Background: an optimization exercise with open tools, aiming at small area and a short achievable clock period. Do not read the settings as production practice. Only simulation tests tie the RTL to the original design; equivalence was not proved. The series may have gaps, and a smaller design here may also do less where the tests do not look.

`flow/run.sh`:
```
#!/bin/bash
# synth_recipe.tcl (not shown) runs the flow's synth.tcl, then flattens the netlist and writes it again
# the make line also repeats each setting of config.mk as NAME=value (left out here)
make -C /OpenROAD-flow-scripts/flow DESIGN_CONFIG=/design/flow/config.mk WORK_HOME=/design/flow/orfs CLKGATE_MAP_FILE= SYNTH_SCRIPT=/design/flow/synth_recipe.tcl finish
```
`flow/config.mk`:
```
export PLATFORM = sky130hd
export DESIGN_NAME = Processor
export DESIGN_NICKNAME = Processor
export VERILOG_FILES = /design/flow/design.v
export SDC_FILE = /design/flow/constraint.sdc
export NUM_CORES = 4
export LEC_CHECK = 0
export CAP_MARGIN = 20
export CORE_MARGIN = 2
export CORE_UTILIZATION = 30
export PLACE_DENSITY = 0.4
export SLEW_MARGIN = 20
```
`flow/constraint.sdc`:
```
create_clock -name core_clock -period 30.0 [get_ports {clk}]
set_input_delay 6.0000 -clock core_clock [delete_from_list [all_inputs] [get_ports {clk}]]
set_output_delay 6.0000 -clock core_clock [all_outputs]
set_load 0.01 [all_outputs]
```
`flow/design.v`:
```
`timescale 1ns / 1ps
module carry_lookahead_adder(
    input [3:0] a,
    input [3:0] b,
    input cin,
    output [3:0] sum,
    output cout
    );
	wire [3:0] t;
	wire [3:0] d;
	wire [3:0] c;
	assign t[0]=a[0]&b[0],t[1]=a[1]&b[1],t[2]=a[2]&b[2],t[3]=a[3]&b[3]; 
	assign d[0]=a[0]^b[0],d[1]=a[1]^b[1],d[2]=a[2]^b[2],d[3]=a[3]^b[3]; 
	assign c[0]=cin,c[1]=t[0]|(d[0]&cin),c[2]=t[1]|(d[1]&t[0])|(d[1]&d[0]&cin),c[3]=t[2]|(d[2]&t[1])|(d[2]&d[1]&t[0])|(d[2]&d[1]&d[0]&cin),
	cout=t[3]|(d[3]&t[2])|(d[3]&d[2]&t[1])|(d[3]&d[2]&d[1]&t[0])|(d[3]&d[2]&d[1]&d[0]&cin);  
	assign sum[0]=d[0]^c[0],sum[1]=d[1]^c[1],sum[2]=d[2]^c[2],sum[3]=d[3]^c[3];  
endmodule
`timescale 1ns / 1ps
module hybrid_adder(
    input [31:0] a,
    input [31:0] b,
    input cin,
    output [31:0] sum,
    output cout
    );
	wire c1,c2,c3,c4,c5,c6,c7;
	carry_lookahead_adder a1(.a(a[3:0]),.b(b[3:0]),.cin(cin),.sum(sum[3:0]),.cout(c1));  
	carry_lookahead_adder a2(.a(a[7:4]),.b(b[7:4]),.cin(c1),.sum(sum[7:4]),.cout(c2));
	carry_lookahead_adder a3(.a(a[11:8]),.b(b[11:8]),.cin(c2),.sum(sum[11:8]),.cout(c3));
	carry_lookahead_adder a4(.a(a[15:12]),.b(b[15:12]),.cin(c3),.sum(sum[15:12]),.cout(c4));
	carry_lookahead_adder a5(.a(a[19:16]),.b(b[19:16]),.cin(c4),.sum(sum[19:16]),.cout(c5));
	carry_lookahead_adder a6(.a(a[23:20]),.b(b[23:20]),.cin(c5),.sum(sum[23:20]),.cout(c6));
	carry_lookahead_adder a7(.a(a[27:24]),.b(b[27:24]),.cin(c6),.sum(sum[27:24]),.cout(c7));
	carry_lookahead_adder a8(.a(a[31:28]),.b(b[31:28]),.cin(c7),.sum(sum[31:28]),.cout(cout));
endmodule
`timescale 1ns / 1ps
module hybrid_adder_64(
    input [63:0] a,
    input [63:0] b,
    input cin,
    output [63:0] sum,
    output cout
    );
	 wire c1;
	 hybrid_adder f1(a[31:0],b[31:0],cin,sum[31:0],c1);
	 hybrid_adder f2(a[63:32],b[63:32],c1,sum[63:32],cout);
endmodule
`timescale 1ns / 1ps
module array_multiplier(a, b, y);
	parameter width = 32;
	input [width-1:0] a, b;
	output [2*width-1:0] y;
	wire [2*width*width-1:0] partials;
	genvar i;
	assign partials[2*width-1 : 0] = a[0] ? b : 0;
	generate for (i = 1; i < width; i = i+1) begin:gen
		 assign partials[2*width*(i+1)-1 : 2*width*i] = (a[i] ? b << i : 0) +
												  partials[2*width*i-1 : 2*width*(i-1)];
	end endgenerate
	assign y = partials[2*width*width-1 : 2*width*(width-1)];
endmodule
`timescale 1ns / 1ps
module signed_multiplier(
    input [31:0] a,
    input [31:0] b,
    output [63:0] product
    );
	wire [63:0] P1;
	wire [63:0] P2;
	wire [63:0] P3;
	wire [63:0] P4;
	wire [63:0] P5;
	wire [63:0] P6;
	assign P1=((a[31]&b[31])<<62);
	assign P2 = (a[31]?((b[30:0]<<31)):64'd0);
	assign P3 = (b[31]?((a[30:0]<<31)):64'd0);
	array_multiplier m1({1'b0,a[30:0]},{1'b0,b[30:0]},P4);
	wire c1,c2,c3;
	hybrid_adder_64 h1(P2,P3,1'b0,P5,c1);
	hybrid_adder_64 h2(P1,((~P5)+1),1'b0,P6,c2);
	hybrid_adder_64 h3(P4,P6,1'b0,product,c3);
endmodule
`timescale 1ns / 1ps
module ALU(
    input signed [31:0] a,
    input signed [31:0] b,
    input [5:0] opcode,
    output reg [31:0] result,
	 output reg [31:0] high,
    output reg carryFlag,
    output reg zFlag,
    output reg signFlag,
    output reg overflowFlag
    );
	wire [31:0] sum;
	wire cout;
	wire [63:0] product;
	wire [63:0] signed_product;
	hybrid_adder fastAdder(a,b,1'b0,sum,cout);
	array_multiplier multiplier(a,b,product);
	signed_multiplier m1(a,b,signed_product);
	always @(*) begin
		high=(opcode==6'd2)?signed_product[63:32]:product[63:32];
	end
	always @(*) begin
		if(opcode==6'd0) begin
			carryFlag = cout;
			result = sum;
			zFlag=(result==0);
			signFlag=(result[31]==1);
			overflowFlag=((a[31]^b[31])^result[31])^carryFlag;
		end
		else if(opcode==6'd1) begin
			result = product[31:0];
			carryFlag=0;
			zFlag=(product==0);
			signFlag=0;
			overflowFlag=0;
		end
		else if(opcode==6'd2) begin
			result=signed_product[31:0];
			carryFlag=0;
			zFlag=(signed_product==0);
			signFlag=0;
			overflowFlag=0;
		end
		else if(opcode==6'd3) begin
			result=~b+1;
			carryFlag=0;
			zFlag=(result==0);
			signFlag=(result[31]==1);
			overflowFlag=0;
		end
		else if(opcode==6'd4) begin
			carryFlag = cout;
			result = sum;
			zFlag=(result==0);
			signFlag=(result[31]==1);
			overflowFlag=((a[31]^b[31])^result[31])^carryFlag;
		end
		else if(opcode==6'd5) begin
			result=~b+1;
			carryFlag=0;
			zFlag=(result==0);
			signFlag=(result[31]==1);
			overflowFlag=0;
		end
		else if(opcode==6'd6) begin
			result=a&b;
			carryFlag=0;
			zFlag=(result==0);
			signFlag=(result[31]==1);
			overflowFlag=0;
		end
		else if(opcode==6'd7) begin
			result=a^b;
			carryFlag=0;
			zFlag=(result==0);
			signFlag=(result[31]==1);
			overflowFlag=0;
		end
		else if(opcode==6'd8) begin
			result=a<<b;
			carryFlag=0;
			zFlag=(result==0);
			signFlag=(result[31]==1);
			overflowFlag=0;
		end
		else if(opcode==6'd9) begin
			result=a>>b;
			carryFlag=0;
			zFlag=(result==0);
			signFlag=(result[31]==1);
			overflowFlag=0;
		end
		else if(opcode==6'd10) begin
			result=a<<b;
			carryFlag=0;
			zFlag=(result==0);
			signFlag=(result[31]==1);
			overflowFlag=0;
		end
		else if(opcode==6'd11) begin
			result=a>>b;
			carryFlag=0;
			zFlag=(result==0);
			signFlag=(result[31]==1);
			overflowFlag=0;
		end
		else if(opcode==6'd12) begin
			result=a>>>b;
			carryFlag=0;
			zFlag=(result==0);
			signFlag=(result[31]==1);
			overflowFlag=0;
		end
		else if(opcode==6'd13) begin
			result=a>>>b;
			carryFlag=0;
			zFlag=(result==0);
			signFlag=(result[31]==1);
			overflowFlag=0;
		end
		else if(opcode==6'd16) begin  
			carryFlag = cout;
			result = sum;
			zFlag=(result==0);
			signFlag=(result[31]==1);
			overflowFlag=((a[31]^b[31])^result[31])^carryFlag;
		end
		else if(opcode==6'd32) begin  
			carryFlag = cout;
			result = sum;
			zFlag=(result==0);
			signFlag=(result[31]==1);
			overflowFlag=((a[31]^b[31])^result[31])^carryFlag;
		end
		else begin
			result=32'd0;
			carryFlag=0;
			zFlag=1;
			signFlag=0;
			overflowFlag=0;
		end
	end
endmodule
`timescale 1ns / 1ps
module mux4to1(
    input [31:0] d0,
    input [31:0] d1,
    input [31:0] d2,
    input [31:0] d3,
    input [1:0] select,
    output reg [31:0] out
    );
	always @(*) begin
		if(select==2'b00)
			out=d0;
		else if(select==2'b01)
			out=d1;
		else if(select==2'b10)
			out=d2;
		else
			out=d3;
	end
endmodule
`timescale 1ns / 1ps
module Control(
    input [5:0] opcode,
    output reg [1:0] RegWrite,  
    output reg MemRead,  
    output reg MemWrite,  
    output reg MemtoReg,  
    output reg [1:0] ALUSrc,  
    output reg RegDst  
	);
	always @(*) begin
		if(opcode[5:4]==2'b00) begin
			MemRead=0;
			MemWrite=0;
			MemtoReg=0;
			RegDst=0;
			if(opcode[3:0]==4'b0001) begin
				RegWrite=2'b10;
				ALUSrc=2'b00;	
			end
			else if(opcode[3:0]==4'b0010) begin
				RegWrite=2'b10;
				ALUSrc=2'b00;
			end
			else if(opcode[3:0]==4'b0100) begin
				RegWrite=2'b01;
				ALUSrc=2'b10;
			end
			else if(opcode[3:0]==4'b0101) begin
				RegWrite=2'b01;
				ALUSrc=2'b10;
			end
			else if(opcode[3:0]==4'b1000) begin
				RegWrite=2'b01;
				ALUSrc=2'b01;
			end
			else if(opcode[3:0]==4'b1001) begin
				RegWrite=2'b01;
				ALUSrc=2'b01;
			end
			else if(opcode[3:0]==4'b1100) begin
				RegWrite=2'b01;
				ALUSrc=2'b01;
			end
			else begin
				RegWrite=2'b01;
				ALUSrc=2'b00;			
			end
		end
		else if(opcode[5:4]==2'b01) begin
			RegWrite=2'b01;
			MemRead=1;
			MemWrite=0;
			MemtoReg=1;
			ALUSrc=2'b11;
			RegDst=1;
		end
		else if(opcode[5:4]==2'b10) begin
			RegWrite=0;
			MemRead=0;
			MemWrite=1;
			MemtoReg=0;
			ALUSrc=2'b11;
			RegDst=0;
		end
		else if(opcode[5:4]==2'b11) begin
			RegWrite=0;
			MemRead=0;
			MemWrite=0;
			MemtoReg=0;
			ALUSrc=0;
			RegDst=0;
			if(opcode[3:0]==4'b1010) begin
				RegWrite=2'b11;
			end
		end
		else begin
			RegWrite=0;
			MemRead=0;
			MemWrite=0;
			MemtoReg=0;
			ALUSrc=0;
			RegDst=0;
		end
	end
endmodule
`timescale 1ns / 1ps
module InstructionDecode(
	 input rst,
    input [31:0] instruction,
    output [5:0] opcode,
    output [4:0] rsAdd,
    output [4:0] rtAdd,
    output [4:0] shift,
    output [20:0] immediate,
    output [25:0] label,
	 output [15:0] offset
    );
	assign opcode=rst?6'b000000:instruction[31:26];
	assign rsAdd=rst?5'b00000:instruction[25:21];
	assign rtAdd=rst?5'b00000:instruction[20:16];
	assign shift=rst?5'b00000:instruction[20:16];
	assign immediate=rst?21'b000000000000000000000:instruction[20:0];
	assign label=rst?26'b00000000000000000000000000:instruction[25:0];
	assign offset=rst?26'b00000000000000000000000000:instruction[15:0];
endmodule
`timescale 1ns / 1ps
module branch(
    input [5:0] opcode,
    input [25:0] label,
	 input [31:0] rsVal,
    input carryFlag,
    input zFlag,
    input overflowFlag,
    input signFlag,
    input [11:0] pc,
	 input [31:0] raDataOld,
	 output reg [31:0] raDataNew,
    output reg [11:0] pcLabel,
    output reg isBranch,
    input rst
    );
	always @(*) begin
		raDataNew={20'd0,(pc+12'd4)};  
		if(rst) begin
			pcLabel=0;
			isBranch=0;
		end
		else begin
			if(opcode==6'd48) begin
				pcLabel=label[11:0];
				isBranch=1;
			end
			else if(opcode==6'd49) begin
				pcLabel=rsVal[11:0];
				isBranch=1;
			end
			else if(opcode==6'd50) begin
				pcLabel=(zFlag==1)?label[11:0]:0;
				isBranch=(zFlag==1);
			end
			else if(opcode==6'd51) begin
				pcLabel=(zFlag==0)?label[11:0]:0;
				isBranch=(zFlag==0);
			end
			else if(opcode==6'd52) begin
				pcLabel=(carryFlag==1)?label[11:0]:0;
				isBranch=(carryFlag==1);
			end
			else if(opcode==6'd53) begin
				pcLabel=(carryFlag==0)?label[11:0]:0;
				isBranch=(carryFlag==0);
			end
			else if(opcode==6'd54) begin
				pcLabel=(signFlag==1)?label[11:0]:0;
				isBranch=(signFlag==1);
			end
			else if(opcode==6'd55) begin
				pcLabel=(signFlag==0)?label[11:0]:0;
				isBranch=(signFlag==0);
			end
			else if(opcode==6'd56) begin
				pcLabel=(overflowFlag==1)?label[11:0]:0;
				isBranch=(overflowFlag==1);
			end
			else if(opcode==6'd57) begin
				pcLabel=(overflowFlag==0)?label[11:0]:0;
				isBranch=(overflowFlag==0);
			end
			else if(opcode==6'd58) begin
				pcLabel=label[11:0];
				isBranch=1;
			end
			else if(opcode==6'd59) begin
				pcLabel=raDataOld[11:0];
				isBranch=1;
			end
			else begin
				pcLabel=0;
				isBranch=0;
			end
		end
	end
endmodule
`timescale 1ns / 1ps
module PC_change(
    input clk,
    input rst,
    input isBranch,
    input [11:0] label,
    output reg [11:0] pc
    );
	always @(posedge clk or posedge rst) begin
		if(rst) begin
			pc<=12'd0;
		end
		else begin
			if(isBranch)
				pc<=label;  
			else
				pc<=pc+12'd4;  
		end
	end
endmodule
`timescale 1ns / 1ps
module RegisterBank32(
    input rst,
    input clk,
    input [4:0] readAddA,
    output [31:0] readDataA,
    input [4:0] readAddB,
    output [31:0] readDataB,
    input [1:0] RegWrite,
    input [4:0] writeAdd,
    input [31:0] writeData,  
	 input [31:0] highData,  
	 input [31:0] raDataIn,
	 output [31:0] raDataOut,
	 output [31:0] rOut,
	 input [4:0] dbgAdd,
	 output [31:0] dbgData
    );
	reg [31:0] R[31:0];
	assign readDataA=rst?32'd0:R[readAddA];
	assign readDataB=rst?32'd0:R[readAddB];
	assign raDataOut=rst?32'd0:R[31];   
	assign rOut=rst?32'd0:R[9];  
	assign dbgData=rst?32'd0:R[dbgAdd];
	always @(posedge clk or posedge rst) begin
		if(rst) begin
			R[0]<=32'd0;R[1]<=32'd0;R[2]<=32'd0;R[3]<=32'd0;R[4]<=32'd0;R[5]<=32'd0;R[6]<=32'd0;R[7]<=32'd0;
			R[8]<=32'd0;R[9]<=32'd0;R[10]<=32'd0;R[11]<=32'd0;R[12]<=32'd0;R[13]<=32'd0;R[14]<=32'd0;R[15]<=32'd0;
			R[16]<=32'd0;R[17]<=32'd0;R[18]<=32'd0;R[19]<=32'd0;R[20]<=32'd0;R[21]<=32'd0;R[22]<=32'd0;R[23]<=32'd0;
			R[24]<=32'd0;R[25]<=32'd0;R[26]<=32'd0;R[27]<=32'd0;R[28]<=32'd0;R[29]<=32'd0;R[30]<=32'd0;R[31]<=32'd0;
		end
		else begin
			if(RegWrite==2'b01)
				R[writeAdd]<=writeData;
			else if(RegWrite==2'b10) begin  
				R[19]<=highData;  
				R[20]<=writeData;  
			end
			else if(RegWrite==2'b11) begin
				R[31]<=raDataIn;
			end
		end
	end	
endmodule
`timescale 1ns / 1ps
module DataMemory(
    input clk,
    input rst,
    input [31:0] address,
    output [31:0] readData,
    input [31:0] writeData,
    input MemRead,
    input MemWrite,
    input [2:0] dbgAdd,
    output [31:0] dbgData
    );
	 integer i;
	 reg [31:0] Mem[7:0];
	 assign readData=MemRead?Mem[address[4:2]]:32'd0;
	 assign dbgData=Mem[dbgAdd];
	 always @(posedge clk or posedge rst) begin
		if(rst) begin
			Mem[0]<=32'd7;
			Mem[1]<=32'd8;
			Mem[2]<=32'd5;
			Mem[3]<=32'd4;
			Mem[4]<=32'd1;
			Mem[5]<=32'd3;
			Mem[6]<=32'd2;
			Mem[7]<=32'd5;
		end
		else begin
			if(MemWrite)
				Mem[address[4:2]]<=writeData;
		end
	 end
endmodule
`timescale 1ns / 1ps
module Processor(
    input clk,
    input rst,
    input [31:0] instr,  
    input [5:0] dbgSel,  
    output [11:0] pc,  
    output [31:0] dbgData,
    output [31:0] rOut
);
	wire [31:0] regDbg;
	wire [31:0] memDbg;
	wire isBranch;
	wire [11:0] pcLabel;
	wire [31:0] instruction;
	wire [5:0] opcode;
	wire [4:0] rsAdd;
	wire [4:0] rtAdd;
	wire [4:0] shift;
	wire [20:0] immediate;
	wire [25:0] label;
	wire [15:0] offset;
	wire [4:0] writeAddReg;  
	wire [31:0] writeDataReg;  
	wire [31:0] highData;
	wire [31:0] raDataIn;
	wire [31:0] raDataOut;
	wire [31:0] rsData;
	wire [31:0] rtData;
	wire [1:0] RegWrite;  
	wire MemRead;  
	wire MemWrite;  
	wire MemtoReg;  
	wire [1:0] ALUSrc;  
	wire RegDst;  
	wire carryFlag;
	wire zFlag;
	wire signFlag;
	wire overflowFlag;
	reg carryFlagPrev;
	reg zFlagPrev;
	reg signFlagPrev;
	reg overflowFlagPrev;
	wire [31:0] aluSecond;
	wire [31:0] aluResult;
	wire [31:0] memReadData;
	always @(posedge clk or posedge rst) begin
		if(rst) begin
			overflowFlagPrev<=0;
			carryFlagPrev<=0;
			zFlagPrev<=0;
			signFlagPrev<=0;
		end
		else begin
			overflowFlagPrev<=overflowFlag;
			carryFlagPrev<=carryFlag;
			zFlagPrev<=zFlag;
			signFlagPrev<=signFlag;
		end
	end
	PC_change  pc_assign(
		.clk(clk), 
		.rst(rst), 
		.isBranch(isBranch), 
		.label(pcLabel), 
		.pc(pc)
	);
	assign instruction=instr;
	InstructionDecode instrDecode (
		.rst(rst), 
		.instruction(instruction), 
		.opcode(opcode), 
		.rsAdd(rsAdd), 
		.rtAdd(rtAdd), 
		.shift(shift), 
		.immediate(immediate), 
		.label(label),
		.offset(offset)
	);
	Control ctrl (
		.opcode(opcode), 
		.RegWrite(RegWrite), 
		.MemRead(MemRead), 
		.MemWrite(MemWrite), 
		.MemtoReg(MemtoReg), 
		.ALUSrc(ALUSrc), 
		.RegDst(RegDst)
	);
	branch brnch (
		.opcode(opcode), 
		.label(label), 
		.rsVal(rsData), 
		.carryFlag(carryFlagPrev), 
		.zFlag(zFlagPrev), 
		.overflowFlag(overflowFlagPrev), 
		.signFlag(signFlagPrev), 
		.pc(pc), 
		.raDataOld(raDataOut), 
		.raDataNew(raDataIn), 
		.pcLabel(pcLabel), 
		.isBranch(isBranch), 
		.rst(rst)
	);
	assign writeDataReg=MemtoReg?memReadData:aluResult;
	assign writeAddReg=RegDst?rtAdd:rsAdd;
	RegisterBank32 regBank (
		.rst(rst), 
		.clk(clk), 
		.readAddA(rsAdd), 
		.readDataA(rsData), 
		.readAddB(rtAdd), 
		.readDataB(rtData), 
		.RegWrite(RegWrite), 
		.writeAdd(writeAddReg), 
		.writeData(writeDataReg),
		.highData(highData),
		.raDataIn(raDataIn),
		.raDataOut(raDataOut),
		.rOut(rOut),
		.dbgAdd(dbgSel[4:0]),
		.dbgData(regDbg)
	);
	mux4to1 alu_mux(rtData,{{27{shift[4]}},shift},{{11{immediate[20]}},immediate},{{16{offset[15]}},offset},ALUSrc,aluSecond);
	ALU alu (
		.a(rsData), 
		.b(aluSecond), 
		.opcode(opcode), 
		.result(aluResult), 
		.high(highData), 
		.carryFlag(carryFlag), 
		.zFlag(zFlag), 
		.signFlag(signFlag), 
		.overflowFlag(overflowFlag)
	);
	DataMemory dataMem (
		.clk(clk), 
		.rst(rst), 
		.address(aluResult), 
		.readData(memReadData), 
		.writeData(rtData), 
		.MemRead(MemRead), 
		.MemWrite(MemWrite),
		.dbgAdd(dbgSel[2:0]),
		.dbgData(memDbg)
	);
	assign dbgData=(dbgSel[5]==1'b0)?regDbg:((dbgSel[4:3]==2'b00)?memDbg:32'd0);
endmodule
```
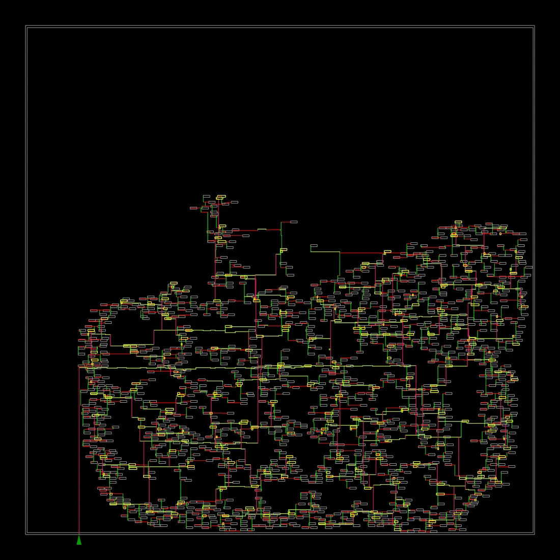
Fig. 1. Clock routing (run 1).
Setup Skew: 0.111 ns
seq_cells: 1,296
Num CTS Buffers: 163
clock sinks: 1,296

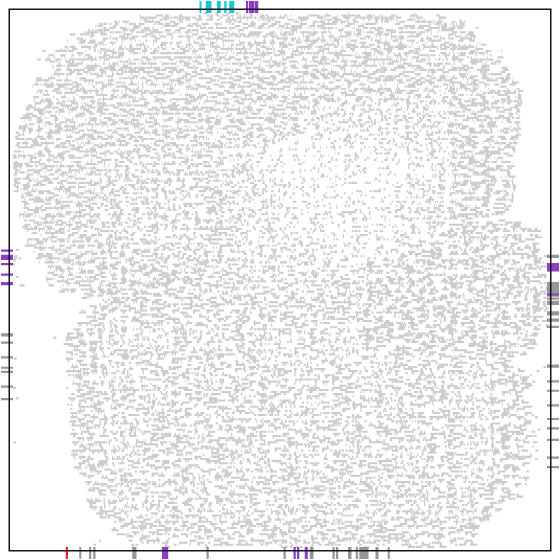
Fig. 2. Pin map (run 1).
Pins as bars across the die edge, other pins in grey.
[red] clk | pins: 1 | direction: input | edge: bottom
[cyan] pc | pins: 12 | direction: output | edge: top
[purple] instr | pins: 32 | direction: input | edge: 9 left, 9 bottom, 7 top, 7 right
all pins by edge: 41 right, 39 bottom, 19 top, 17 left

==> flow_metrics.py, run 1 <==
metrics = {
    "run_status": {
        "status": "complete, no violations",
    },
    "clock_network": {
        "cts_tree": "yes",
        "clk_pin_slew_ns": 0.06,
        "postCtsSetupBuffers": 0,
    },
    "logic_synthesis": {
        "synthXorXnorAreaFrac": 0.0146,
        "synthAdderAreaFrac": 0.285,
        "synth_edf_count": 0,
        "muxShareOfSynthArea": 0.0269,
        "synth_fp_nets": 19600,
        "ys_types": 128,
        "synth_top_family_by_area": "adder cells",
    },
    "sta": {
        "finalHoldViolations": 0,
        "fmax_mhz": 37.6,
        "grt_setup_unrepaired": "no",
        "final.period_utilization": 0.887,
        "period_needed_ns": 26.62,
        "worst-slew-pin-transition_ns": 1.37,
    },
    "hold_path": {
        "holdPathStages": 1,
        "hold_path_end": "dataMem.Mem[2][10]",
    },
    "route": {
        "met1Wirelength_um": 409000,
        "via_per_inst": 6.37,
        "dr_wl_met2_um": 385000,
        "vias": 150000,
    },
    "global_routing": {
        "grt_pass1_vias": 144000,
        "grt_max_degree": 133,
        "grt_usage": 0.396,
        "overflow": 0,
    },
    "cells_and_area": {
        "sh_seq_area": 0.200,
        "multi_input_area_share": 0.626,
        "signal_buffers": 802,
        "layout_commonest_cell": "inv_1",
        "clock_buffers": 221,
        "seq_area_mm2": 0.0324,
    },
    "setup_path": {
        "r2r_setup_slack_ns": 10.55,
        "cp-endpoint": "zFlagPrev",
        "required_ns": 30.82,
        "cp.depth": 63,
        "max_stage_delay_ns": 0.94,
        "r2r-end": "zFlagPrev",
    },
}
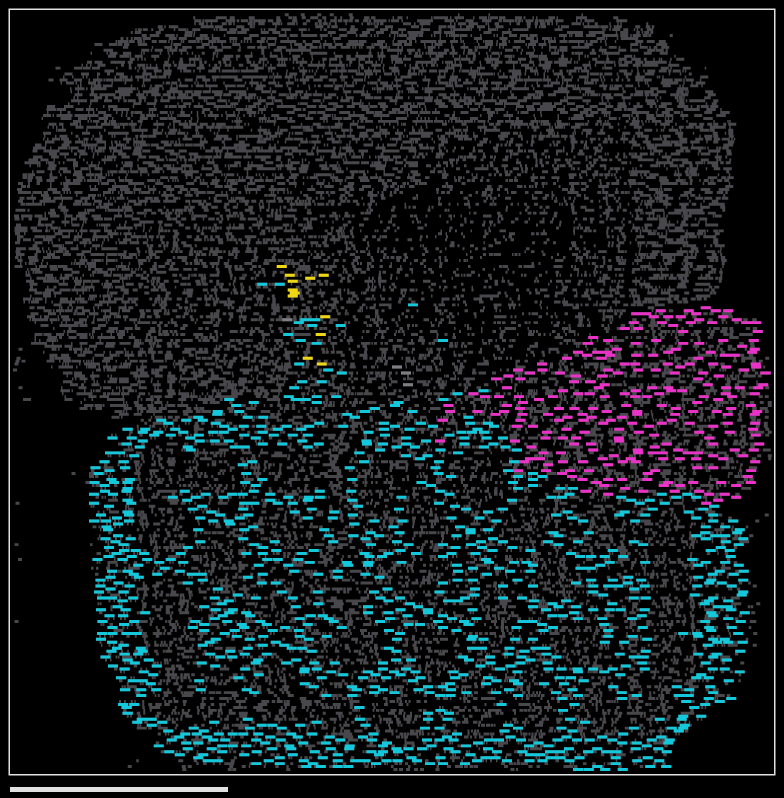
Fig. 3. Register map, names as in the netlist (run 1).
The bar under the picture is 200 um long. Other sequential cells in the stronger grey, the rest of the logic in the fainter grey.
[yellow] pc_assign.pc | placed flops: 12
[cyan] regBank.R | placed flops: 1,024
[magenta] dataMem.Mem | placed flops: 256 | where: right middle
not coloured: 4

--- run 2: outline of the changes from run 1 ---
flow/design.v: 674 -> 2692 lines; modules unchanged: 0
  sk_add32: new, 204 lines
  booth_mul33: new, 2277 lines
  Processor: edited, 146 -> 208 lines
  removed: carry_lookahead_adder, hybrid_adder, hybrid_adder_64, array_multiplier, signed_multiplier, ALU, mux4to1, Control, InstructionDecode, branch, PC_change, RegisterBank32, DataMemory
==> module sk_add32 as of run 2 <==
module sk_add32(
    input [31:0] a,
    input [31:0] b,
    input cin,
    output [31:0] s,
    output cout
    );
	wire [31:0] p = a ^ b;
	wire [31:0] g0 = a & b;
	wire c0g = g0[0] | (p[0] & cin);
	wire G0_1 = g0[1] | (p[1] & c0g);
	wire P0_1 = p[1] & p[0];
	wire G0_3 = g0[3] | (p[3] & g0[2]);
	wire P0_3 = p[3] & p[2];
	wire G0_5 = g0[5] | (p[5] & g0[4]);
	wire P0_5 = p[5] & p[4];
	wire G0_7 = g0[7] | (p[7] & g0[6]);
	wire P0_7 = p[7] & p[6];
	wire G0_9 = g0[9] | (p[9] & g0[8]);
	wire P0_9 = p[9] & p[8];
	wire G0_11 = g0[11] | (p[11] & g0[10]);
	wire P0_11 = p[11] & p[10];
	wire G0_13 = g0[13] | (p[13] & g0[12]);
	wire P0_13 = p[13] & p[12];
	wire G0_15 = g0[15] | (p[15] & g0[14]);
	wire P0_15 = p[15] & p[14];
	wire G0_17 = g0[17] | (p[17] & g0[16]);
	wire P0_17 = p[17] & p[16];
	wire G0_19 = g0[19] | (p[19] & g0[18]);
	wire P0_19 = p[19] & p[18];
	wire G0_21 = g0[21] | (p[21] & g0[20]);
	wire P0_21 = p[21] & p[20];
	wire G0_23 = g0[23] | (p[23] & g0[22]);
	wire P0_23 = p[23] & p[22];
	wire G0_25 = g0[25] | (p[25] & g0[24]);
	wire P0_25 = p[25] & p[24];
	wire G0_27 = g0[27] | (p[27] & g0[26]);
	wire P0_27 = p[27] & p[26];
	wire G0_29 = g0[29] | (p[29] & g0[28]);
	wire P0_29 = p[29] & p[28];
	wire G0_31 = g0[31] | (p[31] & g0[30]);
	wire P0_31 = p[31] & p[30];
	wire G1_2 = g0[2] | (p[2] & G0_1);
	wire P1_2 = p[2] & P0_1;
	wire G1_3 = G0_3 | (P0_3 & G0_1);
	wire P1_3 = P0_3 & P0_1;
	wire G1_6 = g0[6] | (p[6] & G0_5);
	wire P1_6 = p[6] & P0_5;
	wire G1_7 = G0_7 | (P0_7 & G0_5);
	wire P1_7 = P0_7 & P0_5;
	wire G1_10 = g0[10] | (p[10] & G0_9);
	wire P1_10 = p[10] & P0_9;
	wire G1_11 = G0_11 | (P0_11 & G0_9);
	wire P1_11 = P0_11 & P0_9;
	wire G1_14 = g0[14] | (p[14] & G0_13);
	wire P1_14 = p[14] & P0_13;
	wire G1_15 = G0_15 | (P0_15 & G0_13);
	wire P1_15 = P0_15 & P0_13;
	wire G1_18 = g0[18] | (p[18] & G0_17);
	wire P1_18 = p[18] & P0_17;
	wire G1_19 = G0_19 | (P0_19 & G0_17);
	wire P1_19 = P0_19 & P0_17;
	wire G1_22 = g0[22] | (p[22] & G0_21);
	wire P1_22 = p[22] & P0_21;
	wire G1_23 = G0_23 | (P0_23 & G0_21);
	wire P1_23 = P0_23 & P0_21;
	wire G1_26 = g0[26] | (p[26] & G0_25);
	wire P1_26 = p[26] & P0_25;
	wire G1_27 = G0_27 | (P0_27 & G0_25);
	wire P1_27 = P0_27 & P0_25;
	wire G1_30 = g0[30] | (p[30] & G0_29);
	wire P1_30 = p[30] & P0_29;
	wire G1_31 = G0_31 | (P0_31 & G0_29);
	wire P1_31 = P0_31 & P0_29;
	wire G2_4 = g0[4] | (p[4] & G1_3);
	wire P2_4 = p[4] & P1_3;
	wire G2_5 = G0_5 | (P0_5 & G1_3);
	wire P2_5 = P0_5 & P1_3;
	wire G2_6 = G1_6 | (P1_6 & G1_3);
	wire P2_6 = P1_6 & P1_3;
	wire G2_7 = G1_7 | (P1_7 & G1_3);
	wire P2_7 = P1_7 & P1_3;
	wire G2_12 = g0[12] | (p[12] & G1_11);
	wire P2_12 = p[12] & P1_11;
	wire G2_13 = G0_13 | (P0_13 & G1_11);
	wire P2_13 = P0_13 & P1_11;
	wire G2_14 = G1_14 | (P1_14 & G1_11);
	wire P2_14 = P1_14 & P1_11;
	wire G2_15 = G1_15 | (P1_15 & G1_11);
	wire P2_15 = P1_15 & P1_11;
	wire G2_20 = g0[20] | (p[20] & G1_19);
	wire P2_20 = p[20] & P1_19;
	wire G2_21 = G0_21 | (P0_21 & G1_19);
	wire P2_21 = P0_21 & P1_19;
	wire G2_22 = G1_22 | (P1_22 & G1_19);
	wire P2_22 = P1_22 & P1_19;
	wire G2_23 = G1_23 | (P1_23 & G1_19);
	wire P2_23 = P1_23 & P1_19;
	wire G2_28 = g0[28] | (p[28] & G1_27);
	wire P2_28 = p[28] & P1_27;
	wire G2_29 = G0_29 | (P0_29 & G1_27);
	wire P2_29 = P0_29 & P1_27;
	wire G2_30 = G1_30 | (P1_30 & G1_27);
	wire P2_30 = P1_30 & P1_27;
	wire G2_31 = G1_31 | (P1_31 & G1_27);
	wire P2_31 = P1_31 & P1_27;
	wire G3_8 = g0[8] | (p[8] & G2_7);
	wire P3_8 = p[8] & P2_7;
	wire G3_9 = G0_9 | (P0_9 & G2_7);
	wire P3_9 = P0_9 & P2_7;
	wire G3_10 = G1_10 | (P1_10 & G2_7);
	wire P3_10 = P1_10 & P2_7;
	wire G3_11 = G1_11 | (P1_11 & G2_7);
	wire P3_11 = P1_11 & P2_7;
	wire G3_12 = G2_12 | (P2_12 & G2_7);
	wire P3_12 = P2_12 & P2_7;
	wire G3_13 = G2_13 | (P2_13 & G2_7);
	wire P3_13 = P2_13 & P2_7;
	wire G3_14 = G2_14 | (P2_14 & G2_7);
	wire P3_14 = P2_14 & P2_7;
	wire G3_15 = G2_15 | (P2_15 & G2_7);
	wire P3_15 = P2_15 & P2_7;
	wire G3_24 = g0[24] | (p[24] & G2_23);
	wire P3_24 = p[24] & P2_23;
	wire G3_25 = G0_25 | (P0_25 & G2_23);
	wire P3_25 = P0_25 & P2_23;
	wire G3_26 = G1_26 | (P1_26 & G2_23);
	wire P3_26 = P1_26 & P2_23;
	wire G3_27 = G1_27 | (P1_27 & G2_23);
	wire P3_27 = P1_27 & P2_23;
	wire G3_28 = G2_28 | (P2_28 & G2_23);
	wire P3_28 = P2_28 & P2_23;
	wire G3_29 = G2_29 | (P2_29 & G2_23);
	wire P3_29 = P2_29 & P2_23;
	wire G3_30 = G2_30 | (P2_30 & G2_23);
	wire P3_30 = P2_30 & P2_23;
	wire G3_31 = G2_31 | (P2_31 & G2_23);
	wire P3_31 = P2_31 & P2_23;
	wire G4_16 = g0[16] | (p[16] & G3_15);
	wire P4_16 = p[16] & P3_15;
	wire G4_17 = G0_17 | (P0_17 & G3_15);
	wire P4_17 = P0_17 & P3_15;
	wire G4_18 = G1_18 | (P1_18 & G3_15);
	wire P4_18 = P1_18 & P3_15;
	wire G4_19 = G1_19 | (P1_19 & G3_15);
	wire P4_19 = P1_19 & P3_15;
	wire G4_20 = G2_20 | (P2_20 & G3_15);
	wire P4_20 = P2_20 & P3_15;
	wire G4_21 = G2_21 | (P2_21 & G3_15);
	wire P4_21 = P2_21 & P3_15;
	wire G4_22 = G2_22 | (P2_22 & G3_15);
	wire P4_22 = P2_22 & P3_15;
	wire G4_23 = G2_23 | (P2_23 & G3_15);
	wire P4_23 = P2_23 & P3_15;
	wire G4_24 = G3_24 | (P3_24 & G3_15);
	wire P4_24 = P3_24 & P3_15;
	wire G4_25 = G3_25 | (P3_25 & G3_15);
	wire P4_25 = P3_25 & P3_15;
	wire G4_26 = G3_26 | (P3_26 & G3_15);
	wire P4_26 = P3_26 & P3_15;
	wire G4_27 = G3_27 | (P3_27 & G3_15);
	wire P4_27 = P3_27 & P3_15;
	wire G4_28 = G3_28 | (P3_28 & G3_15);
	wire P4_28 = P3_28 & P3_15;
	wire G4_29 = G3_29 | (P3_29 & G3_15);
	wire P4_29 = P3_29 & P3_15;
	wire G4_30 = G3_30 | (P3_30 & G3_15);
	wire P4_30 = P3_30 & P3_15;
	wire G4_31 = G3_31 | (P3_31 & G3_15);
	wire P4_31 = P3_31 & P3_15;
	assign s[0] = p[0] ^ cin;
	assign s[1] = p[1] ^ c0g;
	assign s[2] = p[2] ^ G0_1;
	assign s[3] = p[3] ^ G1_2;
	assign s[4] = p[4] ^ G1_3;
	assign s[5] = p[5] ^ G2_4;
	assign s[6] = p[6] ^ G2_5;
	assign s[7] = p[7] ^ G2_6;
	assign s[8] = p[8] ^ G2_7;
	assign s[9] = p[9] ^ G3_8;
	assign s[10] = p[10] ^ G3_9;
	assign s[11] = p[11] ^ G3_10;
	assign s[12] = p[12] ^ G3_11;
	assign s[13] = p[13] ^ G3_12;
	assign s[14] = p[14] ^ G3_13;
	assign s[15] = p[15] ^ G3_14;
	assign s[16] = p[16] ^ G3_15;
	assign s[17] = p[17] ^ G4_16;
	assign s[18] = p[18] ^ G4_17;
	assign s[19] = p[19] ^ G4_18;
	assign s[20] = p[20] ^ G4_19;
	assign s[21] = p[21] ^ G4_20;
	assign s[22] = p[22] ^ G4_21;
	assign s[23] = p[23] ^ G4_22;
	assign s[24] = p[24] ^ G4_23;
	assign s[25] = p[25] ^ G4_24;
	assign s[26] = p[26] ^ G4_25;
	assign s[27] = p[27] ^ G4_26;
	assign s[28] = p[28] ^ G4_27;
	assign s[29] = p[29] ^ G4_28;
	assign s[30] = p[30] ^ G4_29;
	assign s[31] = p[31] ^ G4_30;
	assign cout = G4_31;
endmodule
==> module Processor as of run 2 <==
module Processor(
    input clk,
    input rst,
    input [31:0] instr,  
    input [5:0] dbgSel,  
    output reg [11:0] pc,  
    output [31:0] dbgData,
    output [31:0] rOut
);
	genvar g;
	integer i;
	reg        pV;           
	reg        isAdd, isNeg, isAnd, isXor, isSh, isMul, isLoad, isStore, isCall;
	reg        useB, useImm, left, arith, lsAddr, wrReg;
	reg [4:0]  pD;           
	reg [20:0] pImm;         
	reg [32:0] pA;           
	reg [32:0] pB;           
	reg [4:0]  pN;           
	reg        pBig;         
	wire [31:0] imm = {{11{pImm[20]}}, pImm[20:0]};
	wire [31:0] off = {{16{pImm[15]}}, pImm[15:0]};
	wire [31:0] a = pA[31:0];
	wire [31:0] b = pB[31:0];
	wire [31:0] bsel = useB ? b : (useImm ? imm : off);
	wire [31:0] x = isNeg ? 32'd0 : a;
	wire [31:0] y = bsel ^ {32{isNeg}};
	wire [32:0] sum;
	sk_add32 adder (.a(x), .b(y), .cin(isNeg), .s(sum[31:0]), .cout(sum[32]));
	wire [63:0] prod;
	booth_mul33 mul (.a(pA), .b(pB), .p(prod));
	wire fill    = arith & a[31];
	wire useHigh = ~left & (pN != 5'd0);
	wire [31:0] mask = left ? (32'hffffffff >> pN) : (32'hffffffff << pN);
	wire [31:0] shRes = pBig ? {32{fill}} : (useHigh ? prod[63:32] : prod[31:0]);
	wire shZero = pBig ? ~fill : ~|(a & mask);
	wire [31:0] res0 = ({32{isAdd | isNeg}} & sum[31:0])
	                 | ({32{isAnd}} & (a & b))
	                 | ({32{isXor}} & (a ^ b));
	wire [31:0] aluRes = res0 | ({32{isSh}} & shRes);
	wire [2:0] memAddr = {3{lsAddr}} & sum[4:2];
	wire cFlag = pV & isAdd & sum[32];
	wire vFlag = pV & isAdd & (a[31] ^ bsel[31] ^ sum[31] ^ sum[32]);
	wire sFlag = pV & aluRes[31];
	wire zFlag = pV & (isMul ? (~|a | ~|b) : (isSh ? shZero : ~|res0));
	reg [31:0] Mn [0:7];     
	reg [7:0] written;
	wire [31:0] M [0:7];
	generate for (g = 0; g < 8; g = g + 1) begin : md
		assign M[g] = ~Mn[g];
	end endgenerate
	function [3:0] init;
		input [2:0] w;
		case (w)
			3'd0: init = 4'd7;
			3'd1: init = 4'd8;
			3'd2: init = 4'd5;
			3'd3: init = 4'd4;
			3'd4: init = 4'd1;
			3'd5: init = 4'd3;
			3'd6: init = 4'd2;
			default: init = 4'd5;
		endcase
	endfunction
	wire pSt = pV & isStore;    
	generate for (g = 0; g < 8; g = g + 1) begin : mw
		always @(posedge clk) begin
			if (pSt && memAddr == g)
				Mn[g] <= ~b;
		end
	end endgenerate
	always @(posedge clk or posedge rst) begin
		if (rst)
			written <= 8'd0;
		else if (pSt)
			written[memAddr] <= 1'b1;
	end
	reg [31:0] memRead;
	always @(*) begin
		memRead = 32'd0;
		for (i = 0; i < 8; i = i + 1)
			memRead = memRead | ({32{memAddr == i}} & (written[i] ? M[i] : {28'd0, init(i)}));
	end
	wire dbgMem = (dbgSel[5:3] == 3'b100);
	reg [31:0] memDbg;
	always @(*) begin
		memDbg = {32{dbgMem & pSt & (dbgSel[2:0] == memAddr)}} & b;
		for (i = 0; i < 8; i = i + 1)
			memDbg = memDbg | ({32{dbgMem & (dbgSel[2:0] == i) & ~(pSt & memAddr == i)}} &
			                   (written[i] ? M[i] : {28'd0, init(i)}));
	end
	wire        pWr  = pV & wrReg;              
	wire        pMul = pV & isMul;              
	wire [31:0] pW   = isMul ? prod[31:0] : (isLoad ? memRead : (isCall ? b : aluRes));
	wire [31:0] pHi  = prod[63:32];
	wire [31:0] ovr;
	generate for (g = 0; g < 32; g = g + 1) begin : ov
		assign ovr[g] = (pWr & (pD == g)) | (pMul & (g == 19));
	end endgenerate
	reg [31:0] Rn [0:31];    
	reg [31:0] valid;
	wire [31:0] R [0:31];
	generate for (g = 0; g < 32; g = g + 1) begin : rd
		assign R[g] = ~Rn[g];
	end endgenerate
	wire [4:0] rs = instr[25:21];
	wire [4:0] rt = instr[20:16];
	reg [31:0] A, B, regDbg;
	always @(*) begin
		A      = ({32{pWr & (rs == pD)}} & pW) | ({32{pMul & (rs == 5'd19)}} & pHi);
		B      = ({32{pWr & (rt == pD)}} & pW) | ({32{pMul & (rt == 5'd19)}} & pHi);
		regDbg = ({32{pWr & (dbgSel == {1'b0, pD})}} & pW) | ({32{pMul & (dbgSel == 6'd19)}} & pHi);
		for (i = 0; i < 32; i = i + 1) begin
			A      = A      | ({32{valid[i] & ~ovr[i] & (rs == i)}} & R[i]);
			B      = B      | ({32{valid[i] & ~ovr[i] & (rt == i)}} & R[i]);
			regDbg = regDbg | ({32{valid[i] & ~ovr[i] & (dbgSel == i)}} & R[i]);
		end
	end
	assign rOut = (pWr & (pD == 5'd9)) ? pW : ({32{valid[9]}} & R[9]);
	wire [31:0] R31 = (pWr & (pD == 5'd31)) ? pW : ({32{valid[31]}} & R[31]);
	assign dbgData = regDbg | memDbg;
	generate for (g = 0; g < 32; g = g + 1) begin : rw
		always @(posedge clk) begin
			if (pWr && pD == g)
				Rn[g] <= ~pW;
			else if (pMul && g == 19)
				Rn[g] <= ~pHi;
		end
	end endgenerate
	always @(posedge clk or posedge rst) begin
		if (rst)
			valid <= 32'd0;
		else
			valid <= valid | ovr;
	end
	wire [5:0] op = instr[31:26];
	always @(posedge clk or posedge rst) begin
		if (rst)
			pV <= 1'b0;
		else
			pV <= 1'b1;
	end
	wire cOpLow = (op[5:4] == 2'b00);
	wire cMul   = cOpLow & (op[3:0] == 4'd1 || op[3:0] == 4'd2);
	wire cSh    = cOpLow & (op[3:2] == 2'b10 || op[3:1] == 3'b110);
	wire cLoad  = (op[5:4] == 2'b01);
	wire cCall  = (op == 6'd58);
	wire cSgn   = (op[1:0] == 2'b10);
	wire cLeft  = ~op[2] & ~op[0];                    
	wire cArith = op[2];                              
	wire cShImm = ~op[1] & ~(op[3] & op[2] & op[0]);  
	wire [4:0] cN = cShImm ? instr[20:16] : B[4:0];
	wire [31:0] oh = 32'd1 << cN;
	wire [31:0] pow;
	assign pow[0] = oh[0];
	generate for (g = 1; g < 32; g = g + 1) begin : pw
		assign pow[g] = cLeft ? oh[g] : oh[32-g];
	end endgenerate
	always @(posedge clk) begin
		isAdd   <= (cOpLow & (op[3:0] == 4'd0 || op[3:0] == 4'd4)) || op == 6'd16 || op == 6'd32;
		isNeg   <= cOpLow & (op[3:0] == 4'd3 || op[3:0] == 4'd5);
		isAnd   <= cOpLow & (op[3:0] == 4'd6);
		isXor   <= cOpLow & (op[3:0] == 4'd7);
		isSh    <= cSh;
		isMul   <= cMul;
		isLoad  <= cLoad;
		isStore <= (op[5:4] == 2'b10);
		isCall  <= cCall;
		useB    <= cOpLow & ~op[2];
		useImm  <= cOpLow & op[2];
		left    <= cLeft;
		arith   <= cArith;
		lsAddr  <= (op == 6'd16 || op == 6'd32);
		wrReg   <= cOpLow | cLoad | cCall;
		pD      <= cMul ? 5'd20 : (cLoad ? rt : (cCall ? 5'd31 : rs));
		pImm    <= instr[20:0];
		pA      <= {(cMul ? cSgn : cArith) & A[31], A};
		pB      <= cSh ? {1'b0, pow} : (cCall ? {21'd0, pc + 12'd4} : {cSgn & B[31], B});
		pN      <= cN;
		pBig    <= cShImm ? instr[20] : |B[31:5];
	end
	reg flag;
	always @(*) begin
		case (op[2:1])
			2'b01: flag = zFlag;    
			2'b10: flag = cFlag;    
			2'b11: flag = sFlag;    
			default: flag = vFlag;  
		endcase
	end
	wire isBr    = (op[5:4] == 2'b11);
	wire toLabel = isBr & ((op[3:0] == 4'd0) | (op[3:0] == 4'd10) |
	               ((op[3:0] >= 4'd2) & (op[3:0] <= 4'd9) & (flag ^ op[0])));
	wire toRs    = isBr & (op[3:0] == 4'd1);
	wire toRa    = isBr & (op[3:0] == 4'd11);
	always @(posedge clk or posedge rst) begin
		if (rst)
			pc <= 12'd0;
		else if (toLabel)
			pc <= instr[11:0];
		else if (toRs)
			pc <= A[11:0];
		else if (toRa)
			pc <= R31[11:0];
		else
			pc <= pc + 12'd4;
	end
endmodule
==> flow/flow/run.sh (new file) <==
#!/bin/bash
set -euo pipefail
export SETUP_SLACK_MARGIN=${FLOW_SETUP_MARGIN:-15}
sed 's/"\${@:-finish}"/MATCH_CELL_FOOTPRINT=0 "${@:-finish}"/' standard.sh > standard_nofp.sh
grep -q 'MATCH_CELL_FOOTPRINT=0' standard_nofp.sh
bash standard_nofp.sh > standard.log 2>&1
==> flow/standard.sh (new file) <==
#!/bin/bash
# synth_recipe.tcl (not shown) runs the flow's synth.tcl, then flattens the netlist and writes it again
# the make line also repeats each setting of config.mk as NAME=value (left out here)
make -C /OpenROAD-flow-scripts/flow DESIGN_CONFIG=/design/flow/config.mk WORK_HOME=/design/flow/orfs CLKGATE_MAP_FILE= SYNTH_SCRIPT=/design/flow/synth_recipe.tcl "${@:-finish}"
--- a/flow/config.mk
+++ b/flow/config.mk
@@ -6,7 +6,11 @@
 export NUM_CORES = 4
 export LEC_CHECK = 0
+export ABC_AREA = 1
 export CAP_MARGIN = 20
 export CORE_MARGIN = 2
-export CORE_UTILIZATION = 30
-export PLACE_DENSITY = 0.4
+export CORE_UTILIZATION = 40
+export CTS_BUF_LIST = sky130_fd_sc_hd__clkbuf_8
+export CTS_CLUSTER_SIZE = 12
+export PLACE_DENSITY = 0.5
 export SLEW_MARGIN = 20
+export TNS_END_PERCENT = 0
removed: flow/run.sh
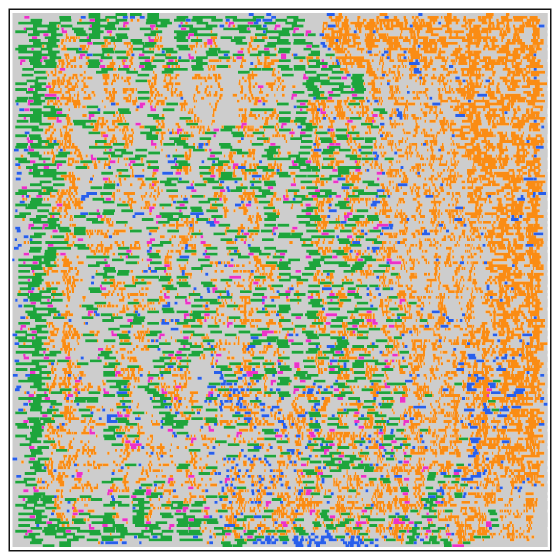
Fig. 4. Placed cells, one colour a class (run 2).
Fill, decap, tap and diode cells in grey.
[orange] combinational and other logic | cells: 9,131 | share of their area: 52%
[magenta] clock drivers and dummy loads | cells: 471 | share of their area: 4.4%
[green] sequential cells | cells: 1,446 | share of their area: 37%
[blue] remaining buffers and delay cells | cells: 816 | share of their area: 7.2%

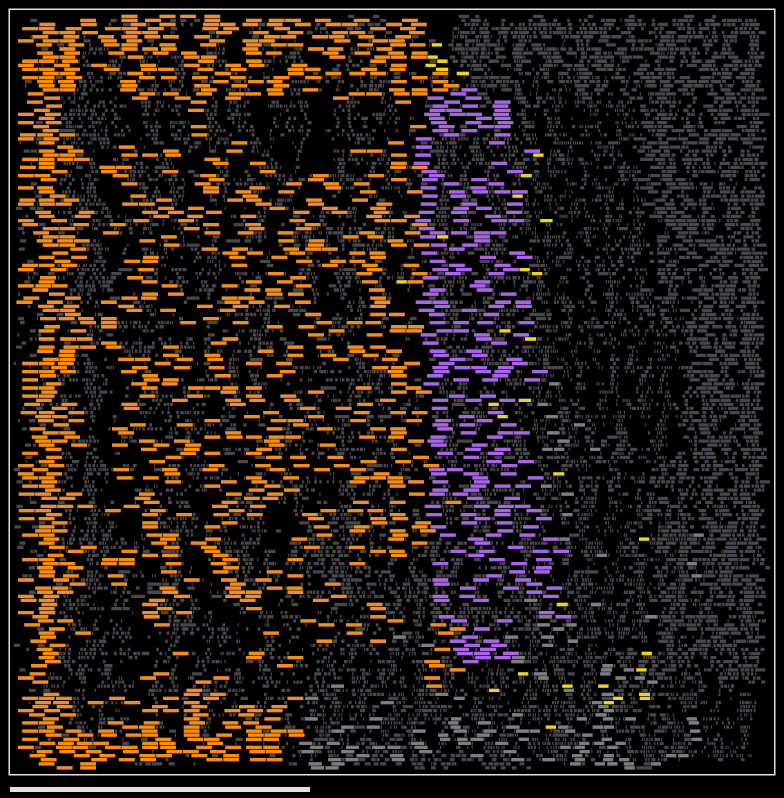
Fig. 5. Register map, names as in the netlist (run 2).
The bar under the picture is 200 um long. Other sequential cells in the stronger grey, the rest of the logic in the fainter grey.
[orange] Rn | placed flops: 1,024
[yellow] pA | placed flops: 33
[purple] Mn | placed flops: 256
not coloured: 133

==> run 2 against run 1 <==
Compared with the run above:
- setup slack gained 11 ns
- critical path depth fell by 48
- register-to-register slack better by 9.2 ns
- critical path type is now in -> out
- now fails the layout checks on max-capacitance violations, max-slew violations
- cell count decreased by 34%
- highest routed layer unchanged
- sequential cell count grew 150
- utilization up 14 points
==> flow_metrics.py, run 2 <==
metrics = {
    "setup_path": {
        "r2r_setup_slack_ns": 19.78,
        "cp-endpoint": "dbgData[26]",
        "cp.depth": 15,
        "max_stage_delay_ns": 0.59,
    },
    "hold_path": {
        "holdPathStages": 2,
        "hold_path_end": "valid[16]",
    },
    "logic_synthesis": {
        "muxShareOfSynthArea": 0.000221,
        "ys_types": 78,
        "synthAdderAreaFrac": 0.117,
        "synth_top_family_by_area": "compound AO/OA/AOI/OAI gates",
        "synthXorXnorAreaFrac": 0.0519,
        "synth_fp_nets": 12000,
    },
    "run_status": {
        "status": "complete, but fails checks",
        "violatedChecks": "max-capacitance violations, max-slew violations",
    },
    "global_routing": {
        "grt_usage": 0.582,
        "grt_max_degree": 64,
        "grt_pass1_vias": 106000,
    },
    "clock_network": {
        "clock-sinks": 1446,
        "clk_pin_slew_ns": 0.06,
        "cts_tree": "yes",
        "postCtsSetupBuffers": 85,
    },
    "sta": {
        "worst-slew-pin-transition_ns": 1.67,
        "grt_setup_unrepaired": "yes",
        "finalHoldViolations": 0,
        "maxSlewViolCount": 15,
        "fmax_mhz": 64.2,
    },
    "route": {
        "dr_wl_met2_um": 300000,
        "met1Wirelength_um": 244000,
        "vias": 119000,
    },
    "cells_and_area": {
        "sh_seq_area": 0.352,
        "clock_buffers": 292,
        "multi_input_area_share": 0.458,
    },
    "job": {
        "max_cap_viol_count": 3,
    },
}
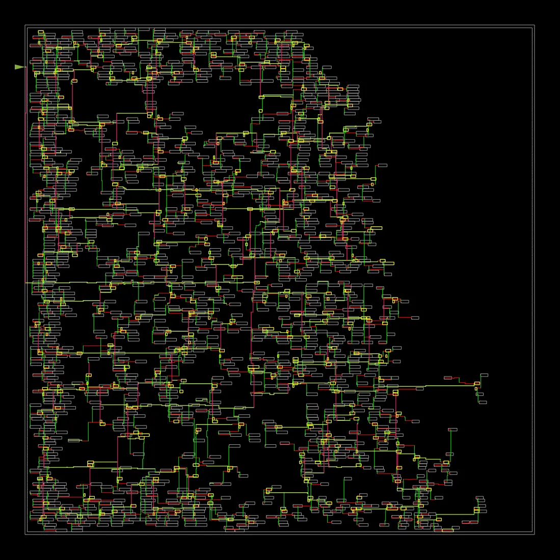
Fig. 6. Clock routing (run 2).
Setup Skew: 0.105 ns
seq_cells: 1,446

==> run 3: changes to the inputs <==
--- a/flow/config.mk
+++ b/flow/config.mk
@@ -12,2 +12,3 @@
 export CTS_BUF_LIST = sky130_fd_sc_hd__clkbuf_8
+export CTS_CLUSTER_DIAMETER = 45
 export CTS_CLUSTER_SIZE = 12
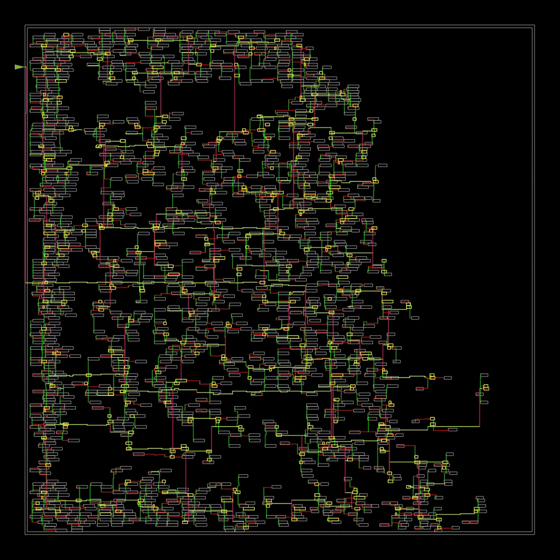
Fig. 7. Clock routing (run 3).
Clk Latency, worst-skew pair: 1.14 ns
clock sinks: 1,446

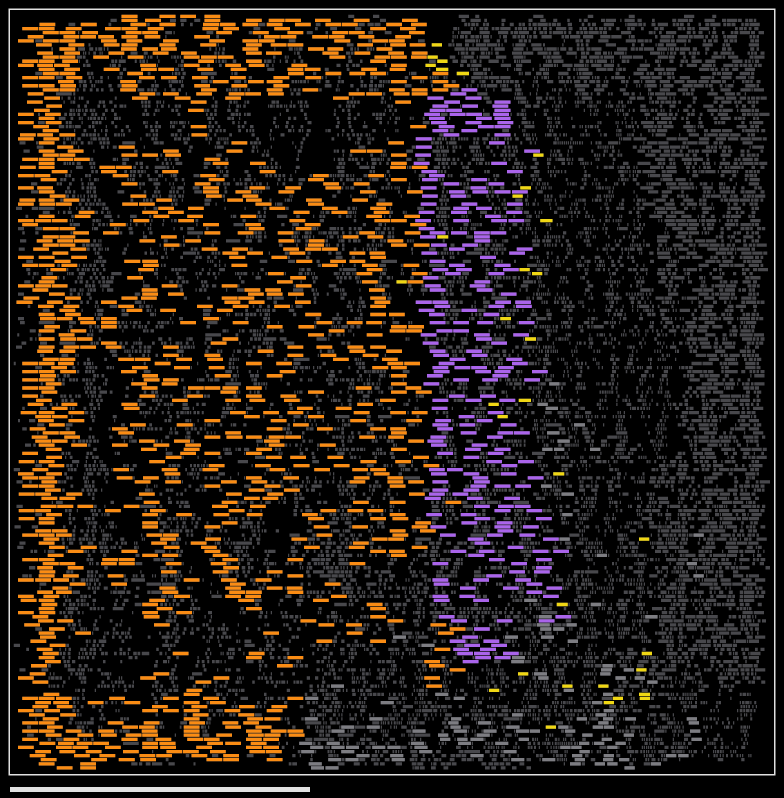
Fig. 8. Register map, names as in the netlist (run 3).
The bar under the picture is 200 um long. Other sequential cells in the stronger grey, the rest of the logic in the fainter grey.
[purple] Mn | placed flops: 256
[orange] Rn | placed flops: 1,024
[yellow] pA | placed flops: 33

==> run 3 against run 2 <==
Compared with the run above:
- the layout fails its checks (antenna violations, max-capacitance violations, max-slew violations)
- synthesized cell count is the same
- sequential cell count is the same
- clock skew shrank 0.031 ns
- count of clock-buffer cells in the layout shrank 76
- synthesized area is the same
- cell count shrank 0.49%
- via count shrank 0.22%
- global-route usage is essentially flat
==> flow_metrics.py, run 3 <==
metrics = {
    "hold_path": {
        "holdPathStages": 2,
    },
    "global_routing": {
        "grt_max_degree": 64,
        "grt_pass1_vias": 106000,
    },
    "clock_network": {
        "cts_tree": "yes",
        "clk_pin_slew_ns": 0.07,
    },
    "route": {
        "met1Wirelength_um": 244000,
        "drtAntennaViolNets": 2,
        "dr_wl_met2_um": 299000,
        "vias": 119000,
        "via_per_inst": 7.73,
    },
    "run_status": {
        "status": "complete, but fails checks",
        "violatedChecks": "antenna violations, max-capacitance violations, max-slew violations",
    },
    "logic_synthesis": {
        "synthAdderAreaFrac": 0.117,
        "synth_edf_count": 1280,
        "synthXorXnorAreaFrac": 0.0519,
        "ys_types": 78,
    },
    "sta": {
        "period_needed_ns": 15.77,
        "maxSlewViolCount": 13,
        "fmax_mhz": 63.4,
        "finalHoldViolations": 0,
    },
    "cells_and_area": {
        "clock_buffers": 216,
        "multi_input_area_share": 0.459,
        "sh_seq_area": 0.353,
        "seq_cell_count": 1446,
        "signal_buffers": 809,
    },
    "job": {
        "max_cap_viol_count": 1,
    },
    "setup_path": {
        "cp-endpoint": "dbgData[15]",
        "r2r-end": "pB[27]",
        "r2r_setup_slack_ns": 19.63,
        "cp.depth": 11,
    },
}
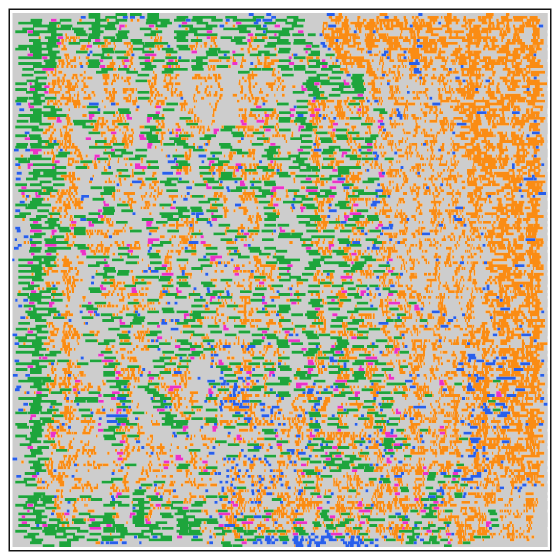
Fig. 9. Placed cells, one colour a class (run 3).
Fill, decap, tap and diode cells in grey.
[orange] combinational and other logic | cells: 9,131 | share of their area: 52%
[green] sequential cells | cells: 1,446 | share of their area: 37%
[blue] remaining buffers and delay cells | cells: 809 | share of their area: 7.1%
[magenta] clock drivers and dummy loads | cells: 397 | share of their area: 4.4%

==> run 4: changes to the inputs <==
--- a/flow/config.mk
+++ b/flow/config.mk
@@ -8,3 +8,3 @@
 export ABC_AREA = 1
-export CAP_MARGIN = 20
+export CAP_MARGIN = 40
 export CORE_MARGIN = 2
@@ -15,3 +15,3 @@
 export PLACE_DENSITY = 0.5
-export SLEW_MARGIN = 20
+export SLEW_MARGIN = 40
 export TNS_END_PERCENT = 0
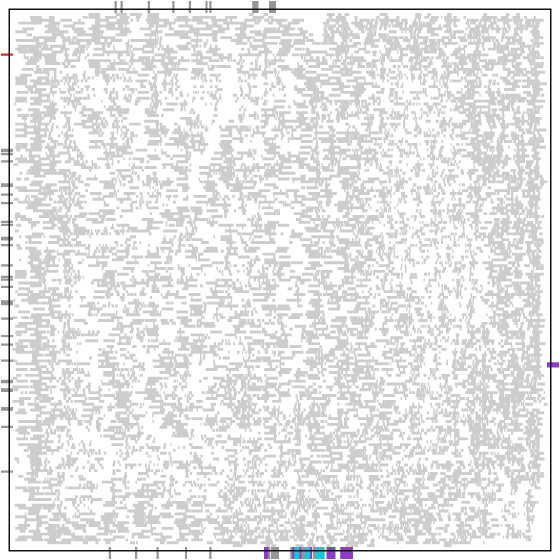
Fig. 10. Pin map (run 4).
Pins as bars across the die edge, other pins in grey.
[cyan] pc | pins: 12 | direction: output | edge: bottom
[purple] instr | pins: 32 | direction: input | edge: 29 bottom, 3 right
[red] clk | pins: 1 | direction: input | edge: left
all pins by edge: 65 bottom, 33 left, 15 top, 3 right

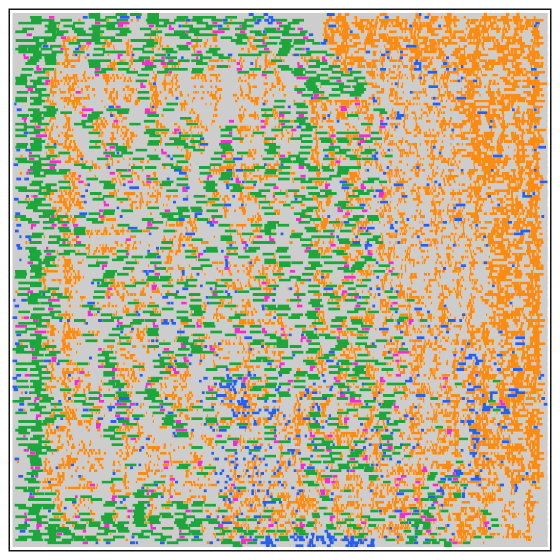
Fig. 11. Placed cells, one colour a class (run 4).
Fill, decap, tap and diode cells in grey.
[orange] combinational and other logic | cells: 9,127 | share of their area: 52%
[green] sequential cells | cells: 1,446 | share of their area: 37%
[blue] remaining buffers and delay cells | cells: 823 | share of their area: 7.3%
[magenta] clock drivers and dummy loads | cells: 395 | share of their area: 4.2%

==> run 4 against run 3 <==
Compared with the run above:
- the run now finishes clean
- first-iteration DRC count is 4.9% lower
- maximum frequency rose by 0.61%
- synthesized area is the same
- non-clock buffer count is 14 higher
- register-to-register slack better by 0.50 ns
- critical endpoint unchanged
- highest routed layer unchanged
==> flow_metrics.py, run 4 <==
metrics = {
    "setup_path": {
        "max_stage_delay_ns": 0.75,
        "cp.depth": 12,
        "cp-endpoint": "dbgData[15]",
        "r2r-end": "pB[29]",
        "required_ns": 24.00,
    },
    "route": {
        "drtAntennaViolNets": 0,
        "via_per_inst": 7.73,
        "met1Wirelength_um": 244000,
    },
    "sta": {
        "finalHoldViolations": 0,
        "final.period_utilization": 0.522,
        "maxSlewViolCount": 0,
        "worst-slew-pin-transition_ns": 1.12,
        "fmax_mhz": 63.8,
    },
    "cells_and_area": {
        "seq_area_mm2": 0.0421,
        "multi_input_area_share": 0.460,
        "sh_seq_area": 0.352,
        "layout_commonest_cell": "o22ai_1",
        "seq_cell_count": 1446,
    },
    "logic_synthesis": {
        "synthXorXnorAreaFrac": 0.0519,
        "synth_fp_nets": 12000,
        "synth_top_family_by_area": "compound AO/OA/AOI/OAI gates",
    },
    "run_status": {
        "status": "complete, no violations",
    },
    "global_routing": {
        "grt_pass1_vias": 105000,
        "overflow": 0,
    },
    "hold_path": {
        "hold_path_end": "valid[5]",
        "holdPathStages": 2,
    },
    "clock_network": {
        "cts_tree": "yes",
        "clock-sinks": 1446,
    },
}
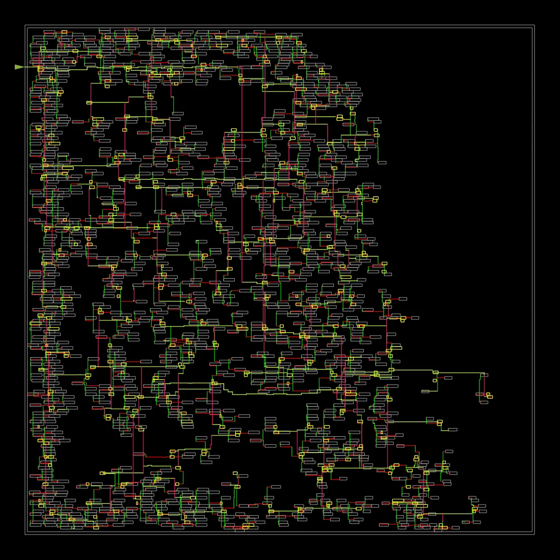
Fig. 12. Clock routing (run 4).
clkbuf count: 225
Num CTS Buffers: 221
Clk Latency, worst-skew pair: 1.10 ns
Setup Skew: 0.0922 ns

## Run 5: large edit since run 4, in outline
flow/design.v: 2692 -> 3234 lines; modules unchanged: 2
  booth_mul33: edited, 2277 -> 2819 lines
--- a/flow/config.mk
+++ b/flow/config.mk
@@ -7,11 +7,10 @@
 export LEC_CHECK = 0
 export ABC_AREA = 1
-export CAP_MARGIN = 40
+export CAP_MARGIN = 20
 export CORE_MARGIN = 2
 export CORE_UTILIZATION = 40
 export CTS_BUF_LIST = sky130_fd_sc_hd__clkbuf_8
-export CTS_CLUSTER_DIAMETER = 45
 export CTS_CLUSTER_SIZE = 12
 export PLACE_DENSITY = 0.5
-export SLEW_MARGIN = 40
+export SLEW_MARGIN = 20
 export TNS_END_PERCENT = 0
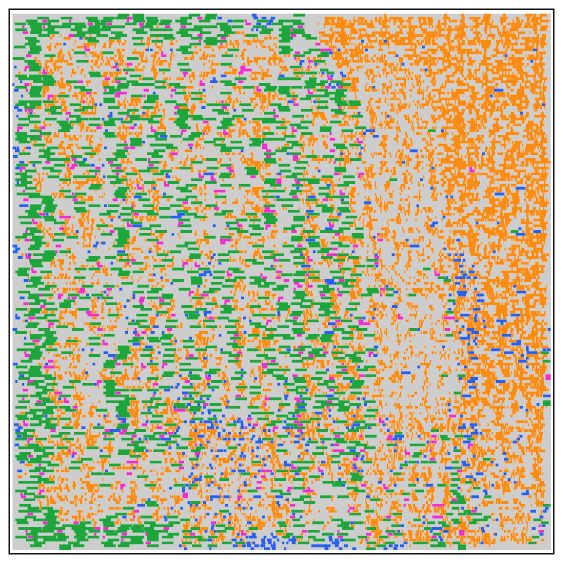
Fig. 13. Placed cells, one colour a class (run 5).
Fill, decap, tap and diode cells in grey.
[magenta] clock drivers and dummy loads | cells: 485 | share of their area: 4.6%
[green] sequential cells | cells: 1,446 | share of their area: 36%
[blue] remaining buffers and delay cells | cells: 752 | share of their area: 6.4%
[orange] combinational and other logic | cells: 9,537 | share of their area: 53%

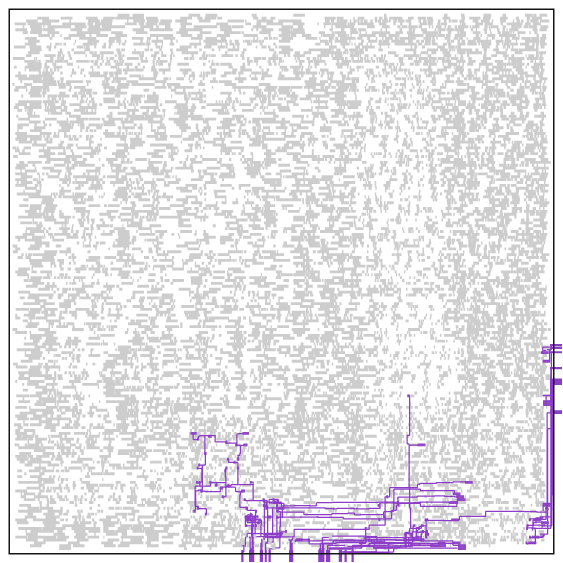
Fig. 14. Port wiring (run 5).
[purple] instr | bits: 32 | direction: input | end cells: 132 | wire: 5,080 um

==> run 5 against run 4 <==
Compared with the run above:
- sequential share of layout area shrank 0.34 points
- still clean
- synthesized cell count grew 3.7%
- cell count grew 2.9%
- global-route usage shrank 2.5 points
- critical path type unchanged
- first-iteration DRC count shrank 7.0%
- synthesized area grew 1.4%
- setup slack gained 0.17 ns
- wire length shrank 3.0%
==> flow_metrics.py, run 5 <==
metrics = {
    "cells_and_area": {
        "layout_commonest_cell": "nand2_1",
        "sh_seq_area": 0.348,
        "seq_cell_count": 1446,
        "seq_area_mm2": 0.0421,
        "finalNonFillerCells": 15800,
        "multi_input_area_share": 0.459,
        "clock_area_frac": 0.0446,
        "clock_buffers": 300,
    },
    "clock_network": {
        "clk_pin_slew_ns": 0.06,
        "clock-sinks": 1446,
        "clk_latency_ns": 1.07,
        "postCtsSetupBuffers": 60,
        "cts_tree": "yes",
    },
    "logic_synthesis": {
        "synth_fp_nets": 12400,
        "ys_seq_area_frac": 0.407,
        "synth_edf_count": 1280,
        "synth_top_family_by_area": "compound AO/OA/AOI/OAI gates",
        "ys_types": 79,
        "synthXorXnorAreaFrac": 0.0513,
        "muxShareOfSynthArea": 0.000484,
        "synthAdderAreaFrac": 0.115,
    },
    "hold_path": {
        "holdPathStages": 2,
        "hp-class": "reg -> reg",
        "hold_path_end": "valid[0]",
    },
    "sta": {
        "final.period_utilization": 0.517,
        "period_needed_ns": 15.50,
        "worst-slew-pin-transition_ns": 1.40,
        "fmax_mhz": 64.5,
        "grt_setup_unrepaired": "yes",
    },
    "setup_path": {
        "max_stage_delay_ns": 0.96,
        "required_ns": 24.00,
        "cp-endpoint": "dbgData[15]",
        "r2r_setup_slack_ns": 20.11,
        "r2r-end": "pBig",
        "cp.depth": 10,
    },
    "global_routing": {
        "overflow": 0,
        "grt_max_degree": 65,
        "grt_pass1_vias": 107000,
        "grt_usage": 0.555,
    },
    "route": {
        "via_per_inst": 7.41,
        "dr_wl_met2_um": 299000,
        "met1Wirelength_um": 237000,
        "vias": 117000,
    },
    "run_status": {
        "status": "complete, no violations",
    },
    "job": {
        "max_cap_viol_count": 0,
    },
}
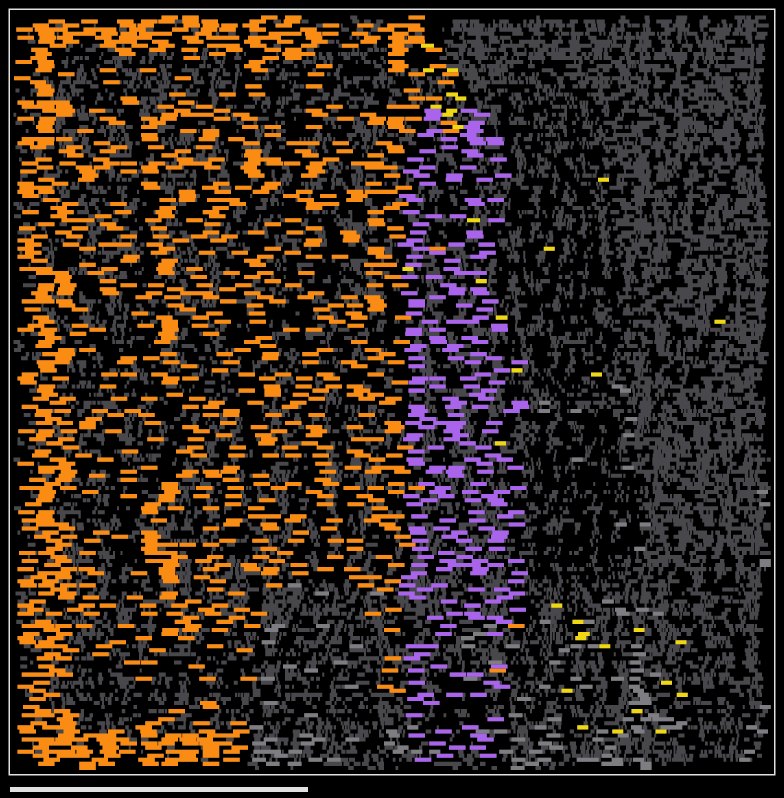
Fig. 15. Register map, names as in the netlist (run 5).
The bar under the picture is 200 um long. Other sequential cells in the stronger grey, the rest of the logic in the fainter grey.
[purple] Mn | placed flops: 256 | where: a vertical strip down the middle
[yellow] pA | placed flops: 33
[orange] Rn | placed flops: 1,024

-- re-timing with driven ports --
No port has a modelled driver above. Below, the same layouts with a new extraction and two added sets of constraints.
Step 1 assumes that a clkbuf_16 drives the clock port and a buf_2 every other input.
Step 2 times the ports against the registers' clock, not the clock port: input delays grow and output delays shrink by t, the midpoint of the rising clock arrivals with the driver on.
a / b / c = no drivers / after step 1 / after step 2; a / b = the first two.
run	t (ns)	setup slack, ns	worst setup path after step 2	slew at the worst register clock pin (ns)	worst data-port slew with drivers (ns)
run 1	0.993	3.379 / 3.476 / 2.484	input to register	0.08 / 0.08	0.40
run 2	1.118	14.419 / 14.302 / 14.302	input to output	0.08 / 0.08	0.11
run 3	1.204	14.235 / 14.204 / 14.204	input to output	0.10 / 0.10	0.11
run 4	1.167	14.330 / 14.302 / 14.302	input to output	0.09 / 0.09	0.13
run 5	1.103	14.500 / 14.474 / 14.474	input to output	0.10 / 0.10	0.14
The setup slack of run 1, which loses most, moves by +0.097 ns with the drivers and by -0.895 ns with both steps.
